Context: an optimization exercise on an open-source flow, tuned for small area, a short achievable clock period and few clock cycles. The choices shown serve that exercise and are no tape-out recipe. Function was checked by simulation only, so behaviour that the tests miss may differ from the original. Not every run is shown, and edits may drop behaviour that the tests do not exercise.

File: run.sh
#!/bin/bash
# synth_recipe.tcl (not shown) runs the flow's synth.tcl, then flattens the netlist and writes it again
# the make line also repeats each setting of config.mk as NAME=value (left out here)
make -C /OpenROAD-flow-scripts/flow DESIGN_CONFIG=/design/flow/config.mk WORK_HOME=/design/flow/orfs CLKGATE_MAP_FILE= SYNTH_SCRIPT=/design/flow/synth_recipe.tcl finish
File: config.mk
export PLATFORM = sky130hd
export DESIGN_NAME = bitcoin_hash
export DESIGN_NICKNAME = bitcoin_hash
export VERILOG_FILES = /design/flow/design.v
export SDC_FILE = /design/flow/constraint.sdc
export NUM_CORES = 4
export LEC_CHECK = 0
export CAP_MARGIN = 20
export CORE_MARGIN = 2
export CORE_UTILIZATION = 40
export SLEW_MARGIN = 20
File: constraint.sdc
create_clock -name core_clock -period 10.0 [get_ports {clk}]
set_input_delay 2.0000 -clock core_clock [delete_from_list [all_inputs] [get_ports {clk}]]
set_output_delay 2.0000 -clock core_clock [all_outputs]
set_load 0.01 [all_outputs]
File: design.v
module bitcoin_hash(
  input logic clk, reset_n, start,
  input logic [31:0] message_addr, output_addr,
  output logic done, mem_we,
  output logic [15:0] mem_addr,
  output logic [31:0] mem_write_data,
  input logic [31:0] mem_read_data);
  parameter NUM_NONCES = 16;
  logic [31:0] nonce;
  logic [31:0] header_hash[0:7];
  function automatic logic [31:0] kval(input logic [5:0] idx);
    case (idx)
      6'd0: kval = 32'h428a2f98;
      6'd1: kval = 32'h71374491;
      6'd2: kval = 32'hb5c0fbcf;
      6'd3: kval = 32'he9b5dba5;
      6'd4: kval = 32'h3956c25b;
      6'd5: kval = 32'h59f111f1;
      6'd6: kval = 32'h923f82a4;
      6'd7: kval = 32'hab1c5ed5;
      6'd8: kval = 32'hd807aa98;
      6'd9: kval = 32'h12835b01;
      6'd10: kval = 32'h243185be;
      6'd11: kval = 32'h550c7dc3;
      6'd12: kval = 32'h72be5d74;
      6'd13: kval = 32'h80deb1fe;
      6'd14: kval = 32'h9bdc06a7;
      6'd15: kval = 32'hc19bf174;
      6'd16: kval = 32'he49b69c1;
      6'd17: kval = 32'hefbe4786;
      6'd18: kval = 32'h0fc19dc6;
      6'd19: kval = 32'h240ca1cc;
      6'd20: kval = 32'h2de92c6f;
      6'd21: kval = 32'h4a7484aa;
      6'd22: kval = 32'h5cb0a9dc;
      6'd23: kval = 32'h76f988da;
      6'd24: kval = 32'h983e5152;
      6'd25: kval = 32'ha831c66d;
      6'd26: kval = 32'hb00327c8;
      6'd27: kval = 32'hbf597fc7;
      6'd28: kval = 32'hc6e00bf3;
      6'd29: kval = 32'hd5a79147;
      6'd30: kval = 32'h06ca6351;
      6'd31: kval = 32'h14292967;
      6'd32: kval = 32'h27b70a85;
      6'd33: kval = 32'h2e1b2138;
      6'd34: kval = 32'h4d2c6dfc;
      6'd35: kval = 32'h53380d13;
      6'd36: kval = 32'h650a7354;
      6'd37: kval = 32'h766a0abb;
      6'd38: kval = 32'h81c2c92e;
      6'd39: kval = 32'h92722c85;
      6'd40: kval = 32'ha2bfe8a1;
      6'd41: kval = 32'ha81a664b;
      6'd42: kval = 32'hc24b8b70;
      6'd43: kval = 32'hc76c51a3;
      6'd44: kval = 32'hd192e819;
      6'd45: kval = 32'hd6990624;
      6'd46: kval = 32'hf40e3585;
      6'd47: kval = 32'h106aa070;
      6'd48: kval = 32'h19a4c116;
      6'd49: kval = 32'h1e376c08;
      6'd50: kval = 32'h2748774c;
      6'd51: kval = 32'h34b0bcb5;
      6'd52: kval = 32'h391c0cb3;
      6'd53: kval = 32'h4ed8aa4a;
      6'd54: kval = 32'h5b9cca4f;
      6'd55: kval = 32'h682e6ff3;
      6'd56: kval = 32'h748f82ee;
      6'd57: kval = 32'h78a5636f;
      6'd58: kval = 32'h84c87814;
      6'd59: kval = 32'h8cc70208;
      6'd60: kval = 32'h90befffa;
      6'd61: kval = 32'ha4506ceb;
      6'd62: kval = 32'hbef9a3f7;
      6'd63: kval = 32'hc67178f2;
      default: kval = 32'h0;
    endcase
  endfunction
  logic waiting;
  logic gettingBlock;
  logic processingBlock;
  logic writing;
  logic halt; 
  logic allProcessed;
  logic prepRoundTwo;
  logic roundTwo;
  logic startRoundTwo;
  logic start_state;
  logic prepGetNewNonce;
  logic [7:0] t; 
  logic [63:0] blockNumber; 
  logic [31:0] W[0:15]; 
  logic [31:0] h[0:7];
  logic [31:0] size;
  logic [7:0] nonces_processed;
  logic [31:0] remaining; 
  logic delimited; 
  logic [31:0] padding; 
  logic [31:0] A,B,C,D,E,F,G,H;
  assign start_state = start | startRoundTwo;
  always_ff @(posedge clk) begin
    if (!reset_n) begin
      waiting <= 1;
      gettingBlock <= 0;
      processingBlock <= 0;
      writing <= 0;
      halt <= 0;
      prepRoundTwo <= 0;
      roundTwo <= 0;
      startRoundTwo <= 0;
      prepGetNewNonce <= 0;
      done <= 0;
      mem_we <= 0;
      t <= 0;
      blockNumber <= 0;
      delimited <= 0;
    end
    else begin
    mem_we <= 0;
    if(start_state) begin
      waiting <= 0;
      h[0] <= 'h6a09e667;
      h[1] <= 'hbb67ae85;
      h[2] <= 'h3c6ef372;
      h[3] <= 'ha54ff53a;
      h[4] <= 'h510e527f;
      h[5] <= 'h9b05688c;
      h[6] <= 'h1f83d9ab;
      h[7] <= 'h5be0cd19;
      A <= 'h6a09e667;
      B <= 'hbb67ae85;
      C <= 'h3c6ef372;
      D <= 'ha54ff53a;
      E <= 'h510e527f;
      F <= 'h9b05688c;
      G <= 'h1f83d9ab;
      H <= 'h5be0cd19;
      if(roundTwo && !start) begin
        remaining <= 256;
        size <= 32;
        startRoundTwo <= 0;
        padding <= 512 - (((32*8)%512)+65);
      end
      else begin
        remaining <= 640;
        size <= 80;
        padding <= 512 - (((80*8)%512)+65);
      end
      done <= 0;
      halt <= 1;
      mem_addr <= message_addr; 
      allProcessed <= 0;
      delimited <= 0;
      nonces_processed <= 0;
      if(start) begin
        nonce <= 0;
        t <= 0;
        blockNumber <= 0;
        roundTwo <= 0;
        startRoundTwo <= 0;
        gettingBlock <= 0;
        processingBlock <= 0;
        writing <= 0;
        prepRoundTwo <= 0;
        prepGetNewNonce <= 0;
      end
    end
    else if(halt) begin
      halt <= 0;
      gettingBlock <= 1;
    end
    else if(gettingBlock) begin
      if(!(((remaining - 32)>>31)&1)) begin
        if(t < 16) begin
          W[15] <= getWord(0);
          remaining <= remaining - 32;
          if(blockNumber == 1 && t == 3) begin
            W[15] <= nonce;
          end
        end
        else if(t < 64) begin
          W[15] <= getWord(0);
        end
      end
      else if(!delimited) begin
        delimited <= 1;
        if(remaining > 0) begin
          W[15] <= getWord(1);
          padding <= padding - ((32-remaining)-1);
        end
        else begin
          W[15] <= 32'h80000000;
        end
      end
      else if(!padding[31]) begin
        if(t < 16) padding <= padding - 32;
        W[15] <= getWord(2);
      end
      else begin
       if(t == 15) begin
          W[15] <= size*8;
          allProcessed <= 1;
        end
        else begin
          W[15] <= getWord(2);
        end
      end
     for(int index = 0; index < 15; index = index + 1) begin
       W[index] <= W[index+1];
     end
      gettingBlock <= 0;
      processingBlock <= 1;
    end
    else if(processingBlock) begin
      if(t < 64) begin
        {A,B,C,D,E,F,G,H} <= processBlock();
        t <= t + 1;
        mem_addr <= message_addr + (16)*blockNumber + t + 1;
        processingBlock <= 0;
        halt <= 1;
      end
      else begin
        h[0] <= h[0] + A;
        h[1] <= h[1] + B;
        h[2] <= h[2] + C;
        h[3] <= h[3] + D;
        h[4] <= h[4] + E;
        h[5] <= h[5] + F;
        h[6] <= h[6] + G;
        h[7] <= h[7] + H;
        if(blockNumber == 0 && !nonce && !allProcessed) begin
          header_hash[0] <= h[0] + A;
          header_hash[1] <= h[1] + B;
          header_hash[2] <= h[2] + C;
          header_hash[3] <= h[3] + D;
          header_hash[4] <= h[4] + E;
          header_hash[5] <= h[5] + F;
          header_hash[6] <= h[6] + G;
          header_hash[7] <= h[7] + H;
        end
        if(allProcessed) begin
          writing <= 1;
          t <= 0;
          processingBlock <= 0;
        end
        else begin
          halt <= 1;
          processingBlock <= 0;
          t <= 0;
          blockNumber <= blockNumber + 1;
          mem_addr <= message_addr + 16*(blockNumber+1);
          A <= h[0] + A;
          B <= h[1] + B;
          C <= h[2] + C;
          D <= h[3] + D;
          E <= h[4] + E;
          F <= h[5] + F;
          G <= h[6] + G;
          H <= h[7] + H;
        end
      end
    end
    else if(writing) begin
      if(!roundTwo) begin
        mem_addr <= message_addr + t;
        mem_we <= 1;
        mem_write_data <= h[t[2:0]];
        t <= t + 1;
        if(t == 8) begin
          prepRoundTwo <= 1;
          writing <= 0;
        end
      end
      else begin
        if(nonce < 16) begin
          mem_addr <= output_addr + nonce;
          mem_we <= 1;
          mem_write_data <= h[0];
          t <= 0;
          nonce <= nonce + 1;
          blockNumber <= 1;
          h[0] <= header_hash[0];
          h[1] <= header_hash[1];
          h[2] <= header_hash[2];
          h[3] <= header_hash[3];
          h[4] <= header_hash[4];
          h[5] <= header_hash[5];
          h[6] <= header_hash[6];
          h[7] <= header_hash[7];
          A <= header_hash[0];
          B <= header_hash[1];
          C <= header_hash[2];
          D <= header_hash[3];
          E <= header_hash[4];
          F <= header_hash[5];
          G <= header_hash[6];
          H <= header_hash[7];
          writing <= 0;
          prepGetNewNonce <= 1;
        end
        else begin
          done <= 1;
        end
      end
    end
    else if(prepRoundTwo) begin
      roundTwo <= 1;
      t <= 0;
      prepRoundTwo <= 0;
      startRoundTwo <= 1;
      blockNumber <= 0;
    end
    else if(prepGetNewNonce) begin
      mem_addr <= message_addr + 16;
      prepGetNewNonce <= 0;
      halt <= 1;
      roundTwo <= 0;
      size <= 80;
      remaining <= 128;
      padding <= 512 - (((80*8)%512)+65);
      delimited <= 0;
    end
    else begin
    end
    end
  end
  function automatic logic [31:0] getWord(input logic [1:0] pad);
    logic [31:0] temp;
    logic [31:0] s0, s1;
    getWord = 32'h0;
    if(t < 16) begin
      if(pad == 0) begin
        getWord = mem_read_data;
      end
      else if(pad == 1) begin
        temp = mem_read_data;
        temp = temp >> (32 - remaining);
        temp = temp << 1;
        temp[0] = 1;
        temp = temp << (31 - remaining);
        getWord = temp;
      end
      else if(pad == 2) begin
        getWord = 32'h0;
      end
    end
    else begin
      s0 = ({W[1][6:0],W[1][31:7]}) ^ ({W[1][17:0],W[1][31:18]}) ^ (W[1]>>3);
      s1 = ({W[14][16:0],W[14][31:17]}) ^ ({W[14][18:0],W[14][31:19]}) ^ (W[14]>>10);
      getWord = W[0] + s0 + W[9] + s1;
    end
  endfunction
  function automatic logic [255:0] processBlock();
    logic [31:0] S0, S1, maj, ch, t1, t2;
    S0 = ({A[1:0],A[31:2]}) ^ ({A[12:0],A[31:13]}) ^ ({A[21:0],A[31:22]});
    maj = (A & B) ^ (A & C) ^ (B & C);
    t2 = S0 + maj;
    S1 = ({E[5:0],E[31:6]}) ^ ({E[10:0],E[31:11]}) ^ ({E[24:0],E[31:25]});
    ch = (E & F) ^ ((~E) & G);
    t1 = H + S1 + ch + kval(t[5:0]) + W[15];
    processBlock = {t1+t2,A,B,C,D+t1,E,F,G};
  endfunction
endmodule
### Critical path on the layout, run 1

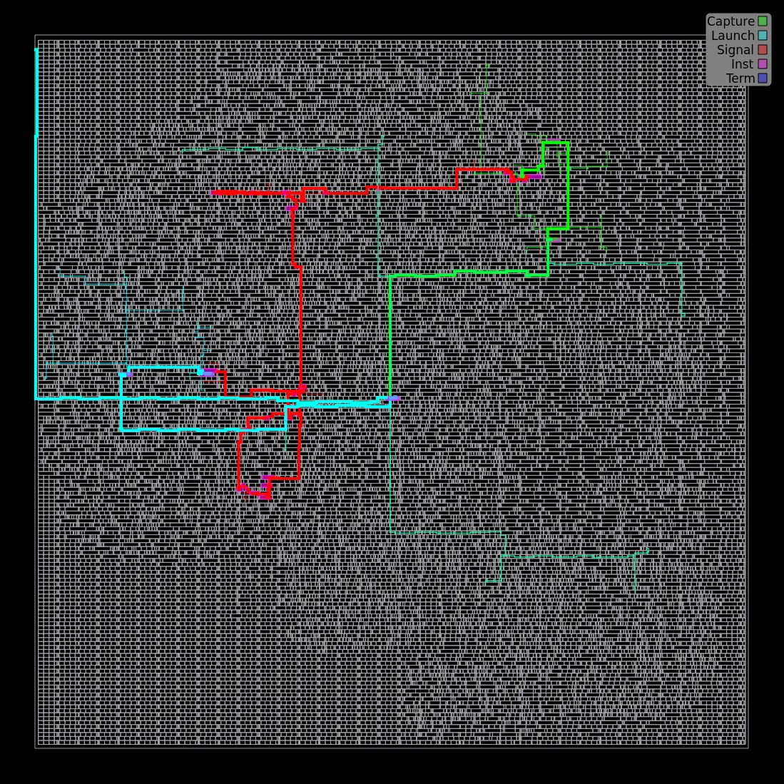
Final min period: 9.320 ns
non-filler cells, final: 12310
Core Util, Final: 44.83%
fin worst setup slack: 0.6799 ns

### Cell density map, run 1

25 x 25 tiles, from white (low) to dark blue (high), 0 to 100% covered.
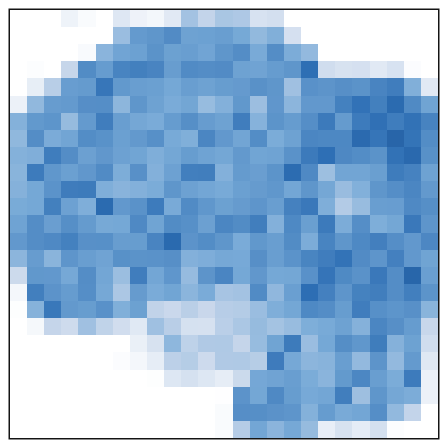
1.4% of the tiles are over 75% full. 18% of the tiles are nearly empty. The mean over all tiles is 42%. The fullest tile reaches 79%.
starting density of the core: 40.22%
core area: 235400 um2

==> impl_metrics.toml, run 1 <==
[run_status]
outcome = "complete, no violations"

[cts]
holdBufCountCts = 0
clock_path_buffers = 3
cts_tree = "done"
cts_root_buf = "clkbuf_16"
htree_levels = 4
cts_resized = 0
clkTransAtPathRegs_ns = 0.06
numCtsBuffers = 178
post_cts_buffers = 0
clkSinkCount = 1537

[cells_and_area]
top_regs = "W: 512 flops, h: 256 flops, header_hash: 256 flops"
top_register = "W"
clkCellAreaFrac_pct = 5.662
signal_buffers = 262
nets = 9824
multi_input_area_share_pct = 44.04
bufAreaShareNonClock_pct = 2.300
largest_register_ff_count = 512
non_clock_inverter_count = 447
num-fill-cells = 21970
postLayoutCellArea_um2 = 105500
diodes = 5
seqCellArea_um2 = 45010
numSequentialCells = 1537
multi_input_gates = 6574

[floorplanning]
die_x_um = 490.5
placementRows = 178
dieArea_um2 = 240600
n_tap_cell = 3150
die_height_um = 490.5

[global_route]
antenna_found_initial = 8
grt_max_degree = 178
use_met3_pct = 4.254
use_met1_pct = 35.86
gr-total-overflow = 0
grtUsageMet2_pct = 42.00
grtUsageTotal_pct = 26.42
grt_pass1_wl_um = 475800
grt.busiest_layer = "met2"
grt_pass1_vias = 69900

[place]
dp_hpwl_um = 234400
gp_congestion = 0.9929
place_ws_ns = 0.8583
numPlacedInstances = 11970

[logic_synthesis]
muxShareOfSynthArea_pct = 3.091
async_flop_share_pct = 0
synth_top_family_by_area = "compound AO/OA/AOI/OAI gates"
synth_edf_count = 1422
ys.flop_type = "edfxtp_1"
synth_top_area_share_pct = 45.10
yosys.area_share.simple_pct = 12.02
synth.distinct_cells = 106
synth_xor_xnor_area_share_pct = 7.539
ys_seq_area_share_pct = 47.53
syn_area_um2 = 94690
yosysMostFrequentCell = "edfxtp_1"
ys_ff_latch = 1537
ys.warnings.count = 4
synth_fa_ha_area_share_pct = 11.45
synthTopCellsByCount = "edfxtp_1 (1422), nand2_1 (907), nor2_1 (839), a21oi_1 (610), xnor2_1 (563)"

[drt]
drt_iter0_drc = 8838
top_layer = "met5"
wl_per_cell_um = 26.63
dr_total_vias = 72950
drtAntennaViolNets = 0
wl_met3_um = 27080

[critical_path]
r2r_slack_ns = 0.68
crit_slowest_cell = "edfxtp_1"
crit_path_max_fanout = 7
r2r_cells = 32
crit_path_frequent_cell = "inv_1"
end_kind = "flop"
endpoint = "A[31]"
critPathLaunch = "E[11]"
required_ns = 10.59
cp_top_family = "compound AO/OA/AOI/OAI gates"
cpPeakStageDelay_ns = 0.57
cp.depth = 32

[sta]
skew_ns = 0.07430
min_period_over_period_pct = 93.20
timing_worst_slew_pin_value_ns = 1.163
finalHoldViolations = 0
fmax_mhz = 107.3
rsz0062_at_grt = "false"
setup-tns-final_ns = 0
maxSlewHeadroom_pct = 21.64

[run]
maxCapViolations = 0

[worst_hold_path]
hold_depth = 0
min-delay-start = "W[5][6]"
Testbench counts for the RTL of run 1, summed over its fixed seeds: cycles 253,692.
### Register map, names as in the netlist, run 1

(1 px per um)
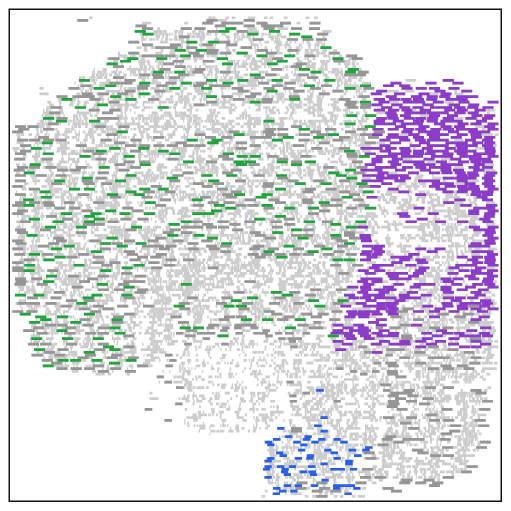
Key: green = `h` [sequential cells 256]; blue = `blockNumber` [sequential cells 64, where bottom centre]; purple = `W` [sequential cells 512]
Another 705 sequential cells are not coloured.
sequential share of cell area: 42.65%

==> run 2: a larger rewrite; changed files in full <==
==> design.v <==
module bitcoin_hash(
  input logic clk, reset_n, start,
  input logic [31:0] message_addr, output_addr,
  output logic done, mem_we,
  output logic [15:0] mem_addr,
  output logic [31:0] mem_write_data,
  input logic [31:0] mem_read_data);
  localparam logic [2:0] S_IDLE = 3'd0, S_W0 = 3'd1, S_B0 = 3'd2, S_IP = 3'd3,
                         S_INN = 3'd4, S_T = 3'd5, S_OUT = 3'd6, S_FIN = 3'd7;
  localparam logic [255:0] IV = {32'h6a09e667, 32'hbb67ae85, 32'h3c6ef372, 32'ha54ff53a,
                                 32'h510e527f, 32'h9b05688c, 32'h1f83d9ab, 32'h5be0cd19};
  function automatic logic [31:0] kval(input logic [5:0] idx);
    case (idx)
      6'd0: kval = 32'h428a2f98;
      6'd1: kval = 32'h71374491;
      6'd2: kval = 32'hb5c0fbcf;
      6'd3: kval = 32'he9b5dba5;
      6'd4: kval = 32'h3956c25b;
      6'd5: kval = 32'h59f111f1;
      6'd6: kval = 32'h923f82a4;
      6'd7: kval = 32'hab1c5ed5;
      6'd8: kval = 32'hd807aa98;
      6'd9: kval = 32'h12835b01;
      6'd10: kval = 32'h243185be;
      6'd11: kval = 32'h550c7dc3;
      6'd12: kval = 32'h72be5d74;
      6'd13: kval = 32'h80deb1fe;
      6'd14: kval = 32'h9bdc06a7;
      6'd15: kval = 32'hc19bf174;
      6'd16: kval = 32'he49b69c1;
      6'd17: kval = 32'hefbe4786;
      6'd18: kval = 32'h0fc19dc6;
      6'd19: kval = 32'h240ca1cc;
      6'd20: kval = 32'h2de92c6f;
      6'd21: kval = 32'h4a7484aa;
      6'd22: kval = 32'h5cb0a9dc;
      6'd23: kval = 32'h76f988da;
      6'd24: kval = 32'h983e5152;
      6'd25: kval = 32'ha831c66d;
      6'd26: kval = 32'hb00327c8;
      6'd27: kval = 32'hbf597fc7;
      6'd28: kval = 32'hc6e00bf3;
      6'd29: kval = 32'hd5a79147;
      6'd30: kval = 32'h06ca6351;
      6'd31: kval = 32'h14292967;
      6'd32: kval = 32'h27b70a85;
      6'd33: kval = 32'h2e1b2138;
      6'd34: kval = 32'h4d2c6dfc;
      6'd35: kval = 32'h53380d13;
      6'd36: kval = 32'h650a7354;
      6'd37: kval = 32'h766a0abb;
      6'd38: kval = 32'h81c2c92e;
      6'd39: kval = 32'h92722c85;
      6'd40: kval = 32'ha2bfe8a1;
      6'd41: kval = 32'ha81a664b;
      6'd42: kval = 32'hc24b8b70;
      6'd43: kval = 32'hc76c51a3;
      6'd44: kval = 32'hd192e819;
      6'd45: kval = 32'hd6990624;
      6'd46: kval = 32'hf40e3585;
      6'd47: kval = 32'h106aa070;
      6'd48: kval = 32'h19a4c116;
      6'd49: kval = 32'h1e376c08;
      6'd50: kval = 32'h2748774c;
      6'd51: kval = 32'h34b0bcb5;
      6'd52: kval = 32'h391c0cb3;
      6'd53: kval = 32'h4ed8aa4a;
      6'd54: kval = 32'h5b9cca4f;
      6'd55: kval = 32'h682e6ff3;
      6'd56: kval = 32'h748f82ee;
      6'd57: kval = 32'h78a5636f;
      6'd58: kval = 32'h84c87814;
      6'd59: kval = 32'h8cc70208;
      6'd60: kval = 32'h90befffa;
      6'd61: kval = 32'ha4506ceb;
      6'd62: kval = 32'hbef9a3f7;
      6'd63: kval = 32'hc67178f2;
      default: kval = 32'h0;
    endcase
  endfunction
  function automatic logic [31:0] rotr(input logic [31:0] x, input int k);
    rotr = (x >> k) | (x << (32 - k));
  endfunction
  logic [2:0]  ph;
  logic [6:0]  c;
  logic [3:0]  n;
  logic [31:0] sa, sb, sc, sd, se, sf, sg, sh;
  logic [31:0] p;
  logic [31:0] w [0:15];
  logic [31:0] mid [0:7];
  logic [15:0] hptr, oaddr;
  logic [31:0] bs0, bs1, ch, maj;
  logic [31:0] x1, y1, x2, y2, x3, y3, x4, y4;
  logic [31:0] newA, newE;
  assign bs1 = rotr(se, 6) ^ rotr(se, 11) ^ rotr(se, 25);
  assign ch  = (se & sf) ^ (~se & sg);
  assign bs0 = rotr(sa, 2) ^ rotr(sa, 13) ^ rotr(sa, 22);
  assign maj = (sa & sb) ^ (sa & sc) ^ (sb & sc);
  assign x1 = p ^ bs1 ^ ch;
  assign y1 = ((p & bs1) | (p & ch) | (bs1 & ch)) << 1;
  assign x2 = sd ^ x1 ^ y1;
  assign y2 = ((sd & x1) | (sd & y1) | (x1 & y1)) << 1;
  assign newE = x2 + y2;
  assign x3 = bs0 ^ x1 ^ y1;
  assign y3 = ((bs0 & x1) | (bs0 & y1) | (x1 & y1)) << 1;
  assign x4 = maj ^ x3 ^ y3;
  assign y4 = ((maj & x3) | (maj & y3) | (x3 & y3)) << 1;
  assign newA = x4 + y4;
  logic [31:0] ss0, ss1, u1, v1, u2, v2, sched;
  assign ss0 = rotr(w[1], 7) ^ rotr(w[1], 18) ^ (w[1] >> 3);
  assign ss1 = rotr(w[14], 17) ^ rotr(w[14], 19) ^ (w[14] >> 10);
  assign u1 = w[0] ^ w[9] ^ ss0;
  assign v1 = ((w[0] & w[9]) | (w[0] & ss0) | (w[9] & ss0)) << 1;
  assign u2 = u1 ^ v1 ^ ss1;
  assign v2 = ((u1 & v1) | (u1 & ss1) | (v1 & ss1)) << 1;
  assign sched = u2 + v2;
  logic [31:0] px, pk, pu, pv;
  assign px = (c == 7'd1) ? sh : ((ph == S_OUT && c == 7'd65) ? mid[7] : sg);
  assign pk = kval(c[5:0] - 6'd1);
  assign pu = px ^ pk ^ w[15];
  assign pv = ((px & pk) | (px & w[15]) | (pk & w[15])) << 1;
  logic [31:0] dsum [0:7];
  assign dsum[0] = mid[0] + sa;
  assign dsum[1] = mid[1] + sb;
  assign dsum[2] = mid[2] + sc;
  assign dsum[3] = mid[3] + sd;
  assign dsum[4] = mid[4] + se;
  assign dsum[5] = mid[5] + sf;
  assign dsum[6] = mid[6] + sg;
  assign dsum[7] = mid[7] + sh;
  logic [31:0] src;
  always_comb begin
    src = sched;
    case (ph)
      S_B0: if (c <= 7'd15) src = mem_read_data;
      S_IP: src = mem_read_data;
      S_INN: begin
        if (c == 7'd2) src = mem_read_data;
        else if (c == 7'd3) src = {28'd0, n};
        else if (c == 7'd4) src = 32'h80000000;
        else if (c <= 7'd14) src = 32'd0;
        else if (c == 7'd15) src = 32'd640;
      end
      S_T: src = w[8];
      S_OUT: begin
        if (c <= 7'd7) src = w[8];
        else if (c == 7'd8) src = 32'h80000000;
        else if (c <= 7'd14) src = 32'd0;
        else if (c == 7'd15) src = 32'd256;
        else if (c >= 7'd64) src = mem_read_data;
      end
      default: ;
    endcase
  end
  logic rnd;
  assign rnd = ((ph == S_B0) && (c >= 7'd2)) || (ph == S_INN) || (ph == S_OUT);
  always_ff @(posedge clk) begin
    p <= pu + pv;
    for (int i = 0; i < 15; i++) w[i] <= w[i+1];
    w[15] <= src;
    if (ph == S_T && c == 7'd0) begin
      w[15] <= dsum[0];
      for (int i = 1; i < 8; i++) w[7+i] <= dsum[i];
    end
    if (ph == S_OUT && c == 7'd65) w[13] <= newA;
    if ((ph == S_IP) && (c == 7'd0)) begin
      for (int i = 0; i < 8; i++) mid[i] <= dsum[i];
    end
    if (ph == S_OUT && c == 7'd65) begin
      {sa, sb, sc, sd, se, sf, sg, sh} <= {mid[0], mid[1], mid[2], mid[3], mid[4], mid[5], mid[6], mid[7]};
    end else if (rnd) begin
      sa <= newA; sb <= sa; sc <= sb; sd <= sc;
      se <= newE; sf <= se; sg <= sf; sh <= sg;
    end else if ((ph == S_IP) && (c == 7'd0)) begin
      {sa, sb, sc, sd, se, sf, sg, sh} <= {dsum[0], dsum[1], dsum[2], dsum[3], dsum[4], dsum[5], dsum[6], dsum[7]};
    end else if ((ph == S_T) && (c == 7'd0)) begin
      {sa, sb, sc, sd, se, sf, sg, sh} <= IV;
    end
    mem_we <= 1'b0;
    case (ph)
      S_W0: begin
        mem_addr <= mem_addr + 16'd1;
        ph <= S_B0;
        c <= 7'd0;
      end
      S_B0: begin
        if (c <= 7'd14 || c == 7'd65) mem_addr <= mem_addr + 16'd1;
        if (c == 7'd65) begin
          hptr <= mem_addr;
          ph <= S_IP;
          c <= 7'd0;
        end else c <= c + 7'd1;
      end
      S_IP: begin
        if (c == 7'd0) begin
          mem_addr <= mem_addr + 16'd1;
          c <= 7'd1;
        end else begin
          ph <= S_INN;
          c <= 7'd2;
        end
      end
      S_INN: begin
        if (c == 7'd2 && n != 4'd0) begin
          mem_addr <= oaddr;
          mem_we <= 1'b1;
          mem_write_data <= w[13] + IV[255:224];
          oaddr <= oaddr + 16'd1;
        end
        if (c == 7'd3) mem_addr <= hptr;
        if (c == 7'd65) begin
          ph <= S_T;
          c <= 7'd0;
        end else c <= c + 7'd1;
      end
      S_T: begin
        if (c == 7'd0) c <= 7'd1;
        else begin
          ph <= S_OUT;
          c <= 7'd2;
        end
      end
      S_OUT: begin
        if (c == 7'd63 || c == 7'd64) mem_addr <= mem_addr + 16'd1;
        if (c == 7'd65) begin
          if (n == 4'd15) ph <= S_FIN;
          else begin
            ph <= S_INN;
            n <= n + 4'd1;
          end
          c <= 7'd2;
        end else c <= c + 7'd1;
      end
      S_FIN: begin
        mem_addr <= oaddr;
        mem_we <= 1'b1;
        mem_write_data <= w[13] + IV[255:224];
        done <= 1'b1;
        ph <= S_IDLE;
      end
      default: ;
    endcase
    if (start) begin
      ph <= S_W0;
      done <= 1'b0;
      mem_we <= 1'b0;
      n <= 4'd0;
      mem_addr <= message_addr[15:0];
      oaddr <= output_addr[15:0];
      {sa, sb, sc, sd, se, sf, sg, sh} <= IV;
      for (int i = 0; i < 8; i++) mid[i] <= IV[255 - 32*i -: 32];
    end
    if (!reset_n) begin
      ph <= S_IDLE;
      done <= 1'b0;
      mem_we <= 1'b0;
    end
  end
endmodule
### Register map, names as in the netlist, run 2

(1 px per um)
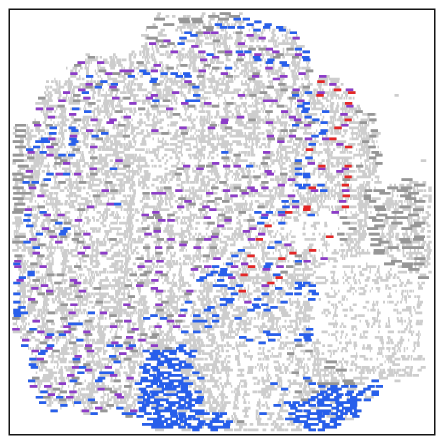
Core Util, Final: 44.70%
FF+latch area: 23930 um2

### Critical path on the layout, run 2

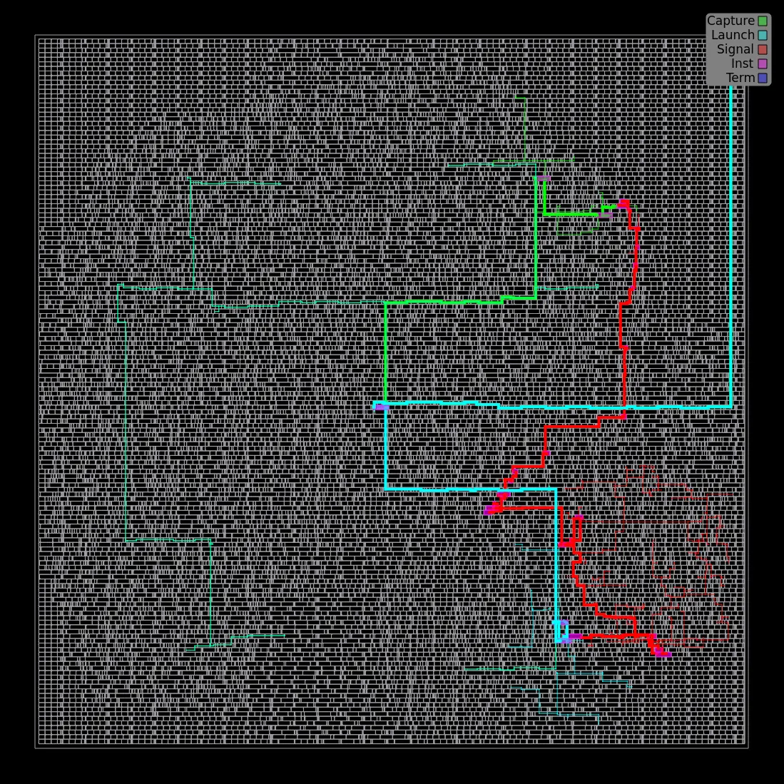
Final min period: 7.495 ns
fin worst setup slack: 2.505 ns

### Cell sizes after repair, run 2

(1.5 px per um)
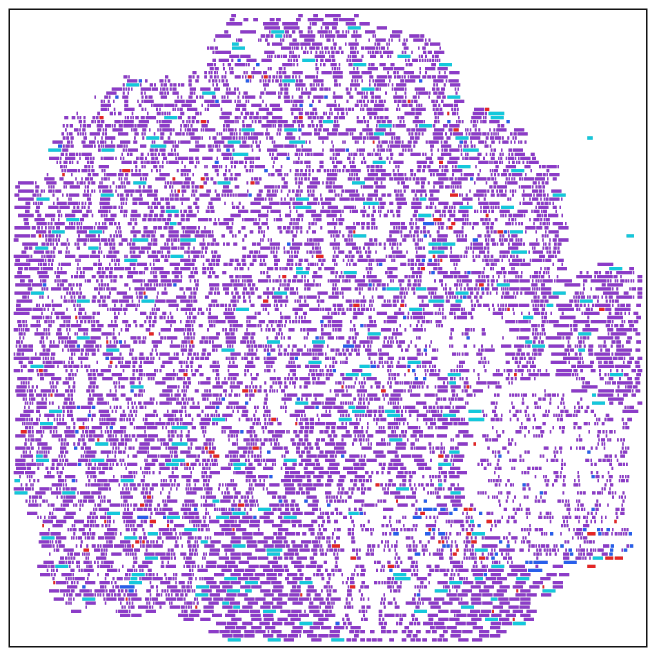
Key: blue = drive 3 to 4 [cells 137, share 1.6%, most used buf_4]; purple = drive 1 or less [cells 8045, share 95%, most used nand2_1]; red = drive 2 [cells 108, share 1.3%, most used clkinv_2]; cyan = drive 6 and up [cells 195, share 2.3%, most used clkbuf_16]
Non-Clock Buffer Count: 235
Final Instance Area: 78550 um2
Syn-to-layout area delta: 11.35%

==> impl_metrics.toml, run 2 <==
[run_status]
outcome = "complete, no violations"

[sta]
skew_ns = 0.06026
finalSetupViolCount = 0
fmax_mhz = 133.4
finalHoldViolations = 0
timing_worst_slew_pin_value_ns = 1.304
slew_viol_final = 0
setup-tns-final_ns = 0
hold_ws_ns = 0.3220
maxSlewHeadroom_pct = 13.07
rsz0062_at_grt = "false"
min_period_over_period_pct = 74.95

[global_route]
grt.busiest_layer = "met2"
antenna_found_initial = 19
use_met3_pct = 6.337
use_met1_pct = 42.19
grt_max_degree = 185
gr-total-overflow = 0
grtUsageMet2_pct = 48.45
grt_pass1_vias = 61060
grtUsageTotal_pct = 31.86
grt_pass1_wl_um = 423300

[critical_path]
r2r_slack_ns = 2.50
crit_slowest_cell = "edfxtp_1"
cpPeakStageDelay_ns = 0.80
worst_ep_arrival_time_ns = 8.20
crit_path_max_fanout = 67
end_kind = "flop"
endpoint = "p[31]"
cp.depth = 25
rr_startpoint = "c[1]"
crit_path_frequent_cell = "a21oi_1"
r2r_cells = 25
required_ns = 10.70
critPathLaunch = "c[1]"
cp_top_family = "adder cells"

[logic_synthesis]
ys_ff_latch = 1152
yosys.area_share.simple_pct = 14.70
synth_fa_ha_area_share_pct = 13.43
avgSynthCellArea_um2 = 8.287
synth_top_family_by_area = "compound AO/OA/AOI/OAI gates"
async_flop_share_pct = 0
ys.flop_type = "dfxtp_1"
muxShareOfSynthArea_pct = 0.8495
synth.distinct_cells = 101
syn_area_um2 = 70550
ys_top_cells_by_area = "dfxtp_1 (30%), ha_1 (7.0%), fa_1 (6.4%)"
yosysMostFrequentCell = "nand2_1"
ys.warnings.count = 4
synth_edf_count = 87
synth_xor_xnor_area_share_pct = 8.036
synthTopCellsByCount = "nand2_1 (1192), dfxtp_1 (1065), a21oi_1 (775), o21ai_0 (707), nor2_1 (667)"
synth_top_area_share_pct = 30.22
ys_seq_area_share_pct = 33.92

[cts]
cts_tree = "done"
post_cts_buffers = 0
cts_resized = 0
clock_path_buffers = 3
holdBufCountCts = 0
cts_root_buf = "clkbuf_16"
clkSinkCount = 1152
clkTransAtPathRegs_ns = 0.06
htree_levels = 4
numCtsBuffers = 138

[floorplanning]
n_tap_cell = 2340
placementRows = 154
die_x_um = 424.0
start_util_pct = 40.15
die_height_um = 424.0
core_area_um2 = 175700

[cells_and_area]
top_regs = "w: 512 flops, mid: 256 flops"
top_register = "w"
clkCellAreaFrac_pct = 5.971
non_clock_inverter_count = 387
diodes = 6
multi_input_gates = 6461
largest_class = "multi-input combinational cells"
numSequentialCells = 1152
num-fill-cells = 17250
bufAreaShareNonClock_pct = 2.765
final_common_cell = "nand2_1"
largest_register_ff_count = 512
nets = 9094
seq_share_pct = 30.47
stdcell_count = 10830
multi_input_area_um2 = 43350
multi_input_area_share_pct = 55.19

[drt]
drtAntennaViolNets = 0
top_layer = "met5"
wl_per_cell_um = 27.27
met2_length_um = 127100
drt_iter0_drc = 7687
wl_met3_um = 27890
dr_total_vias = 65560

[run]
maxCapViolations = 0

[worst_hold_path]
min-delay-start = "w[3][16]"
hold_path_class = "reg2reg"
hold_depth = 0

[place]
numPlacedInstances = 10580
dp_hpwl_um = 218400
gp_congestion = 0.9852
place_ws_ns = 2.572
Testbench counts for the RTL of run 2, summed over its fixed seeds: cycles 77,472.
### Logic cells by family, run 2

(1.5 px per um)
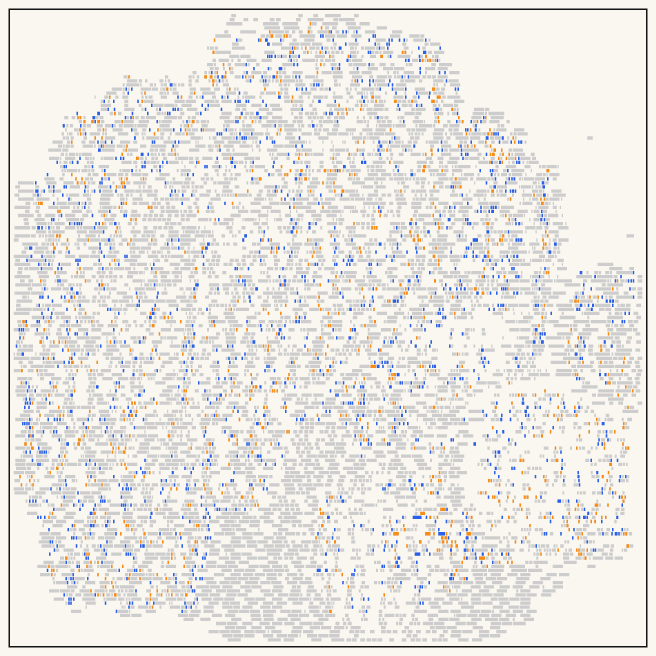

## Run 3: files that changed since run 2, shown whole
==> design.v <==
module bitcoin_hash(
  input logic clk, reset_n, start,
  input logic [31:0] message_addr, output_addr,
  output logic done, mem_we,
  output logic [15:0] mem_addr,
  output logic [31:0] mem_write_data,
  input logic [31:0] mem_read_data);
  localparam logic [2:0] S_IDLE = 3'd0, S_W0 = 3'd1, S_B0 = 3'd2, S_FF = 3'd3,
                         S_INN = 3'd4, S_OUT = 3'd5, S_FIN = 3'd6;
  localparam logic [255:0] IV = {32'h6a09e667, 32'hbb67ae85, 32'h3c6ef372, 32'ha54ff53a,
                                 32'h510e527f, 32'h9b05688c, 32'h1f83d9ab, 32'h5be0cd19};
  function automatic logic [31:0] kc(input logic [5:0] idx);
    case (idx)
      6'd0: kc = 32'hc67178f2;
      6'd1: kc = 32'h428a2f98;
      6'd2: kc = 32'h71374491;
      6'd3: kc = 32'hb5c0fbcf;
      6'd4: kc = 32'he9b5dba5;
      6'd5: kc = 32'h3956c25b;
      6'd6: kc = 32'h59f111f1;
      6'd7: kc = 32'h923f82a4;
      6'd8: kc = 32'hab1c5ed5;
      6'd9: kc = 32'hd807aa98;
      6'd10: kc = 32'h12835b01;
      6'd11: kc = 32'h243185be;
      6'd12: kc = 32'h550c7dc3;
      6'd13: kc = 32'h72be5d74;
      6'd14: kc = 32'h80deb1fe;
      6'd15: kc = 32'h9bdc06a7;
      6'd16: kc = 32'hc19bf174;
      6'd17: kc = 32'he49b69c1;
      6'd18: kc = 32'hefbe4786;
      6'd19: kc = 32'h0fc19dc6;
      6'd20: kc = 32'h240ca1cc;
      6'd21: kc = 32'h2de92c6f;
      6'd22: kc = 32'h4a7484aa;
      6'd23: kc = 32'h5cb0a9dc;
      6'd24: kc = 32'h76f988da;
      6'd25: kc = 32'h983e5152;
      6'd26: kc = 32'ha831c66d;
      6'd27: kc = 32'hb00327c8;
      6'd28: kc = 32'hbf597fc7;
      6'd29: kc = 32'hc6e00bf3;
      6'd30: kc = 32'hd5a79147;
      6'd31: kc = 32'h06ca6351;
      6'd32: kc = 32'h14292967;
      6'd33: kc = 32'h27b70a85;
      6'd34: kc = 32'h2e1b2138;
      6'd35: kc = 32'h4d2c6dfc;
      6'd36: kc = 32'h53380d13;
      6'd37: kc = 32'h650a7354;
      6'd38: kc = 32'h766a0abb;
      6'd39: kc = 32'h81c2c92e;
      6'd40: kc = 32'h92722c85;
      6'd41: kc = 32'ha2bfe8a1;
      6'd42: kc = 32'ha81a664b;
      6'd43: kc = 32'hc24b8b70;
      6'd44: kc = 32'hc76c51a3;
      6'd45: kc = 32'hd192e819;
      6'd46: kc = 32'hd6990624;
      6'd47: kc = 32'hf40e3585;
      6'd48: kc = 32'h106aa070;
      6'd49: kc = 32'h19a4c116;
      6'd50: kc = 32'h1e376c08;
      6'd51: kc = 32'h2748774c;
      6'd52: kc = 32'h34b0bcb5;
      6'd53: kc = 32'h391c0cb3;
      6'd54: kc = 32'h4ed8aa4a;
      6'd55: kc = 32'h5b9cca4f;
      6'd56: kc = 32'h682e6ff3;
      6'd57: kc = 32'h748f82ee;
      6'd58: kc = 32'h78a5636f;
      6'd59: kc = 32'h84c87814;
      6'd60: kc = 32'h8cc70208;
      6'd61: kc = 32'h90befffa;
      6'd62: kc = 32'ha4506ceb;
      6'd63: kc = 32'hbef9a3f7;
      default: kc = 32'h0;
    endcase
  endfunction
  function automatic logic [31:0] ivw(input logic [2:0] idx);
    case (idx)
      3'd1: ivw = 32'h6a09e667;
      3'd2: ivw = 32'hbb67ae85;
      3'd3: ivw = 32'h3c6ef372;
      3'd4: ivw = 32'ha54ff53a;
      3'd5: ivw = 32'h510e527f;
      3'd6: ivw = 32'h9b05688c;
      3'd7: ivw = 32'h1f83d9ab;
      default: ivw = 32'h5be0cd19;
    endcase
  endfunction
  function automatic logic [31:0] rotr(input logic [31:0] x, input int k);
    rotr = (x >> k) | (x << (32 - k));
  endfunction
  logic [2:0]  ph;
  logic [6:0]  c;
  logic [3:0]  n;
  logic [31:0] sa, sb, sc, sd, se, sf, sg, sh;
  logic [31:0] p;
  logic [31:0] w [0:15];
  logic [31:0] mid [0:7];
  logic [15:0] oaddr;
  assign mem_write_data = w[12];
  logic [31:0] bs0, bs1, ch, maj;
  logic [31:0] x1, y1, x2, y2, x3, y3, x4, y4;
  logic [31:0] newA, newE;
  assign bs1 = rotr(se, 6) ^ rotr(se, 11) ^ rotr(se, 25);
  assign ch  = (se & sf) ^ (~se & sg);
  assign bs0 = rotr(sa, 2) ^ rotr(sa, 13) ^ rotr(sa, 22);
  assign maj = (sa & sb) ^ (sa & sc) ^ (sb & sc);
  assign x1 = p ^ bs1 ^ ch;
  assign y1 = ((p & bs1) | (p & ch) | (bs1 & ch)) << 1;
  assign x2 = sd ^ x1 ^ y1;
  assign y2 = ((sd & x1) | (sd & y1) | (x1 & y1)) << 1;
  assign newE = x2 + y2;
  assign x3 = bs0 ^ x1 ^ y1;
  assign y3 = ((bs0 & x1) | (bs0 & y1) | (x1 & y1)) << 1;
  assign x4 = maj ^ x3 ^ y3;
  assign y4 = ((maj & x3) | (maj & y3) | (x3 & y3)) << 1;
  assign newA = x4 + y4;
  logic [31:0] ss0, ss1, u1, v1, u2, v2, sched;
  assign ss0 = rotr(w[1], 7) ^ rotr(w[1], 18) ^ (w[1] >> 3);
  assign ss1 = rotr(w[14], 17) ^ rotr(w[14], 19) ^ (w[14] >> 10);
  assign u1 = w[0] ^ w[9] ^ ss0;
  assign v1 = ((w[0] & w[9]) | (w[0] & ss0) | (w[9] & ss0)) << 1;
  assign u2 = u1 ^ v1 ^ ss1;
  assign v2 = ((u1 & v1) | (u1 & ss1) | (v1 & ss1)) << 1;
  assign sched = u2 + v2;
  logic [31:0] px, pk, pu, pv;
  logic f_iv, f_mid;
  assign px = f_iv ? IV[31:0] : (f_mid ? mid[7] : sg);
  assign pk = kc(c[5:0]);
  assign pu = px ^ pk ^ w[15];
  assign pv = ((px & pk) | (px & w[15]) | (pk & w[15])) << 1;
  logic [31:0] ffsum;
  assign ffsum = w[8] + ((ph == S_OUT) ? mid[0] : ivw((ph == S_FF) ? c[2:0] : 3'd1));
  logic [31:0] src;
  always_comb begin
    src = sched;
    case (ph)
      S_B0: if (c <= 7'd15) src = mem_read_data;
      S_FF: if (c >= 7'd64) src = mem_read_data;
      S_INN: begin
        if (c == 7'd2) src = mem_read_data;
        else if (c == 7'd3) src = {28'd0, n};
        else if (c == 7'd4) src = 32'h80000000;
        else if (c <= 7'd14) src = 32'd0;
        else if (c == 7'd15) src = 32'd640;
      end
      S_OUT: begin
        if (c <= 7'd7) src = ffsum;
        else if (c == 7'd8) src = 32'h80000000;
        else if (c <= 7'd14) src = 32'd0;
        else if (c == 7'd15) src = 32'd256;
        else if (c >= 7'd64) src = mem_read_data;
      end
      default: ;
    endcase
  end
  logic rnd, endc, ldmid;
  assign rnd = ((ph == S_B0) && (c >= 7'd2)) || (ph == S_INN) ||
               ((ph == S_OUT) && (c >= 7'd2) && (c <= 7'd64));
  assign endc = (c == 7'd65) && ((ph == S_B0) || (ph == S_INN) || (ph == S_OUT));
  assign ldmid = (c == 7'd65) && ((ph == S_OUT) || (ph == S_FF));
  always_ff @(posedge clk) begin
    p <= pu + pv;
    f_iv <= (c == 7'd0) && (ph == S_B0 || ph == S_OUT);
    f_mid <= (c == 7'd64) && (ph == S_OUT || ph == S_FF);
    for (int i = 0; i < 15; i++) w[i] <= w[i+1];
    w[15] <= src;
    if (endc) begin
      {w[8], w[9], w[10], w[11], w[12], w[13]} <= {newA, sa, sb, sc, newE, se};
      if (ph != S_OUT) {w[14], w[15]} <= {sf, sg};
    end
    if ((ph == S_INN && c == 7'd2) || ph == S_FIN) w[12] <= ffsum;
    if ((ph == S_FF && c <= 7'd64) || (ph == S_OUT && c <= 7'd7)) begin
      for (int i = 0; i < 7; i++) mid[i] <= mid[i+1];
      mid[7] <= (ph == S_FF) ? ffsum : mid[0];
    end
    if (rnd && !ldmid) begin
      sa <= newA; sb <= sa; sc <= sb; sd <= sc;
      se <= newE; sf <= se; sg <= sf; sh <= sg;
    end else if (ldmid) begin
      {sa, sb, sc, sd, se, sf, sg, sh} <= {mid[0], mid[1], mid[2], mid[3], mid[4], mid[5], mid[6], mid[7]};
    end else begin
      {sa, sb, sc, sd, se, sf, sg, sh} <= IV;
    end
    mem_we <= 1'b0;
    case (ph)
      S_W0: begin
        mem_addr <= mem_addr + 16'd1;
        ph <= S_B0;
        c <= 7'd0;
      end
      S_B0: begin
        if (c <= 7'd14) mem_addr <= mem_addr + 16'd1;
        if (c == 7'd65) begin
          ph <= S_FF;
          c <= 7'd57;
        end else c <= c + 7'd1;
      end
      S_FF: begin
        if (c == 7'd63 || c == 7'd64) mem_addr <= mem_addr + 16'd1;
        if (c == 7'd65) begin
          ph <= S_INN;
          c <= 7'd2;
        end else c <= c + 7'd1;
      end
      S_INN: begin
        if (c == 7'd2 && n != 4'd0) begin
          mem_addr <= oaddr;
          mem_we <= 1'b1;
          oaddr <= oaddr + 16'd1;
        end
        if (c == 7'd3) mem_addr <= {message_addr[15:4] + 12'd1, message_addr[3:0]};
        if (c == 7'd65) begin
          ph <= S_OUT;
          c <= 7'd0;
        end else c <= c + 7'd1;
      end
      S_OUT: begin
        if (c == 7'd63 || c == 7'd64) mem_addr <= mem_addr + 16'd1;
        if (c == 7'd65) begin
          if (n == 4'd15) ph <= S_FIN;
          else begin
            ph <= S_INN;
            n <= n + 4'd1;
          end
          c <= 7'd2;
        end else c <= c + 7'd1;
      end
      S_FIN: begin
        mem_addr <= oaddr;
        mem_we <= 1'b1;
        done <= 1'b1;
        ph <= S_IDLE;
      end
      default: ;
    endcase
    if (start) begin
      ph <= S_W0;
      done <= 1'b0;
      mem_we <= 1'b0;
      n <= 4'd0;
      mem_addr <= message_addr[15:0];
      oaddr <= output_addr[15:0];
    end
    if (!reset_n) begin
      ph <= S_IDLE;
      done <= 1'b0;
      mem_we <= 1'b0;
    end
  end
endmodule
==> config.mk <==
export PLATFORM = sky130hd
export DESIGN_NAME = bitcoin_hash
export DESIGN_NICKNAME = bitcoin_hash
export VERILOG_FILES = /design/flow/design.v
export SDC_FILE = /design/flow/constraint.sdc
export NUM_CORES = 4
export LEC_CHECK = 0
export CAP_MARGIN = 20
export CORE_MARGIN = 2
export CORE_UTILIZATION = 65
export PLACE_DENSITY = 0.75
export SETUP_SLACK_MARGIN = 5
export SLEW_MARGIN = 20
### Logic cells by family, run 3

(2 px per um)
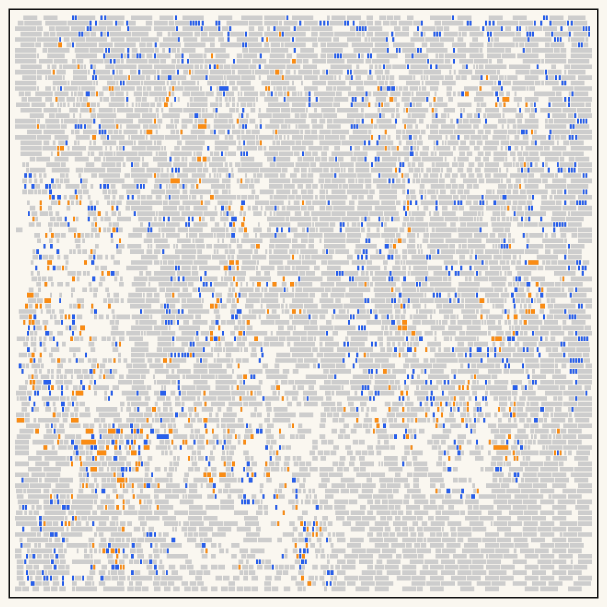
Key: orange = NOR gates [cells 385, most used nor2_1, where spread over the die]; blue = NAND gates [cells 926, most used nand2_1, where spread over the die]
multi-input logic portion of the cell area: 45.29%
non-filler cells, final: 6696
commonest non-fill, non-tap cell in the layout: nand2_1

### Register map, names as in the netlist, run 3

(1.5 px per um)
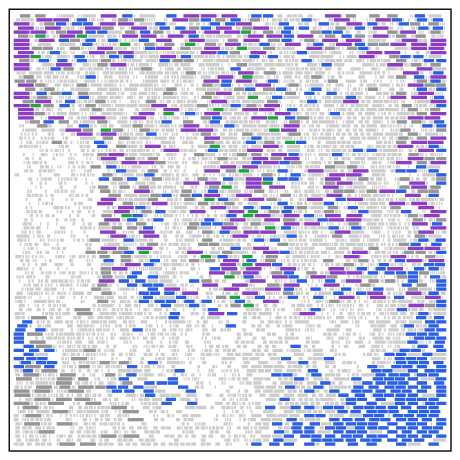
Key: blue = `w` [sequential cells 512, where spread over the die]; green = `sf` [sequential cells 32]; purple = `mid` [sequential cells 256]
FF+latch area: 25170 um2
Core Util, Final: 73.61%

### Critical path on the layout, run 3

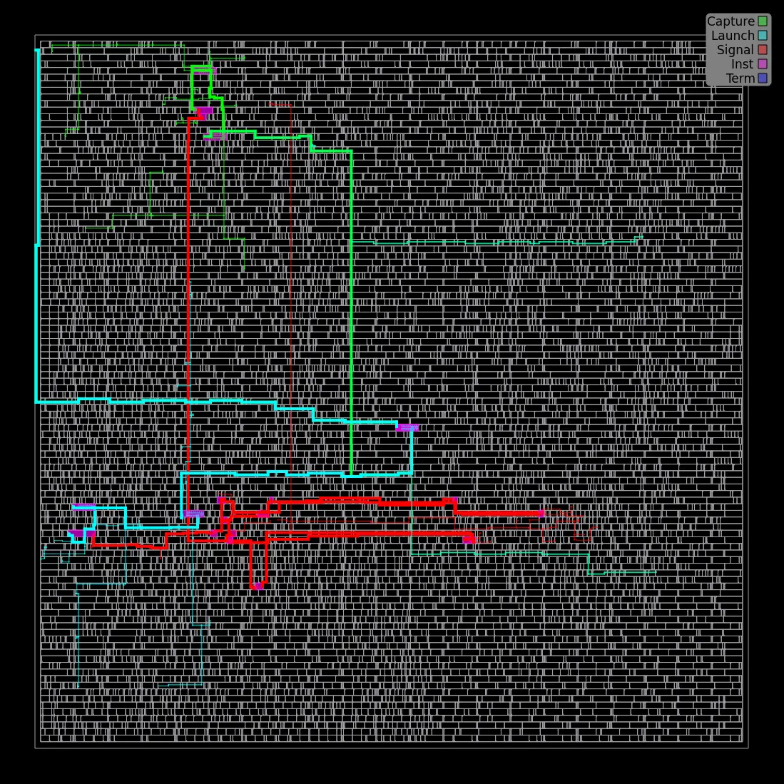
fin worst setup slack: 4.794 ns
TNS Setup: 0 ns
Final min period: 5.206 ns

==> impl_metrics.toml, run 3 <==
[logic_synthesis]
synth_xor_xnor_area_share_pct = 6.927
synth_top_area_share_pct = 29.79
ys.flop_type = "dfxtp_1"
synth_top_family_by_area = "compound AO/OA/AOI/OAI gates"
ys.warnings.count = 3
syn_nets = 6021
syn_area_um2 = 54490
syn_inst = 5521
async_flop_share_pct = 0
synth_top_area_cell = "dfxtp_1"
ys_ff_latch = 1106
yosysMostFrequentCell = "dfxtp_1"
synth-compound-area-share_pct = 17.22
ys_seq_area_share_pct = 46.05
synth.distinct_cells = 95
avgSynthCellArea_um2 = 9.870
muxShareOfSynthArea_pct = 1.348
synthTopCellsByCount = "dfxtp_1 (811), nand2_1 (781), o21ai_0 (379), inv_1 (354), edfxtp_1 (295)"
yosys.area_share.simple_pct = 11.29
ys_top_cells_by_area = "dfxtp_1 (30%), edfxtp_1 (16%), fa_1 (8.0%)"
synth_fa_ha_area_share_pct = 12.28
synth_edf_count = 295

[cells_and_area]
bufAreaShareNonClock_pct = 3.177
numSequentialCells = 1106
top_register = "w"
drive_gt1_share_pct = 9.130
top_regs = "w: 512 flops, mid: 256 flops"
largest_register_ff_count = 512
signal_buffers = 208
clkCellAreaFrac_pct = 6.065
largest_class = "multi-input combinational cells"
diodes = 8
num-fill-cells = 5925
multi_input_gates = 3735
nets = 6014
nClkBuffers = 142
area_growth_pct = 12.51
non_clock_inverter_count = 357
multi_input_area_um2 = 27770
seq_share_pct = 41.05
postLayoutCellArea_um2 = 61310
final_cell_mix = "nand2_1 (777), dfxtp_1 (776), inv_1 (349)"

[global_route]
antenna_found_initial = 7
grt.busiest_layer = "met2"
grt_max_degree = 160
grt_pass1_wl_um = 285900
gr-total-overflow = 0
grt_pass1_vias = 41280
grtUsageTotal_pct = 46.28
grtUsageMet2_pct = 65.13
use_met1_pct = 59.73
use_met3_pct = 13.35

[sta]
maxSlewHeadroom_pct = 7.497
timing_worst_slew_pin_value_ns = 1.388
rsz0062_at_grt = "true"
slew_viol_final = 0
finalHoldViolations = 0
skew_ns = 0.04696
hold_ws_ns = 0.3217
fmax_mhz = 192.1
finalSetupViolCount = 0
min_period_over_period_pct = 52.06

[drt]
wl_met3_um = 26800
routed_wl_um = 203000
wl_per_cell_um = 30.32
drtAntennaViolNets = 0
m1WireLength_um = 73280
via_per_inst = 6.660
drtPass1Iterations = 8
drt_iter0_drc = 6491
drc = 0
dr_total_vias = 44590
top_layer = "met5"
met2_length_um = 82310

[cts]
cts_tree = "done"
holdBufCountCts = 0
post_cts_buffers = 14
clkTransAtPathRegs_ns = 0.07
htree_levels = 3
clock_path_buffers = 3
clock_latency_ns = 0.74
cts_resized = 148
clkSinkCount = 1106
cts_root_buf = "clkbuf_16"
numCtsBuffers = 106

[run_status]
outcome = "complete, no violations"

[floorplanning]
n_tap_cell = 1080
start_util_pct = 65.43
io_pins = 149
placementRows = 106
core_area_um2 = 83290
dieArea_um2 = 86170
die_height_um = 293.6
die_x_um = 293.6

[critical_path]
critPathLaunch = "c[0]"
cp_top_family = "compound AO/OA/AOI/OAI gates"
crit_slowest_cell = "xor2_1"
rr_startpoint = "c[0]"
worst-path-buf-inv = 2
cp-start-kind = "flop"
path_cells = "buf_4 > nand2b_2 > or2_2 > a21oi_1 > nor2_1 > ha_1 > a211oi_1 > o211ai_1 > buf_4 > a21oi_1 > xor2_1 > o221ai_1 > o21a_1"
r2r_slack_ns = 4.79
r2r_cells = 13
crit_type = "reg2reg"
cpPeakStageDelay_ns = 1.04
crit-reg2reg-capture = "w[15][7]"
cp.depth = 13
crit_path_max_fanout = 12
worst_ep_arrival_time_ns = 5.82
endpoint = "w[15][7]"
end_kind = "flop"
required_ns = 10.61

[place]
numPlacedInstances = 6455
place_ws_ns = 3.483
dpl-instance-area_um2 = 56290
dp_hpwl_um = 148800
gp_congestion = 1.058
port_buffers = 116

[worst_hold_path]
min-delay-start = "w[5][23]"
worst_hold_path.endpoint = "w[4][23]"
hold_depth = 0
hold_path_class = "reg2reg"

[run]
maxCapViolations = 0
Testbench counts for the RTL of run 3, summed over its fixed seeds: cycles 77,724.
### Cell sizes after repair, run 3

(2 px per um)
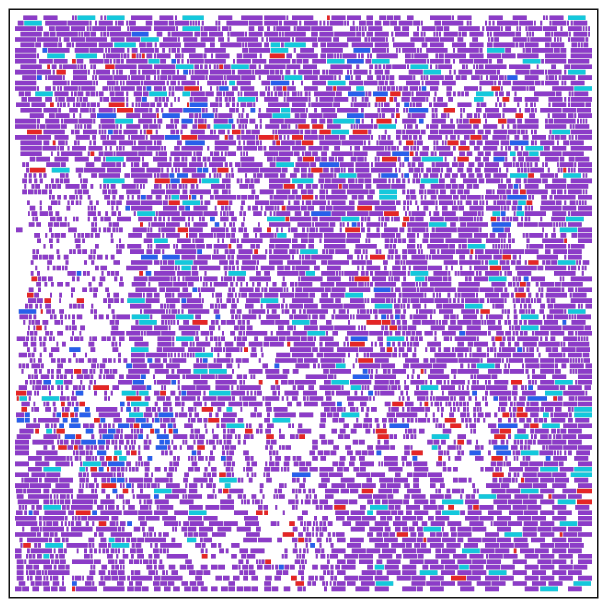

## Run 4: files that changed since run 3, shown whole
==> design.v <==
module bitcoin_hash(
  input logic clk, reset_n, start,
  input logic [31:0] message_addr, output_addr,
  output logic done, mem_we,
  output logic [15:0] mem_addr,
  output logic [31:0] mem_write_data,
  input logic [31:0] mem_read_data);
  localparam logic [2:0] S_IDLE = 3'd0, S_W0 = 3'd1, S_B0 = 3'd2, S_FF = 3'd3,
                         S_P = 3'd4, S_INN = 3'd5, S_OUT = 3'd6;
  localparam logic [255:0] IV = {32'h6a09e667, 32'hbb67ae85, 32'h3c6ef372, 32'ha54ff53a,
                                 32'h510e527f, 32'h9b05688c, 32'h1f83d9ab, 32'h5be0cd19};
  function automatic logic [31:0] kc(input logic [5:0] idx);
    case (idx)
      6'd0: kc = 32'hc67178f2;
      6'd1: kc = 32'h428a2f98;
      6'd2: kc = 32'h71374491;
      6'd3: kc = 32'hb5c0fbcf;
      6'd4: kc = 32'he9b5dba5;
      6'd5: kc = 32'h3956c25b;
      6'd6: kc = 32'h59f111f1;
      6'd7: kc = 32'h923f82a4;
      6'd8: kc = 32'hab1c5ed5;
      6'd9: kc = 32'hd807aa98;
      6'd10: kc = 32'h12835b01;
      6'd11: kc = 32'h243185be;
      6'd12: kc = 32'h550c7dc3;
      6'd13: kc = 32'h72be5d74;
      6'd14: kc = 32'h80deb1fe;
      6'd15: kc = 32'h9bdc06a7;
      6'd16: kc = 32'hc19bf174;
      6'd17: kc = 32'he49b69c1;
      6'd18: kc = 32'hefbe4786;
      6'd19: kc = 32'h0fc19dc6;
      6'd20: kc = 32'h240ca1cc;
      6'd21: kc = 32'h2de92c6f;
      6'd22: kc = 32'h4a7484aa;
      6'd23: kc = 32'h5cb0a9dc;
      6'd24: kc = 32'h76f988da;
      6'd25: kc = 32'h983e5152;
      6'd26: kc = 32'ha831c66d;
      6'd27: kc = 32'hb00327c8;
      6'd28: kc = 32'hbf597fc7;
      6'd29: kc = 32'hc6e00bf3;
      6'd30: kc = 32'hd5a79147;
      6'd31: kc = 32'h06ca6351;
      6'd32: kc = 32'h14292967;
      6'd33: kc = 32'h27b70a85;
      6'd34: kc = 32'h2e1b2138;
      6'd35: kc = 32'h4d2c6dfc;
      6'd36: kc = 32'h53380d13;
      6'd37: kc = 32'h650a7354;
      6'd38: kc = 32'h766a0abb;
      6'd39: kc = 32'h81c2c92e;
      6'd40: kc = 32'h92722c85;
      6'd41: kc = 32'ha2bfe8a1;
      6'd42: kc = 32'ha81a664b;
      6'd43: kc = 32'hc24b8b70;
      6'd44: kc = 32'hc76c51a3;
      6'd45: kc = 32'hd192e819;
      6'd46: kc = 32'hd6990624;
      6'd47: kc = 32'hf40e3585;
      6'd48: kc = 32'h106aa070;
      6'd49: kc = 32'h19a4c116;
      6'd50: kc = 32'h1e376c08;
      6'd51: kc = 32'h2748774c;
      6'd52: kc = 32'h34b0bcb5;
      6'd53: kc = 32'h391c0cb3;
      6'd54: kc = 32'h4ed8aa4a;
      6'd55: kc = 32'h5b9cca4f;
      6'd56: kc = 32'h682e6ff3;
      6'd57: kc = 32'h748f82ee;
      6'd58: kc = 32'h78a5636f;
      6'd59: kc = 32'h84c87814;
      6'd60: kc = 32'h8cc70208;
      6'd61: kc = 32'h90befffa;
      6'd62: kc = 32'ha4506ceb;
      6'd63: kc = 32'hbef9a3f7;
      default: kc = 32'h0;
    endcase
  endfunction
  function automatic logic [31:0] ivw(input logic [2:0] idx);
    ivw = IV[255 - 32*idx -: 32];
  endfunction
  function automatic logic [31:0] rotr(input logic [31:0] x, input int k);
    rotr = (x >> k) | (x << (32 - k));
  endfunction
  logic [2:0]  ph;
  logic [6:0]  c;
  logic [3:0]  n;
  logic        wpend;    
  logic [31:0] sa, sb, sc, sd, se, sf, sg, sh;
  logic [31:0] p;
  logic [31:0] w [0:15];
  logic        f_iv;     
  assign mem_write_data = w[0];
  logic [31:0] bs0, bs1, ch, maj;
  logic [31:0] x1, y1, x2, y2, x3, y3, x4, y4;
  logic [31:0] newA, newE;
  assign bs1 = rotr(se, 6) ^ rotr(se, 11) ^ rotr(se, 25);
  assign ch  = (se & sf) ^ (~se & sg);
  assign bs0 = rotr(sa, 2) ^ rotr(sa, 13) ^ rotr(sa, 22);
  assign maj = (sa & sb) ^ (sa & sc) ^ (sb & sc);
  assign x1 = p ^ bs1 ^ ch;
  assign y1 = ((p & bs1) | (p & ch) | (bs1 & ch)) << 1;
  assign x2 = sd ^ x1 ^ y1;
  assign y2 = ((sd & x1) | (sd & y1) | (x1 & y1)) << 1;
  assign newE = x2 + y2;
  assign x3 = bs0 ^ x1 ^ y1;
  assign y3 = ((bs0 & x1) | (bs0 & y1) | (x1 & y1)) << 1;
  assign x4 = maj ^ x3 ^ y3;
  assign y4 = ((maj & x3) | (maj & y3) | (x3 & y3)) << 1;
  assign newA = x4 + y4;
  logic [31:0] ss0, ss1, u1, v1, u2, v2, sched;
  assign ss0 = rotr(w[1], 7) ^ rotr(w[1], 18) ^ (w[1] >> 3);
  assign ss1 = rotr(w[14], 17) ^ rotr(w[14], 19) ^ (w[14] >> 10);
  assign u1 = w[0] ^ w[9] ^ ss0;
  assign v1 = ((w[0] & w[9]) | (w[0] & ss0) | (w[9] & ss0)) << 1;
  assign u2 = u1 ^ v1 ^ ss1;
  assign v2 = ((u1 & v1) | (u1 & ss1) | (v1 & ss1)) << 1;
  assign sched = u2 + v2;
  logic [31:0] px, pk, pu, pv;
  assign px = f_iv ? IV[31:0] : sg;
  assign pk = kc(c[5:0]);
  assign pu = px ^ pk ^ w[15];
  assign pv = ((px & pk) | (px & w[15]) | (pk & w[15])) << 1;
  logic [31:0] ffsum;
  assign ffsum = w[8] + ((ph == S_OUT) ? w[7] : ivw((ph == S_FF) ? c[2:0] : 3'd0));
  logic [31:0] src;
  always_comb begin
    src = sched;
    case (ph)
      S_B0: if (c <= 7'd15) src = mem_read_data;
      S_FF: if (c >= 7'd17) src = mem_read_data;
      S_P: if (c >= 7'd64) src = w[8];
      S_INN: begin
        if (c == 7'd2) src = mem_read_data;
        else if (c == 7'd3) src = {28'd0, n};
        else if (c == 7'd4) src = 32'h80000000;
        else if (c <= 7'd14) src = 32'd0;
        else if (c == 7'd15) src = 32'd640;
      end
      S_OUT: begin
        if (c <= 7'd7) src = ffsum;
        else if (c == 7'd8) src = 32'h80000000;
        else if (c <= 7'd14) src = 32'd0;
        else if (c == 7'd15) src = 32'd256;
        else if (c >= 7'd64) src = mem_read_data;
      end
      default: ;
    endcase
  end
  logic rnd, endc;
  assign rnd = ((ph == S_B0) && (c >= 7'd2)) || (ph == S_INN) || ((ph == S_OUT) && (c >= 7'd2));
  assign endc = (c == 7'd65) && ((ph == S_B0) || (ph == S_INN) || (ph == S_OUT));
  logic        a_set, a_out;
  logic [4:0]  a_off;
  always_comb begin
    a_set = 1'b1;
    a_out = 1'b0;
    a_off = 5'd0;
    case (ph)
      S_IDLE: a_off = 5'd0;
      S_W0: a_off = 5'd1;
      S_B0: begin
        a_off = c[4:0] + 5'd2;
        a_set = (c <= 7'd13);
      end
      S_FF: begin
        if (c == 7'd15) a_off = 5'd16;
        else if (c == 7'd16) a_off = 5'd17;
        else if (c == 7'd17) a_off = 5'd7;
        else if (c == 7'd18) a_off = 5'd6;
        else a_off = c[4:0] - 5'd7;
      end
      S_P: begin
        if (c == 7'd64) a_off = 5'd18;
        else if (c == 7'd65) begin
          a_out = 1'b1;
          a_off = {1'b0, n};
        end else a_off = 5'd63 - c[4:0];
      end
      S_INN: begin
        a_off = c[4:0] - 5'd31;
        a_set = (c >= 7'd63);
      end
      S_OUT: begin
        if (c == 7'd62) a_off = 5'd16;
        else if (c == 7'd63) a_off = 5'd17;
        else if (c == 7'd64) a_off = 5'd7;
        else if (c == 7'd65) a_off = 5'd6;
        else a_off = c[4:0] + 5'd3;
      end
      default: ;
    endcase
  end
  always_ff @(posedge clk) begin
    p <= pu + pv;
    f_iv <= (c == 7'd0) && (ph == S_B0 || ph == S_OUT);
    for (int i = 0; i < 15; i++) w[i] <= w[i+1];
    w[15] <= src;
    if (endc) begin
      {w[8], w[9], w[10], w[11], w[12], w[13]} <= {newA, sa, sb, sc, newE, se};
      if (ph != S_OUT) {w[14], w[15]} <= {sf, sg};
    end
    if ((ph == S_FF && c <= 7'd7) || (ph == S_P && c == 7'd58)) w[7] <= ffsum;
    if ((ph == S_INN && c == 7'd65) || (ph == S_OUT && c <= 7'd6)) w[7] <= mem_read_data;
    if (rnd) begin
      sa <= newA; sb <= sa; sc <= sb; sd <= sc;
      se <= newE; sf <= se; sg <= sf; sh <= sg;
    end else if (ph == S_P) begin
      sa <= mem_read_data; sb <= sa; sc <= sb; sd <= sc;
      se <= sd; sf <= se; sg <= sf; sh <= sg;
    end else begin
      {sa, sb, sc, sd, se, sf, sg, sh} <= IV;
    end
    if (a_set) mem_addr <= (a_out ? output_addr[15:0] : message_addr[15:0]) + {11'd0, a_off};
    mem_we <= 1'b0;
    case (ph)
      S_W0: begin
        ph <= S_B0;
        c <= 7'd0;
      end
      S_B0: begin
        if (c == 7'd65) begin
          ph <= S_FF;
          c <= 7'd0;
        end else c <= c + 7'd1;
      end
      S_FF: begin
        if (c >= 7'd7 && c <= 7'd14) mem_we <= 1'b1;
        if (c == 7'd18) begin
          ph <= S_P;
          c <= 7'd58;
        end else c <= c + 7'd1;
      end
      S_P: begin
        if (c == 7'd65) begin
          mem_we <= wpend;
          wpend <= 1'b0;
          if (wpend) n <= n + 4'd1;
          if (wpend && n == 4'd15) begin
            done <= 1'b1;
            ph <= S_IDLE;
          end else begin
            ph <= S_INN;
            c <= 7'd2;
          end
        end else c <= c + 7'd1;
      end
      S_INN: begin
        if (c == 7'd65) begin
          ph <= S_OUT;
          c <= 7'd0;
        end else c <= c + 7'd1;
      end
      S_OUT: begin
        if (c == 7'd65) begin
          ph <= S_P;
          c <= 7'd58;
          wpend <= 1'b1;
        end else c <= c + 7'd1;
      end
      default: ;
    endcase
    if (start) begin
      ph <= S_W0;
      done <= 1'b0;
      mem_we <= 1'b0;
      n <= 4'd0;
      wpend <= 1'b0;
      mem_addr <= message_addr[15:0];
    end
    if (!reset_n) begin
      ph <= S_IDLE;
      done <= 1'b0;
      mem_we <= 1'b0;
    end
  end
endmodule
### Cell sizes after repair, run 4

(2 px per um)
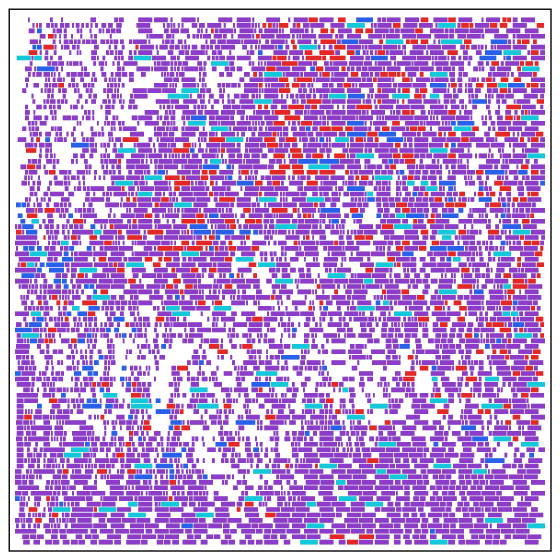
Final Instance Area: 52320 um2
fin worst setup slack: 4.664 ns
Non-Clock Buffer Count: 217

### Register map, names as in the netlist, run 4

(1.5 px per um)
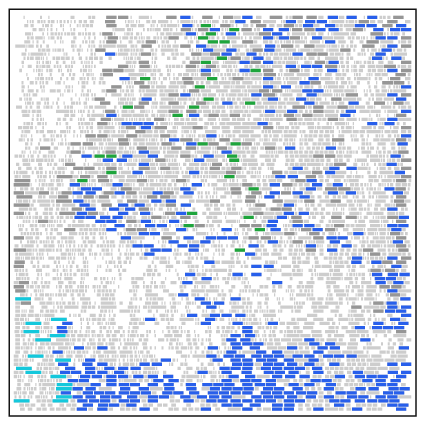
Key: green = `sf` [sequential cells 32]; blue = `w` [sequential cells 512, where spread over the die]; cyan = `mem_addr` [sequential cells 16, where lower left]
Another 274 sequential cells are not coloured.
FF+latch area: 17010 um2
sequential share of cell area: 32.52%
Core Util, Final: 74.71%

==> impl_metrics.toml, run 4 <==
[critical_path]
r2r_cells = 19
worst_ep_arrival_time_ns = 5.87
crit_type = "reg2reg"
endpoint = "w[8][31]"
critPathLaunch = "se[11]"
r2r_slack_ns = 4.66
path_cells = "xor2_1 > xnor2_2 > fa_2 > fa_1 > inv_2 > fa_1 > ha_2 > inv_2 > fa_2 > nor2b_4 > o2111ai_4 > and3_4 > or3b_4 > o21ai_4 > a221o_1 > a41oi_2 > a211o_1 > xnor2_2 > o21ai_1"
rr_startpoint = "se[11]"

[sta]
period_minus_slack_ns = 5.336
finalSetupViolCount = 0
min_period_over_period_pct = 53.36
maxSlewHeadroom_pct = 27.19
timing_worst_slew_pin_value_ns = 1.081
slew_viol_final = 0
fmax_mhz = 187.4

[logic_synthesis]
yosysMostFrequentCell = "dfxtp_1"
syn_inst = 5024
syn_nets = 5538
synth_top_area_cell = "dfxtp_1"
muxShareOfSynthArea_pct = 4.877
synth_top_family_by_area = "compound AO/OA/AOI/OAI gates"
ys_seq_area_share_pct = 36.76
yosys.area_share.simple_pct = 12.89

[drt]
top_layer = "met5"
dr_total_vias = 39720
routed_wl_um = 172000
via_per_inst = 6.587
drtPass1Iterations = 8
m1WireLength_um = 63320
drt_iter0_drc = 5630

[place]
port_buffers = 116
dp_hpwl_um = 127900
gp_congestion = 1.072

[cells_and_area]
final_common_cell = "dfxtp_1"
diodes = 5
numSequentialCells = 834
nets = 5538
multi_input_gates = 3589
final_cell_mix = "dfxtp_1 (779), nand2_1 (436), o21ai_0 (345)"
largest_register_ff_count = 512
top_register = "w"
clkCellAreaFrac_pct = 5.180

[cts]
holdBufCountCts = 0
clock_latency_ns = 0.68
cts_resized = 178
clkTransAtPathRegs_ns = 0.07
numCtsBuffers = 81

[floorplanning]
die_x_um = 270.2
io_pins = 149
dieArea_um2 = 72990

[worst_hold_path]
min-delay-start = "w[3][22]"

[global_route]
gr-total-overflow = 0

[run_status]
outcome = "complete, no violations"
Testbench counts for the RTL of run 4, summed over its fixed seeds: cycles 82,944.
### Cell density map, run 4

(1.5 px per um) 27 x 27 tiles, from white (low) to dark blue (high), 0 to 100% covered.
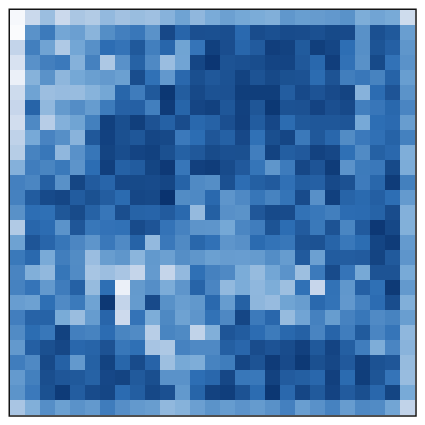
46% of the tiles are over 75% full. The fullest tile reaches 99%. The mean over all tiles is 70%. The emptiest ninth of the die: upper left.
starting density of the core: 65.76%
core area: 70030 um2

### Logic cells by family, run 4

(2 px per um)
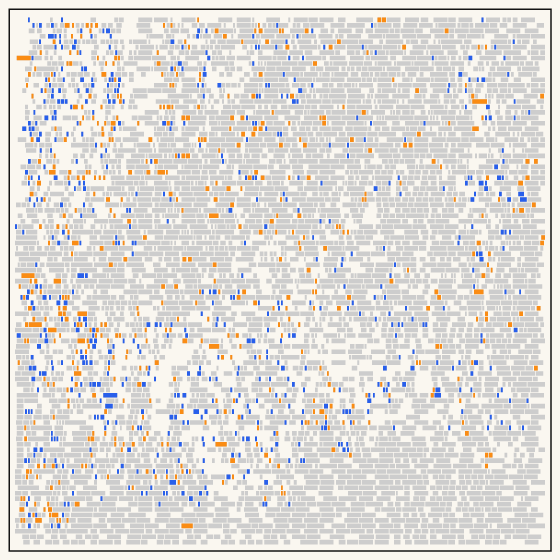

==> inputs of run 5 (changes only) <==
--- a/config.mk
+++ b/config.mk
@@ -5,9 +5,12 @@
 export SDC_FILE = /design/flow/constraint.sdc
 export NUM_CORES = 4
 export LEC_CHECK = 0
+export ABC_AREA = 1
 export CAP_MARGIN = 20
 export CORE_MARGIN = 2
 export CORE_UTILIZATION = 65
+export CTS_CLUSTER_DIAMETER = 60
+export CTS_CLUSTER_SIZE = 30
 export PLACE_DENSITY = 0.75
 export SETUP_SLACK_MARGIN = 5
 export SLEW_MARGIN = 20
### Logic cells by family, run 5

(2 px per um)
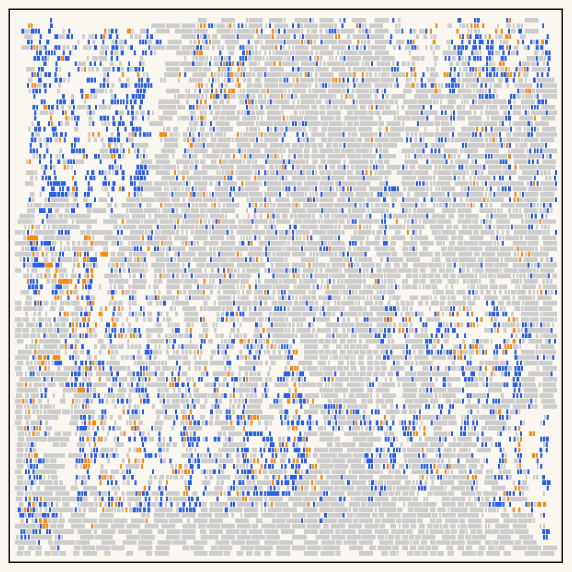
Key: orange = NOR gates [cells 521, most used nor2_1, where spread over the die]; blue = NAND gates [cells 1931, most used nand2_1, where spread over the die]
non-filler cells, final: 7419
multi-input logic portion of the cell area: 51.20%

### Register map, names as in the netlist, run 5

(1.5 px per um)
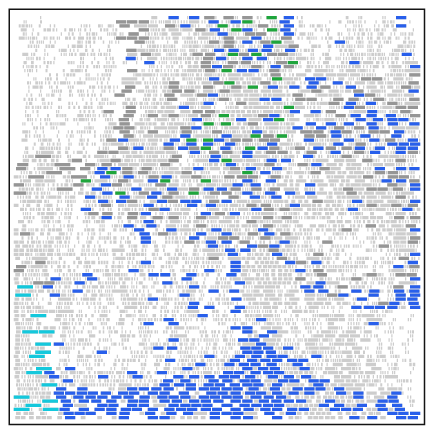
Key: green = `sf` [sequential cells 32]; cyan = `mem_addr` [sequential cells 16, where lower left]; blue = `w` [sequential cells 512, where spread over the die]
Core Util, Final: 71.73%
sequential share of cell area: 32.33%
FF+latch area: 16950 um2

### Critical path on the layout, run 5

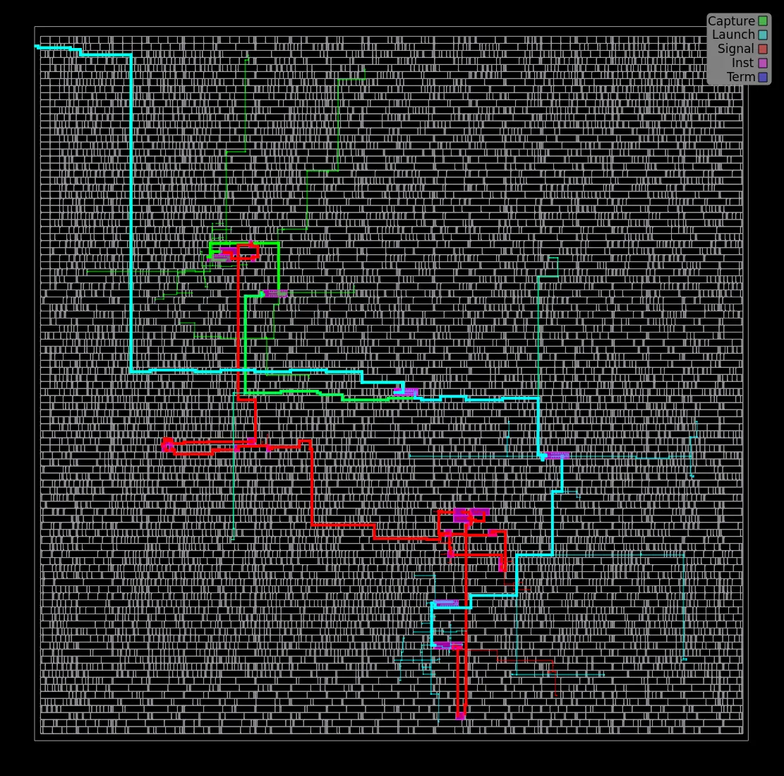
fin worst setup slack: 4.991 ns
Final min period: 5.009 ns

==> impl_metrics.toml, run 5 <==
[drt]
dr_total_vias = 45990
wl_per_cell_um = 25.13
top_layer = "met5"
m1WireLength_um = 66580
wl_met3_um = 28650
met2_length_um = 74010
drtPass1Iterations = 11
drt_iter0_drc = 7059
via_per_inst = 6.199
routed_wl_um = 186400

[place]
gp_congestion = 1.160
port_buffers = 116
place_ws_ns = 4.138
dp_hpwl_um = 144400
numPlacedInstances = 7292
dpl-instance-area_um2 = 49720

[critical_path]
worst_ep_arrival_time_ns = 5.58
crit_type = "reg2reg"
r2r_slack_ns = 4.99
crit_slowest_cell = "xnor2_1"
path_cells = "xnor2_1 > xor2_1 > inv_1 > fa_1 > fa_1 > ha_1 > or2_2 > and2_1 > nand2_1 > nand2_1 > xnor2_1 > nand2_1 > o21ai_0 > nand2_1 > nand3_1 > nand2_1 > nand2_1 > nand3b_1 > nand2_1 > inv_1"
crit_path_frequent_cell = "nand2_1"
cp-start-kind = "flop"
r2r_cells = 20
cp.depth = 20
critPathLaunch = "w[1][20]"
crit_path_max_fanout = 4
required_ns = 10.57
endpoint = "w[15][8]"
rr_startpoint = "w[1][20]"
end_kind = "flop"
cp_top_family = "simple AND/OR/NAND/NOR gates"
worst-path-buf-inv = 2
crit-reg2reg-capture = "w[15][8]"
cpPeakStageDelay_ns = 0.68

[logic_synthesis]
synth.distinct_cells = 60
synth_top_family_by_area = "simple AND/OR/NAND/NOR gates"
synth_top_area_share_pct = 33.82
avgSynthCellArea_um2 = 7.486
synth_xor_xnor_area_share_pct = 6.531
ys.warnings.count = 3
ys_ff_latch = 834
ys.flop_type = "dfxtp_1"
yosysMostFrequentCell = "nand2_1"
synth_top_area_cell = "dfxtp_1"
synth_edf_count = 23
ys_top_cells_by_area = "dfxtp_1 (34%), nand2_1 (12%), fa_1 (9.1%)"
yosys.area_share.simple_pct = 21.38
synthTopCellsByCount = "nand2_1 (1496), inv_1 (919), dfxtp_1 (811), o21ai_0 (590), nor2_1 (457)"
syn_nets = 6927
ys_seq_area_share_pct = 35.26
syn_inst = 6413
muxShareOfSynthArea_pct = 0

[cts]
htree_levels = 2
numCtsBuffers = 54
cts_root_buf = "clkbuf_16"
holdBufCountCts = 0
cts_resized = 30
cts_tree = "done"
clkSinkCount = 834
clock_latency_ns = 0.72
clkTransAtPathRegs_ns = 0.10
clock_path_buffers = 3

[global_route]
grt_pass1_wl_um = 267200
gr-total-overflow = 0
antenna_found_initial = 12
grtUsageMet2_pct = 68.32
use_met1_pct = 59.78
grt_max_degree = 185
grt_pass1_vias = 42490
use_met3_pct = 18.32

[cells_and_area]
clkCellAreaFrac_pct = 4.332
area_growth_pct = 9.187
drive_gt1_share_pct = 4.583
largest_register_ff_count = 512
num-fill-cells = 5768
postLayoutCellArea_um2 = 52420
numSequentialCells = 834
multi_input_area_um2 = 26840
final_cell_mix = "nand2_1 (1485), inv_1 (915), dfxtp_1 (797)"
largest_class = "multi-input combinational cells"
final_common_cell = "nand2_1"
bufAreaShareNonClock_pct = 3.003
top_register = "w"
diodes = 2
nClkBuffers = 55
signal_buffers = 171
multi_input_gates = 4405
nets = 6927
non_clock_inverter_count = 947

[run_status]
outcome = "complete, no violations"

[sta]
finalSetupViolCount = 0
hold_ws_ns = 0.3281
finalHoldViolations = 0
fmax_mhz = 199.6
timing_worst_slew_pin_value_ns = 1.177
rsz0062_at_grt = "true"
maxSlewHeadroom_pct = 21.50
min_period_over_period_pct = 50.09
slew_viol_final = 0

[run]
maxCapViolations = 0

[floorplanning]
start_util_pct = 65.69
io_pins = 149
placementRows = 99
n_tap_cell = 959
dieArea_um2 = 76050
core_area_um2 = 73080
die_x_um = 275.8
die_height_um = 275.8

[worst_hold_path]
worst_hold_path.endpoint = "w[5][22]"
min-delay-start = "w[6][22]"
hold_depth = 0
### Cell sizes after repair, run 5

(2 px per um)
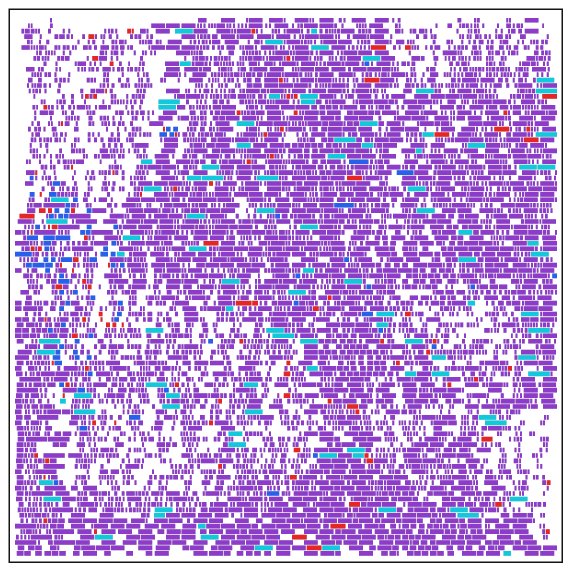

==> inputs of run 6 (changes only) <==
==> flow/run.sh (new file) <==
#!/bin/bash
# The standard layout (standard.sh: the standard synthesis and ORFS flow
# with config.mk's settings), with only the setup repair's slack margin
# raised to 5.5 ns: repair_timing then works the paths down toward 4.5 ns.
# The clock, the constraints and every other step are the standard ones.
# The whole make output goes to standard_flow.log in the work folder.
set -euo pipefail
cd "$(dirname "$0")/.."
bash standard.sh SETUP_SLACK_MARGIN=5.5 finish > standard_flow.log 2>&1
==> standard.sh (new file) <==
#!/bin/bash
# synth_recipe.tcl (not shown) runs the flow's synth.tcl, then flattens the netlist and writes it again
# the make line also repeats each setting of config.mk as NAME=value (left out here)
make -C /OpenROAD-flow-scripts/flow DESIGN_CONFIG=/design/flow/config.mk WORK_HOME=/design/flow/orfs CLKGATE_MAP_FILE= SYNTH_SCRIPT=/design/flow/synth_recipe.tcl "${@:-finish}"
--- a/config.mk
+++ b/config.mk
@@ -12,5 +12,4 @@
 export CTS_CLUSTER_DIAMETER = 60
 export CTS_CLUSTER_SIZE = 30
 export PLACE_DENSITY = 0.75
-export SETUP_SLACK_MARGIN = 5
 export SLEW_MARGIN = 20
removed: run.sh
### Cell sizes after repair, run 6

(2 px per um)
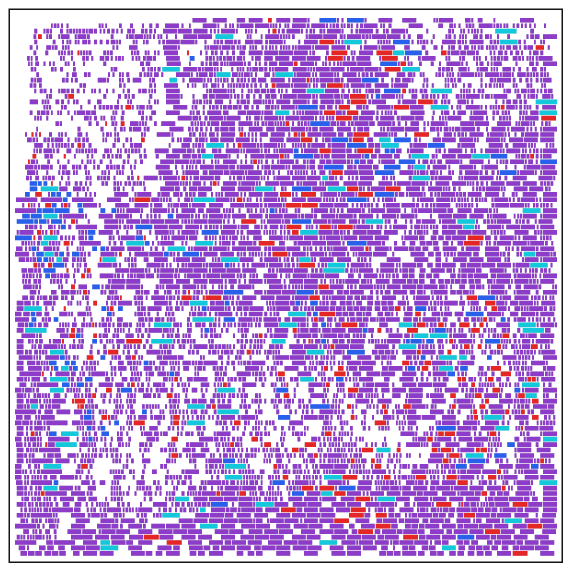
Key: blue = drive 3 to 4 [cells 157, share 2.4%, most used buf_4]; cyan = drive 6 and up [cells 105, share 1.6%, most used clkbuf_16]; red = drive 2 [cells 267, share 4.1%, most used nand2_2]; purple = drive 1 or less [cells 5943, share 92%, most used nand2_1]
fin worst setup slack: 5.376 ns
Final Instance Area: 53720 um2
Non-Clock Buffer Count: 186
Syn-to-layout area delta: 11.89%

### Critical path on the layout, run 6

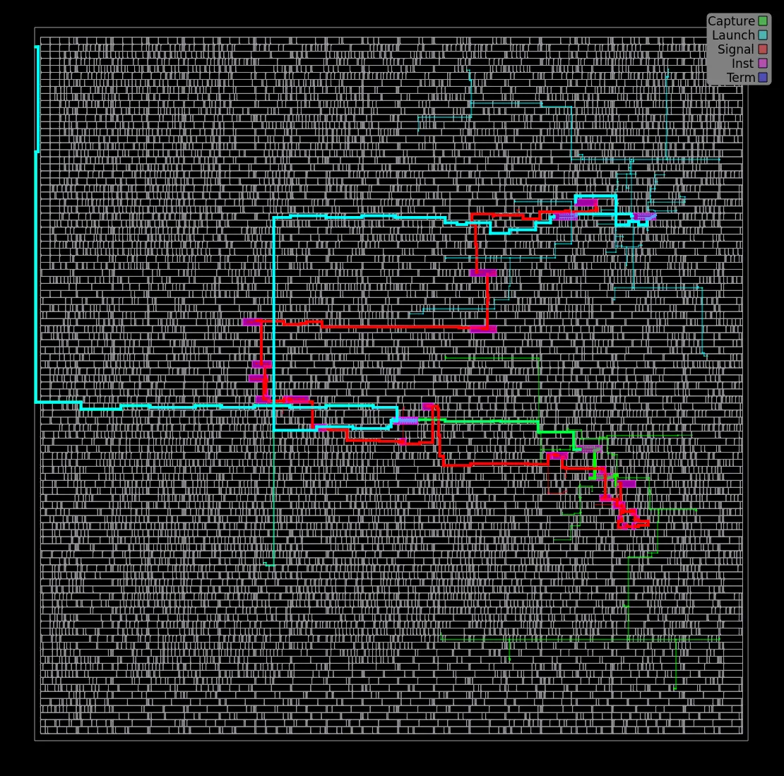
Final min period: 4.624 ns
non-filler cells, final: 7438
Core Util, Final: 73.50%

==> impl_metrics.toml, run 6 <==
[run]
maxCapViolations = 0

[critical_path]
path_cells = "xnor2_4 > xor2_4 > fa_1 > fa_1 > inv_2 > fa_1 > ha_2 > inv_2 > fa_2 > o21ai_4 > nand2_2 > nand2_4 > inv_4 > o21ai_4 > nand2_2 > nand2_4 > nand2_2 > nand2_2 > nand2_2 > nand2_1 > nand2_1 > nand3_1 > o21ai_1"
cp.depth = 23
crit_slowest_cell = "fa_1"
worst_ep_arrival_time_ns = 5.17
r2r_slack_ns = 5.38
crit_path_max_fanout = 6
cpPeakStageDelay_ns = 0.55
r2r_cells = 23
crit-reg2reg-capture = "sa[21]"
crit_path_frequent_cell = "nand2_2"
worst-path-buf-inv = 3
endpoint = "sa[21]"
critPathLaunch = "se[26]"
rr_startpoint = "se[26]"
end_kind = "flop"
cp_top_family = "adder cells"
cp-start-kind = "flop"
required_ns = 10.55
crit_type = "reg2reg"

[logic_synthesis]
synth_top_family_by_area = "simple AND/OR/NAND/NOR gates"
synth_top_area_cell = "dfxtp_1"
syn_area_um2 = 48010
synth_edf_count = 23
syn_nets = 6927
ys.warnings.count = 3
syn_inst = 6413
synthTopCellsByCount = "nand2_1 (1496), inv_1 (919), dfxtp_1 (811), o21ai_0 (590), nor2_1 (457)"
muxShareOfSynthArea_pct = 0
yosys.area_share.simple_pct = 21.38
ys_top_cells_by_area = "dfxtp_1 (34%), nand2_1 (12%), fa_1 (9.1%)"
async_flop_share_pct = 0
synth_top_area_share_pct = 33.82
synth-compound-area-share_pct = 13.20
synth.distinct_cells = 60
avgSynthCellArea_um2 = 7.486
ys.flop_type = "dfxtp_1"
ys_ff_latch = 834
yosysMostFrequentCell = "nand2_1"
synth_fa_ha_area_share_pct = 14.24
synth_xor_xnor_area_share_pct = 6.531
ys_seq_area_share_pct = 35.26

[place]
dpl-instance-area_um2 = 49740
dp_hpwl_um = 142900
numPlacedInstances = 7292
port_buffers = 116
gp_congestion = 1.137
place_ws_ns = 4.111

[drt]
top_layer = "met5"
drtPass1Iterations = 9
met2_length_um = 75670
drt_iter0_drc = 7011
routed_wl_um = 189000
dr_total_vias = 46210
wl_per_cell_um = 25.40
drtAntennaViolNets = 0
m1WireLength_um = 66500
wl_met3_um = 29010
via_per_inst = 6.213
drc = 0

[floorplanning]
placementRows = 99
core_area_um2 = 73080
die_x_um = 275.8
start_util_pct = 65.69
n_tap_cell = 959
io_pins = 149
dieArea_um2 = 76050
die_height_um = 275.8

[cells_and_area]
seq_share_pct = 31.74
nets = 6943
diodes = 7
num-fill-cells = 5628
final_common_cell = "nand2_1"
final_cell_mix = "nand2_1 (1456), inv_1 (903), dfxtp_1 (758)"
largest_class = "multi-input combinational cells"
clkCellAreaFrac_pct = 4.174
nClkBuffers = 59
multi_input_area_um2 = 27860
largest_register_ff_count = 512
drive_gt1_share_pct = 8.174
non_clock_inverter_count = 948
numSequentialCells = 834
bufAreaShareNonClock_pct = 3.259
top_register = "w"
multi_input_gates = 4404
seqCellArea_um2 = 17050

[cts]
clkSinkCount = 834
clock_latency_ns = 0.73
htree_levels = 2
cts_resized = 149
cts_root_buf = "clkbuf_16"
clkTransAtPathRegs_ns = 0.11
cts_tree = "done"
numCtsBuffers = 55
holdBufCountCts = 0
clock_path_buffers = 3
post_cts_buffers = 10

[worst_hold_path]
worst_hold_path.endpoint = "w[2][11]"
min-delay-start = "w[3][11]"
hold_depth = 0
hold_path_class = "reg2reg"

[global_route]
grt_pass1_wl_um = 268700
grt_max_degree = 177
grtUsageTotal_pct = 48.36
grt.busiest_layer = "met2"
antenna_found_initial = 13
grtUsageMet2_pct = 67.50
grt_pass1_vias = 42970
use_met3_pct = 18.09
gr-total-overflow = 0
use_met1_pct = 60.52

[sta]
finalHoldViolations = 0
min_period_over_period_pct = 46.24
timing_worst_slew_pin_value_ns = 1.184
fmax_mhz = 216.3
rsz0062_at_grt = "true"
slew_viol_final = 0
setup-tns-final_ns = 0
hold_ws_ns = 0.3196
finalSetupViolCount = 0
skew_ns = 0.05984
maxSlewHeadroom_pct = 20.87

[run_status]
outcome = "complete, no violations"
### Logic cells by family, run 6

(2 px per um)
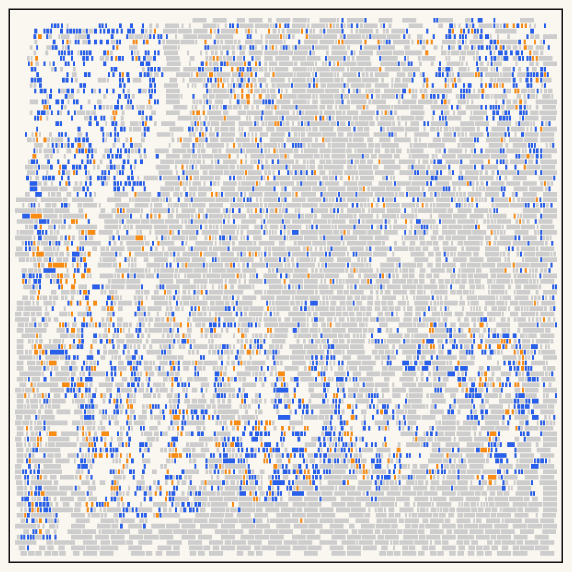
Key: orange = NOR gates [cells 521, most used nor2_1, where spread over the die]; blue = NAND gates [cells 1930, most used nand2_1, where spread over the die]
multi-input logic portion of the cell area: 51.86%

### Cell density map, run 6

(1.5 px per um) 28 x 28 tiles, from white (low) to dark blue (high), 0 to 100% covered.
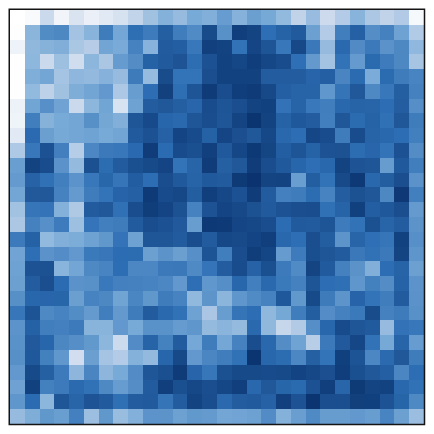

## Run 7: files that changed since run 6, shown whole
==> design.v <==
module bitcoin_hash(
  input logic clk, reset_n, start,
  input logic [31:0] message_addr, output_addr,
  output logic done, mem_we,
  output logic [15:0] mem_addr,
  output logic [31:0] mem_write_data,
  input logic [31:0] mem_read_data);
  localparam logic [2:0] S_IDLE = 3'd0, S_W0 = 3'd1, S_B0 = 3'd2, S_FF = 3'd3,
                         S_P = 3'd4, S_INN = 3'd5, S_OUT = 3'd6, S_W1 = 3'd7;
  localparam logic [255:0] IV = {32'h6a09e667, 32'hbb67ae85, 32'h3c6ef372, 32'ha54ff53a,
                                 32'h510e527f, 32'h9b05688c, 32'h1f83d9ab, 32'h5be0cd19};
  function automatic logic [31:0] kc(input logic [5:0] idx);
    case (idx)
      6'd0: kc = 32'hc67178f2;
      6'd1: kc = 32'h428a2f98;
      6'd2: kc = 32'h71374491;
      6'd3: kc = 32'hb5c0fbcf;
      6'd4: kc = 32'he9b5dba5;
      6'd5: kc = 32'h3956c25b;
      6'd6: kc = 32'h59f111f1;
      6'd7: kc = 32'h923f82a4;
      6'd8: kc = 32'hab1c5ed5;
      6'd9: kc = 32'hd807aa98;
      6'd10: kc = 32'h12835b01;
      6'd11: kc = 32'h243185be;
      6'd12: kc = 32'h550c7dc3;
      6'd13: kc = 32'h72be5d74;
      6'd14: kc = 32'h80deb1fe;
      6'd15: kc = 32'h9bdc06a7;
      6'd16: kc = 32'hc19bf174;
      6'd17: kc = 32'he49b69c1;
      6'd18: kc = 32'hefbe4786;
      6'd19: kc = 32'h0fc19dc6;
      6'd20: kc = 32'h240ca1cc;
      6'd21: kc = 32'h2de92c6f;
      6'd22: kc = 32'h4a7484aa;
      6'd23: kc = 32'h5cb0a9dc;
      6'd24: kc = 32'h76f988da;
      6'd25: kc = 32'h983e5152;
      6'd26: kc = 32'ha831c66d;
      6'd27: kc = 32'hb00327c8;
      6'd28: kc = 32'hbf597fc7;
      6'd29: kc = 32'hc6e00bf3;
      6'd30: kc = 32'hd5a79147;
      6'd31: kc = 32'h06ca6351;
      6'd32: kc = 32'h14292967;
      6'd33: kc = 32'h27b70a85;
      6'd34: kc = 32'h2e1b2138;
      6'd35: kc = 32'h4d2c6dfc;
      6'd36: kc = 32'h53380d13;
      6'd37: kc = 32'h650a7354;
      6'd38: kc = 32'h766a0abb;
      6'd39: kc = 32'h81c2c92e;
      6'd40: kc = 32'h92722c85;
      6'd41: kc = 32'ha2bfe8a1;
      6'd42: kc = 32'ha81a664b;
      6'd43: kc = 32'hc24b8b70;
      6'd44: kc = 32'hc76c51a3;
      6'd45: kc = 32'hd192e819;
      6'd46: kc = 32'hd6990624;
      6'd47: kc = 32'hf40e3585;
      6'd48: kc = 32'h106aa070;
      6'd49: kc = 32'h19a4c116;
      6'd50: kc = 32'h1e376c08;
      6'd51: kc = 32'h2748774c;
      6'd52: kc = 32'h34b0bcb5;
      6'd53: kc = 32'h391c0cb3;
      6'd54: kc = 32'h4ed8aa4a;
      6'd55: kc = 32'h5b9cca4f;
      6'd56: kc = 32'h682e6ff3;
      6'd57: kc = 32'h748f82ee;
      6'd58: kc = 32'h78a5636f;
      6'd59: kc = 32'h84c87814;
      6'd60: kc = 32'h8cc70208;
      6'd61: kc = 32'h90befffa;
      6'd62: kc = 32'ha4506ceb;
      6'd63: kc = 32'hbef9a3f7;
      default: kc = 32'h0;
    endcase
  endfunction
  function automatic logic [31:0] ivw(input logic [2:0] idx);
    ivw = IV[255 - 32*idx -: 32];
  endfunction
  function automatic logic [31:0] rotr(input logic [31:0] x, input int k);
    rotr = (x >> k) | (x << (32 - k));
  endfunction
  logic [2:0]  ph;
  logic [6:0]  c;
  logic [3:0]  n;
  logic        wpend;    
  logic [15:0] oaddr;    
  logic [31:0] a1, a2, a3, e, f, g, h, t1;
  logic [31:0] p, r, pk;
  logic [31:0] w [1:15];
  logic        f_iv;     
  assign mem_write_data = w[1];
  logic [31:0] bs1, ch, u1, v1, u2, v2, newT1, newE;
  assign bs1 = rotr(e, 6) ^ rotr(e, 11) ^ rotr(e, 25);
  assign ch  = (e & f) ^ (~e & g);
  assign u1 = p ^ bs1 ^ ch;
  assign v1 = ((p & bs1) | (p & ch) | (bs1 & ch)) << 1;
  assign newT1 = u1 + v1;
  assign u2 = a3 ^ u1 ^ v1;
  assign v2 = ((a3 & u1) | (a3 & v1) | (u1 & v1)) << 1;
  assign newE = u2 + v2;
  logic [31:0] bs0, maj, u3, v3, newA;
  assign bs0 = rotr(a1, 2) ^ rotr(a1, 13) ^ rotr(a1, 22);
  assign maj = (a1 & a2) ^ (a1 & a3) ^ (a2 & a3);
  assign u3 = t1 ^ bs0 ^ maj;
  assign v3 = ((t1 & bs0) | (t1 & maj) | (bs0 & maj)) << 1;
  assign newA = u3 + v3;
  logic [31:0] px, u4, v4;
  assign px = f_iv ? IV[31:0] : g;
  assign pk = kc(c[5:0]);
  assign u4 = px ^ pk ^ w[15];
  assign v4 = ((px & pk) | (px & w[15]) | (pk & w[15])) << 1;
  logic [31:0] ss0, ss1, u6, v6, sched;
  assign ss0 = rotr(w[2], 7) ^ rotr(w[2], 18) ^ (w[2] >> 3);
  assign ss1 = rotr(w[14], 17) ^ rotr(w[14], 19) ^ (w[14] >> 10);
  assign u6 = w[1] ^ w[10] ^ ss0;
  assign v6 = ((w[1] & w[10]) | (w[1] & ss0) | (w[10] & ss0)) << 1;
  assign sched = ss1 + r;
  logic [31:0] ffsum;
  assign ffsum = w[8] + (ff_out ? w[7] : ivw(ff_i));
  logic [31:0] src;
  always_comb begin
    src = ({32{s_mem}} & mem_read_data) | ({32{s_w8}} & w[8]) | ({32{s_ff}} & ffsum)
        | ({32{s_sch}} & sched) | ({32{s_n}} & {28'd0, n})
        | {s_c80, 21'd0, s_640, s_256, s_640, 7'd0};
  end
  logic [2:0] ph_n;
  logic [6:0] c_n;
  always_comb begin
    ph_n = ph;
    c_n = c + 7'd1;
    case (ph)
      S_IDLE: c_n = c;
      S_W0: ph_n = S_W1;
      S_W1: begin
        ph_n = S_B0;
        c_n = 7'd0;
      end
      S_B0: if (c == 7'd66) begin
        ph_n = S_FF;
        c_n = 7'd0;
      end
      S_FF: if (c == 7'd18) begin
        ph_n = S_P;
        c_n = 7'd58;
      end
      S_P: if (c == 7'd65) begin
        if (wpend && n == 4'd15) ph_n = S_IDLE;
        else begin
          ph_n = S_INN;
          c_n = 7'd2;
        end
      end
      S_INN: if (c == 7'd66) begin
        ph_n = S_OUT;
        c_n = 7'd0;
      end
      S_OUT: if (c == 7'd65) begin
        ph_n = S_P;
        c_n = 7'd58;
      end
      default: ;
    endcase
  end
  logic inb_n;
  logic e_en, a_en, a_force, a_mem, chain, s_full, s_w8r, w7_ff, w7_mem;
  logic s_mem, s_w8, s_ff, s_sch, s_n, s_c80, s_640, s_256;
  logic ff_out;
  logic [2:0] ff_i;
  logic a_msg, a_res, a_step;
  logic [4:0] a_d;
  logic we_n;
  assign inb_n = (ph_n == S_B0) || (ph_n == S_INN) || (ph_n == S_OUT);
  always_ff @(posedge clk) begin
    e_en <= inb_n && (c_n >= 7'd2) && (c_n <= 7'd65);
    a_en <= inb_n && (c_n >= 7'd3) && (c_n <= 7'd65);
    a_force <= inb_n && (c_n == 7'd2);
    a_mem <= (ph_n == S_INN);
    chain <= (ph_n == S_P);
    s_full <= ((ph_n == S_B0) || (ph_n == S_INN)) && (c_n == 7'd66);
    s_w8r <= (ph_n == S_P) && (c_n == 7'd58);
    w7_ff <= ((ph_n == S_FF) && (c_n <= 7'd7)) || ((ph_n == S_P) && (c_n == 7'd59));
    w7_mem <= ((ph_n == S_INN) && (c_n == 7'd66)) || ((ph_n == S_OUT) && (c_n <= 7'd6));
    f_iv <= (c_n == 7'd1) && (ph_n == S_B0 || ph_n == S_OUT);
    ff_out <= (ph_n == S_OUT);
    ff_i <= (ph_n == S_FF) ? c_n[2:0] : 3'd0;
    s_mem <= 1'b0; s_w8 <= 1'b0; s_ff <= 1'b0; s_sch <= 1'b0;
    s_n <= 1'b0; s_c80 <= 1'b0; s_640 <= 1'b0; s_256 <= 1'b0;
    case (ph_n)
      S_B0: if (c_n <= 7'd15) s_mem <= 1'b1; else s_sch <= 1'b1;
      S_FF: if (c_n >= 7'd17) s_mem <= 1'b1;
      S_P: begin
        if (c_n == 7'd58) s_mem <= 1'b1;
        else if (c_n >= 7'd64) s_w8 <= 1'b1;
      end
      S_INN: begin
        if (c_n == 7'd2) s_w8 <= 1'b1;
        else if (c_n == 7'd3) s_n <= 1'b1;
        else if (c_n == 7'd4) s_c80 <= 1'b1;
        else if (c_n == 7'd15) s_640 <= 1'b1;
        else if (c_n >= 7'd16) s_sch <= 1'b1;
      end
      S_OUT: begin
        if (c_n <= 7'd7) s_ff <= 1'b1;
        else if (c_n == 7'd8) s_c80 <= 1'b1;
        else if (c_n == 7'd15) s_256 <= 1'b1;
        else if (c_n >= 7'd64) s_mem <= 1'b1;
        else if (c_n >= 7'd16) s_sch <= 1'b1;
      end
      default: ;
    endcase
    a_msg <= 1'b0;
    a_res <= 1'b0;
    a_step <= 1'b0;
    a_d <= 5'd1;
    we_n <= 1'b0;
    case (ph_n)
      S_W1: a_step <= 1'b1;
      S_B0: begin
        a_step <= (c_n <= 7'd13);
        a_msg <= (c_n == 7'd66);
      end
      S_FF: begin
        a_step <= (c_n >= 7'd7) && (c_n != 7'd14);
        a_msg <= (c_n == 7'd6);
        we_n <= (c_n >= 7'd6) && (c_n <= 7'd13);
        if (c_n == 7'd15) a_d <= 5'd9;
        else if (c_n == 7'd18) a_d <= -5'd11;
      end
      S_P: begin
        a_step <= (c_n <= 7'd64);
        a_res <= (c_n == 7'd65);
        a_d <= -5'd1;
      end
      S_INN: begin
        a_msg <= (c_n == 7'd64);
        a_step <= (c_n >= 7'd65);
      end
      S_OUT: begin
        a_step <= (c_n <= 7'd4) || (c_n >= 7'd62);
        if (c_n == 7'd62) a_d <= 5'd9;
        else if (c_n == 7'd65) a_d <= -5'd11;
      end
      default: ;
    endcase
  end
  always_ff @(posedge clk) begin
    t1 <= newT1;
    p <= u4 + v4;
    r <= u6 + v6;
    for (int i = 1; i < 15; i++) w[i] <= w[i+1];
    w[15] <= src;
    if (s_full)
      {w[8], w[9], w[10], w[11], w[12], w[13], w[14], w[15]} <= {newA, a1, a2, a3, e, f, g, h};
    if (s_w8r) w[8] <= newA;
    if (w7_ff) w[7] <= ffsum;
    if (w7_mem) w[7] <= mem_read_data;
    if (a_en) a1 <= newA;
    else if (a_force) a1 <= a_mem ? mem_read_data : IV[255:224];
    else if (chain) a1 <= mem_read_data;
    else a1 <= IV[223:192];
    if (a_en || a_force || chain) begin
      a2 <= a1;
      a3 <= a2;
    end else begin
      a2 <= IV[191:160];
      a3 <= IV[159:128];
    end
    if (e_en) e <= newE;
    else if (chain) e <= a3;
    else e <= IV[127:96];
    if (e_en || chain) begin
      f <= e;
      g <= f;
      h <= g;
    end else begin
      f <= IV[95:64];
      g <= IV[63:32];
      h <= IV[31:0];
    end
    if (a_msg) mem_addr <= message_addr[15:0];
    else if (a_res) mem_addr <= oaddr;
    else if (a_step) mem_addr <= mem_addr + {{11{a_d[4]}}, a_d};
    ph <= ph_n;
    c <= c_n;
    mem_we <= we_n && (ph != S_IDLE);
    case (ph)
      S_W0: begin
        mem_addr <= message_addr[15:0];
        oaddr <= output_addr[15:0];
        n <= 4'd0;
        wpend <= 1'b0;
      end
      S_P: if (c == 7'd65 && wpend) begin
        mem_we <= 1'b1;
        oaddr <= oaddr + 16'd1;
        n <= n + 4'd1;
        wpend <= 1'b0;
        if (n == 4'd15) done <= 1'b1;
      end
      S_OUT: if (c == 7'd65) wpend <= 1'b1;
      default: ;
    endcase
    if (start) begin
      ph <= S_W0;
      done <= 1'b0;
      mem_we <= 1'b0;
    end
    if (!reset_n) begin
      ph <= S_IDLE;
      done <= 1'b0;
      mem_we <= 1'b0;
    end
  end
endmodule
==> flow/run.sh <==
#!/bin/bash
# The standard layout (standard.sh: the standard synthesis and ORFS flow
# with config.mk's settings), with only the setup repair's slack margin
# raised to 6.3 ns: repair_timing then works the paths down toward 3.7 ns.
# The clock, the constraints and every other step are the standard ones.
# The whole make output goes to standard_flow.log in the work folder.
set -euo pipefail
cd "$(dirname "$0")/.."
bash standard.sh SETUP_SLACK_6.3=6.3 finish > standard_flow.log 2>&1
### Cell density map, run 7

(1.5 px per um) 28 x 28 tiles, from white (low) to dark blue (high), 0 to 100% covered.
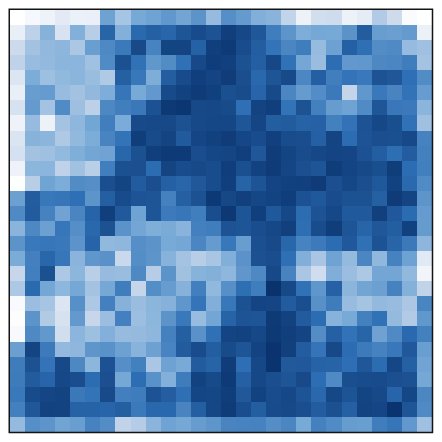
The mean over all tiles is 67%. The emptiest ninth of the die: upper left. 0.50% of the tiles are nearly empty. The fullest tile reaches 99%. 44% of the tiles are over 75% full.
Core Util, Final: 71.27%
core area: 75950 um2
starting density of the core: 65.74%

### Register map, names as in the netlist, run 7

(1.5 px per um)
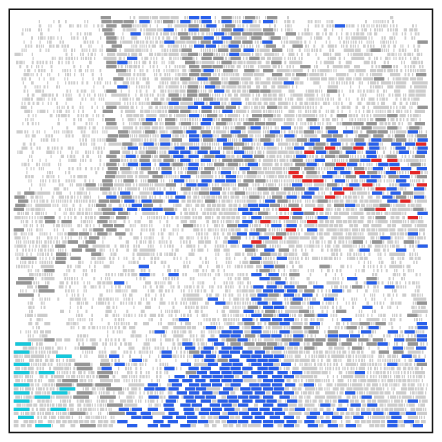
Key: red = `a2` [sequential cells 32, where middle right]; blue = `w` [sequential cells 480]; cyan = `mem_addr` [sequential cells 16, where lower left]
Another 381 sequential cells are not coloured.
sequential share of cell area: 34.31%
FF+latch area: 18570 um2

==> impl_metrics.toml, run 7 <==
[critical_path]
cp_top_family = "simple AND/OR/NAND/NOR gates"
worst-path-buf-inv = 7
rr_startpoint = "ff_i[0]"
r2r_cells = 26
required_ns = 10.58
crit_type = "reg2reg"
end_kind = "flop"
worst_ep_arrival_time_ns = 6.23
cp.depth = 26
r2r_slack_ns = 4.35

[place]
numPlacedInstances = 7490
place_ws_ns = 4.595
port_buffers = 116

[global_route]
use_met3_pct = 14.55
grt_pass1_wl_um = 275100
grt_max_degree = 120
use_met1_pct = 57.46
grt_pass1_vias = 44060

[cts]
numCtsBuffers = 59
clkTransAtPathRegs_ns = 0.11
cts_resized = 0
cts_root_buf = "clkbuf_16"
holdBufCountCts = 0
clkSinkCount = 909
htree_levels = 2

[cells_and_area]
diodes = 9
bufAreaShareNonClock_pct = 2.478
signal_buffers = 140
drive_gt1_share_pct = 3.685
num-fill-cells = 5862
area_growth_pct = 8.407
largest_register_ff_count = 480
multi_input_gates = 4441

[logic_synthesis]
synth_fa_ha_area_share_pct = 13.13
ys.flop_type = "dfxtp_1"
yosysMostFrequentCell = "nand2_1"
yosys.area_share.simple_pct = 18.58
synthTopCellsByCount = "nand2_1 (1316), inv_1 (944), dfxtp_1 (872), o21ai_0 (658), nor2_1 (465)"
async_flop_share_pct = 0
syn_inst = 6540
synth.distinct_cells = 57
syn_nets = 7060
muxShareOfSynthArea_pct = 0.02005

[sta]
skew_ns = 0.06724
rsz0062_at_grt = "false"
fmax_mhz = 177.1
finalHoldViolations = 0
hold_ws_ns = 0.3138

[floorplanning]
die_x_um = 281.2
placementRows = 101
die_height_um = 281.2

[drt]
drc = 0
dr_total_vias = 47010
wl_met3_um = 25230
drt_iter0_drc = 7240

[run]
maxCapViolations = 0

[run_status]
outcome = "complete, no violations"
Testbench counts for the RTL of run 7, summed over its fixed seeds: cycles 83,592.
### Critical path on the layout, run 7

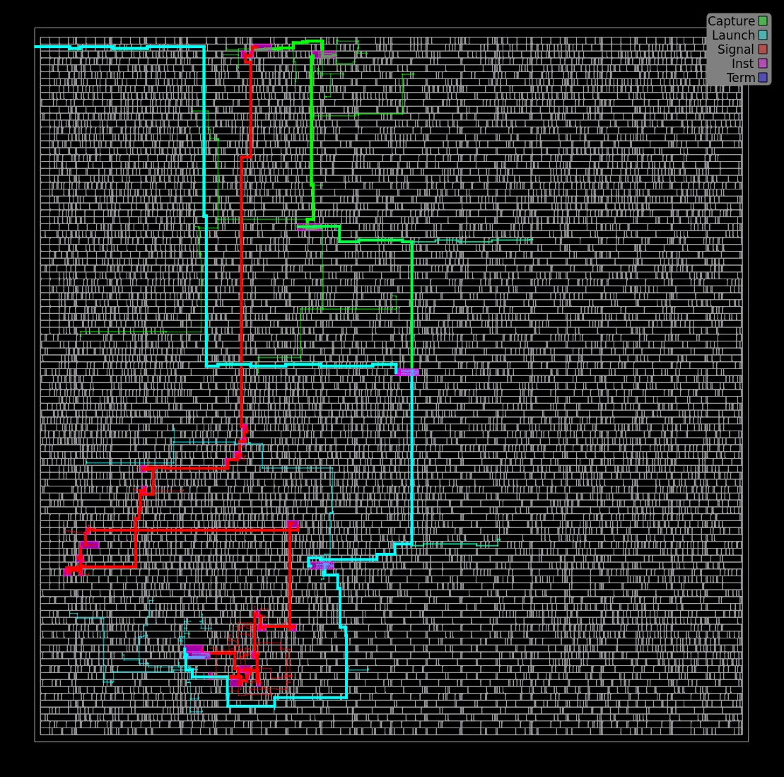
non-filler cells, final: 7606
fin worst setup slack: 4.353 ns
Final min period: 5.647 ns

### Logic cells by family, run 7

(2 px per um)
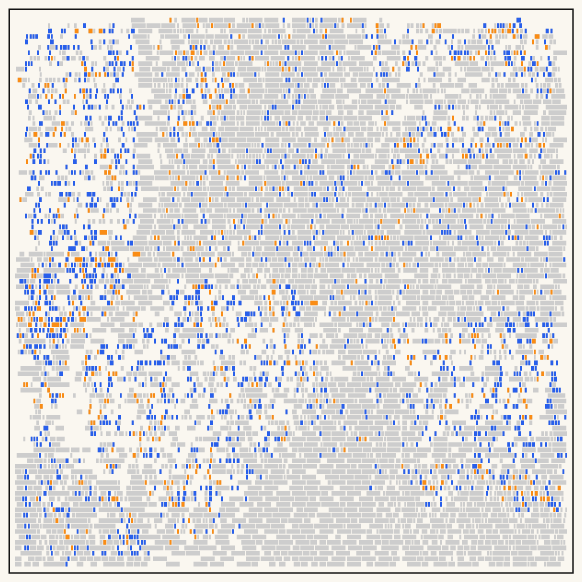

==> inputs of run 8 (changes only) <==
--- a/flow/run.sh
+++ b/flow/run.sh
@@ -6,4 +6,4 @@
 # The whole make output goes to standard_flow.log in the work folder.
 set -euo pipefail
 cd "$(dirname "$0")/.."
-bash standard.sh SETUP_SLACK_6.3=6.3 finish > standard_flow.log 2>&1
+bash standard.sh SETUP_SLACK_MARGIN=6.3 finish > standard_flow.log 2>&1
### Logic cells by family, run 8

(2 px per um)
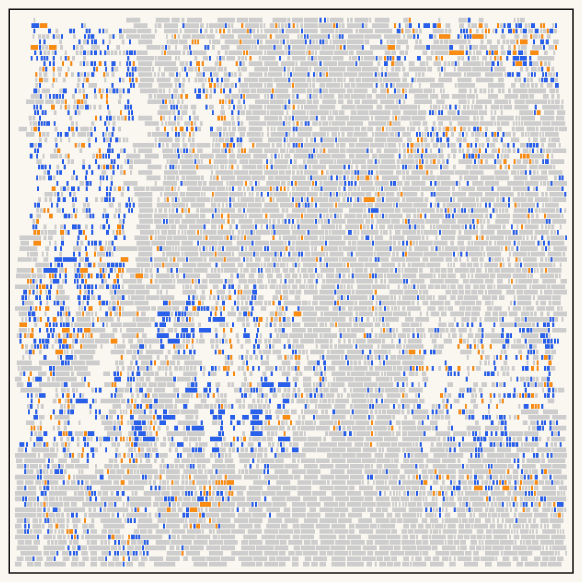
multi-input logic portion of the cell area: 50.60%
non-filler cells, final: 7668

### Cell sizes after repair, run 8

(2 px per um)
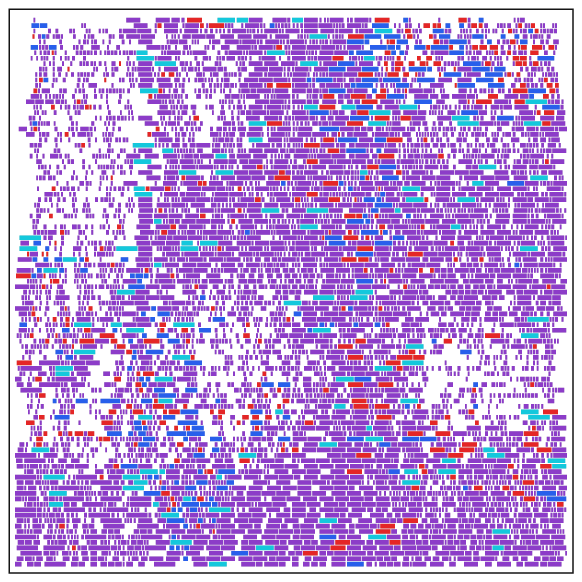
Key: purple = drive 1 or less [cells 5927, share 89%, most used nand2_1]; blue = drive 3 to 4 [cells 231, share 3.5%, most used buf_4]; cyan = drive 6 and up [cells 115, share 1.7%, most used clkbuf_16]; red = drive 2 [cells 359, share 5.4%, most used or2_2]
fin worst setup slack: 6.075 ns
Syn-to-layout area delta: 13.96%
Non-Clock Buffer Count: 201
Final Instance Area: 56900 um2

==> impl_metrics.toml, run 8 <==
[run_status]
outcome = "complete, no violations"

[drt]
drc = 0
dr_total_vias = 48200
wl_met3_um = 26940
drt_iter0_drc = 7376
wl_per_cell_um = 25.74
top_layer = "met5"

[cells_and_area]
num-fill-cells = 5528
diodes = 6
drive_gt1_share_pct = 10.63
largest_register_ff_count = 480
nClkBuffers = 62
multi_input_gates = 4442
bufAreaShareNonClock_pct = 3.230
seq_share_pct = 32.97

[critical_path]
worst_ep_arrival_time_ns = 4.47
crit_type = "reg2reg"
required_ns = 10.54
cp_top_family = "adder cells"
cp.depth = 18
r2r_slack_ns = 6.07
worst-path-buf-inv = 2
rr_startpoint = "e[14]"
endpoint = "e[26]"
end_kind = "flop"
r2r_cells = 18

[sta]
rsz0062_at_grt = "true"
setup-tns-final_ns = 0
skew_ns = 0.06538
hold_ws_ns = 0.3217
fmax_mhz = 254.8
period_minus_slack_ns = 3.925
finalHoldViolations = 0

[global_route]
grt_pass1_vias = 44340
use_met3_pct = 12.69
use_met1_pct = 58.54
grt_pass1_wl_um = 275100
grt_max_degree = 128

[place]
place_ws_ns = 5.275
port_buffers = 116
numPlacedInstances = 7487

[cts]
htree_levels = 2
clock_path_buffers = 3
cts_resized = 270
clkSinkCount = 909
holdBufCountCts = 0
numCtsBuffers = 60
clkTransAtPathRegs_ns = 0.10
cts_root_buf = "clkbuf_16"

[run]
maxCapViolations = 0

[floorplanning]
placementRows = 101
start_util_pct = 65.74
die_height_um = 281.2
core_area_um2 = 75950
die_x_um = 281.2

[logic_synthesis]
async_flop_share_pct = 0
syn_nets = 7060
ys.flop_type = "dfxtp_1"
synthTopCellsByCount = "nand2_1 (1316), inv_1 (944), dfxtp_1 (872), o21ai_0 (658), nor2_1 (465)"
yosys.area_share.simple_pct = 18.58
muxShareOfSynthArea_pct = 0.02005
synth.distinct_cells = 57
yosysMostFrequentCell = "nand2_1"
synth_fa_ha_area_share_pct = 13.13
ys_seq_area_share_pct = 37.19
syn_inst = 6540
### Register map, names as in the netlist, run 8

(1.5 px per um)
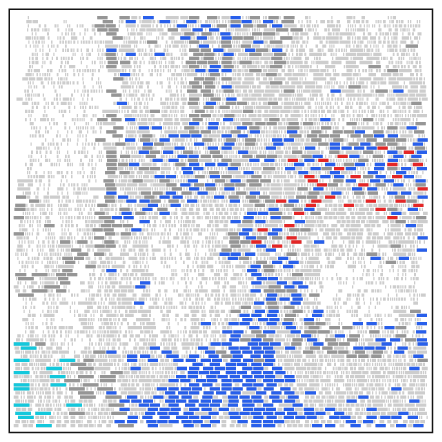
Key: cyan = `mem_addr` [sequential cells 16, where lower left]; red = `a2` [sequential cells 32, where middle right]; blue = `w` [sequential cells 480]
FF+latch area: 18760 um2
Core Util, Final: 74.92%

### Cell density map, run 8

(1.5 px per um) 28 x 28 tiles, from white (low) to dark blue (high), 0 to 100% covered.
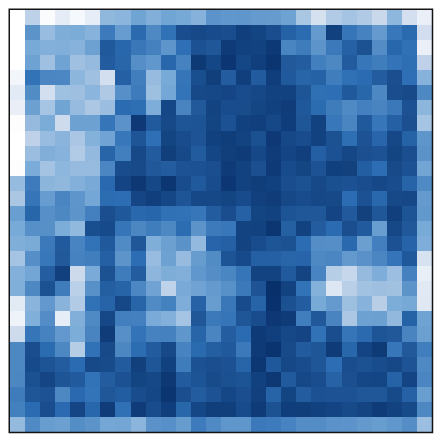

==> inputs of run 9 (changes only) <==
--- a/design.v
+++ b/design.v
@@ -79,7 +79,16 @@
     endcase
   endfunction
   function automatic logic [31:0] ivw(input logic [2:0] idx);
-    ivw = IV[255 - 32*idx -: 32];
+    case (idx)
+      3'd0: ivw = 32'h6a09e667;
+      3'd1: ivw = 32'hbb67ae85;
+      3'd2: ivw = 32'h3c6ef372;
+      3'd3: ivw = 32'ha54ff53a;
+      3'd4: ivw = 32'h510e527f;
+      3'd5: ivw = 32'h9b05688c;
+      3'd6: ivw = 32'h1f83d9ab;
+      default: ivw = 32'h5be0cd19;
+    endcase
   endfunction
   function automatic logic [31:0] rotr(input logic [31:0] x, input int k);
     rotr = (x >> k) | (x << (32 - k));
### Cell density map, run 9

(1.5 px per um) 28 x 28 tiles, from white (low) to dark blue (high), 0 to 100% covered.
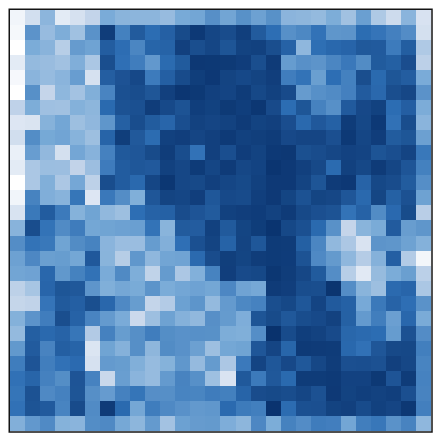
The fullest tile reaches 99%. 0.40% of the tiles are nearly empty. The mean over all tiles is 69%.
starting density of the core: 65.60%
Core Util, Final: 73.22%

### Logic cells by family, run 9

(2 px per um)
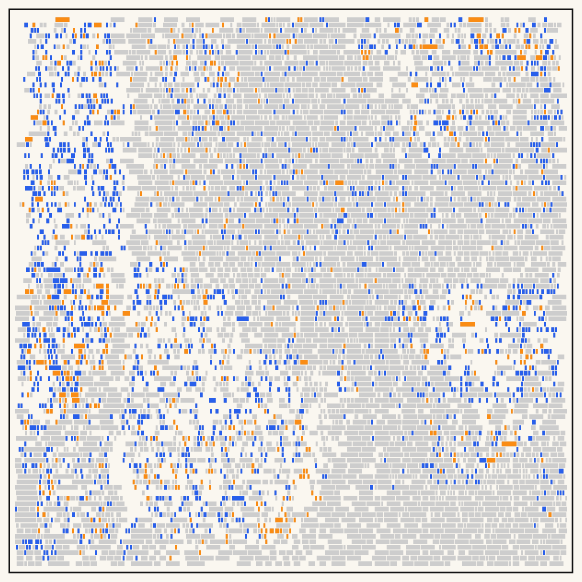
multi-input logic portion of the cell area: 50.20%
non-filler cells, final: 7635

### Critical path on the layout, run 9

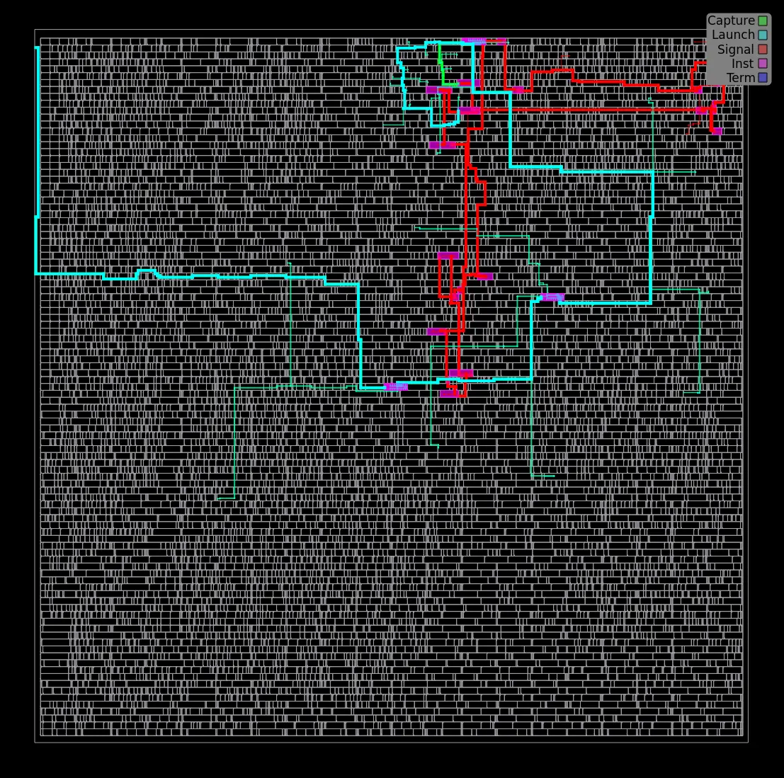
fin worst setup slack: 6.013 ns
Final min period: 3.987 ns

==> impl_metrics.toml, run 9 <==
[cells_and_area]
drive_gt1_share_pct = 8.721
multi_input_area_um2 = 27920
diodes = 12
top_register = "w"
final_common_cell = "nand2_1"
nets = 7059
nClkBuffers = 62
area_growth_pct = 11.62
bufAreaShareNonClock_pct = 3.339
num-fill-cells = 5576
clkCellAreaFrac_pct = 4.036
largest_register_ff_count = 480
signal_buffers = 200
seq_share_pct = 33.69
non_clock_inverter_count = 934
postLayoutCellArea_um2 = 55610
numSequentialCells = 909
multi_input_gates = 4444
largest_class = "multi-input combinational cells"
seqCellArea_um2 = 18740
final_cell_mix = "nand2_1 (1341), inv_1 (890), dfxtp_1 (798)"

[place]
numPlacedInstances = 7458
place_ws_ns = 5.071
dpl-instance-area_um2 = 51630
dp_hpwl_um = 148600
port_buffers = 116
gp_congestion = 1.127

[drt]
drtPass1Iterations = 12
wl_per_cell_um = 26.04
wl_met3_um = 27500
dr_total_vias = 47890
via_per_inst = 6.273
m1WireLength_um = 67590
routed_wl_um = 198900
drc = 0
top_layer = "met5"
drtAntennaViolNets = 0
met2_length_um = 83070
drt_iter0_drc = 7088

[critical_path]
crit_path_max_fanout = 3
required_ns = 10.67
cp_top_family = "adder cells"
cp-start-kind = "flop"
crit_type = "reg2reg"
crit_slowest_cell = "fa_1"
r2r_cells = 20
path_cells = "xnor2_4 > xor2_4 > fa_1 > inv_2 > fa_1 > ha_4 > fa_2 > nand3_2 > nand2_2 > a21oi_4 > o21ai_2 > buf_6 > a21o_1 > nand2_1 > nand2_2 > nand2_2 > nand2_1 > nand2_1 > nand3_2 > nand2_4"
cp.depth = 20
r2r_slack_ns = 6.01
crit-reg2reg-capture = "e[27]"
critPathLaunch = "e[26]"
worst_ep_arrival_time_ns = 4.65
rr_startpoint = "e[26]"
cpPeakStageDelay_ns = 0.48
end_kind = "flop"
endpoint = "e[27]"
worst-path-buf-inv = 2

[logic_synthesis]
ys_seq_area_share_pct = 37.27
ys.flop_type = "dfxtp_1"
ys_ff_latch = 909
yosysMostFrequentCell = "nand2_1"
ys_top_cells_by_area = "dfxtp_1 (35%), nand2_1 (10%), inv_1 (6.8%)"
ys.warnings.count = 2
syn_nets = 7016
synth_top_area_cell = "dfxtp_1"
synth_fa_ha_area_share_pct = 13.03
synth.distinct_cells = 63
muxShareOfSynthArea_pct = 0.02009
avgSynthCellArea_um2 = 7.660
yosys.area_share.simple_pct = 19.65
async_flop_share_pct = 0
synth_edf_count = 37
synth_top_area_share_pct = 35.04
synth_top_family_by_area = "simple AND/OR/NAND/NOR gates"
synthTopCellsByCount = "nand2_1 (1365), inv_1 (901), dfxtp_1 (872), o21ai_0 (601), nor2_1 (465)"
syn_inst = 6504
syn_area_um2 = 49820
synth_xor_xnor_area_share_pct = 7.014
synth-compound-area-share_pct = 14.19

[global_route]
antenna_found_initial = 25
gr-total-overflow = 0
grt.busiest_layer = "met2"
grt_pass1_wl_um = 284300
grtUsageMet2_pct = 73.53
grtUsageTotal_pct = 48.88
use_met3_pct = 17.67
grt_max_degree = 123
use_met1_pct = 56.26
grt_pass1_vias = 45880

[worst_hold_path]
worst_hold_path.endpoint = "w[4][29]"
min-delay-start = "w[5][29]"
hold_depth = 0
hold_path_class = "reg2reg"

[sta]
fmax_mhz = 250.8
min_period_over_period_pct = 39.87
maxSlewHeadroom_pct = 26.27
timing_worst_slew_pin_value_ns = 1.102
finalSetupViolCount = 0
hold_ws_ns = 0.3233
finalHoldViolations = 0
rsz0062_at_grt = "true"
slew_viol_final = 0
setup-tns-final_ns = 0
skew_ns = 0.06483

[cts]
numCtsBuffers = 58
post_cts_buffers = 29
cts_root_buf = "clkbuf_16"
htree_levels = 2
clock_latency_ns = 0.73
holdBufCountCts = 0
cts_tree = "done"
clock_path_buffers = 3
clkSinkCount = 909
clkTransAtPathRegs_ns = 0.11
cts_resized = 168

[run]
maxCapViolations = 0

[floorplanning]
die_x_um = 280.9
n_tap_cell = 1030
io_pins = 149
die_height_um = 280.9
dieArea_um2 = 78880
placementRows = 101
core_area_um2 = 75950

[run_status]
outcome = "complete, no violations"
Testbench counts for the RTL of run 9, summed over its fixed seeds: cycles 83,592.

[static timing again, ports no longer ideal]
No port has a modelled driver above. Below, the same layouts with a new extraction and two added sets of constraints.
Step 1 assumes that a clkbuf_16 drives the clock port and a buf_2 every other input.
Step 2, shift: input delay + t, output delay - t, t = (earliest + latest rising clock arrival at the registers) / 2. This alone moves slack from input paths to output paths.
Three values: no drivers, after step 1, after step 2; two values: the first two.
run	t (ns)	slack for setup (ns)	worst setup path after step 2	worst register clock-pin slew, ns	worst data-port slew with drivers (ns)
run 1	0.930	0.680 / 0.680 / 0.680	register to register	0.07 / 0.07	0.15
run 2	0.921	2.505 / 2.505 / 2.505	register to register	0.07 / 0.07	0.09
run 3	0.790	4.794 / 4.794 / 4.794	register to register	0.07 / 0.07	0.06
run 4	0.726	4.664 / 4.664 / 4.664	register to register	0.07 / 0.07	0.05
run 5	0.766	4.991 / 4.991 / 4.991	register to register	0.11 / 0.11	0.04
run 6	0.766	5.376 / 5.376 / 5.018	input to register	0.11 / 0.11	0.05
run 7	0.745	4.353 / 4.353 / 4.353	register to register	0.11 / 0.11	0.11
run 8	0.767	6.075 / 6.075 / 6.075	register to register	0.11 / 0.11	0.06
run 9	0.774	6.013 / 6.013 / 6.013	register to register	0.11 / 0.11	0.08
After both steps every run listed still meets setup and hold. The setup slack of run 6, which loses most, moves by 0.000 ns with the drivers and by -0.358 ns with both steps.
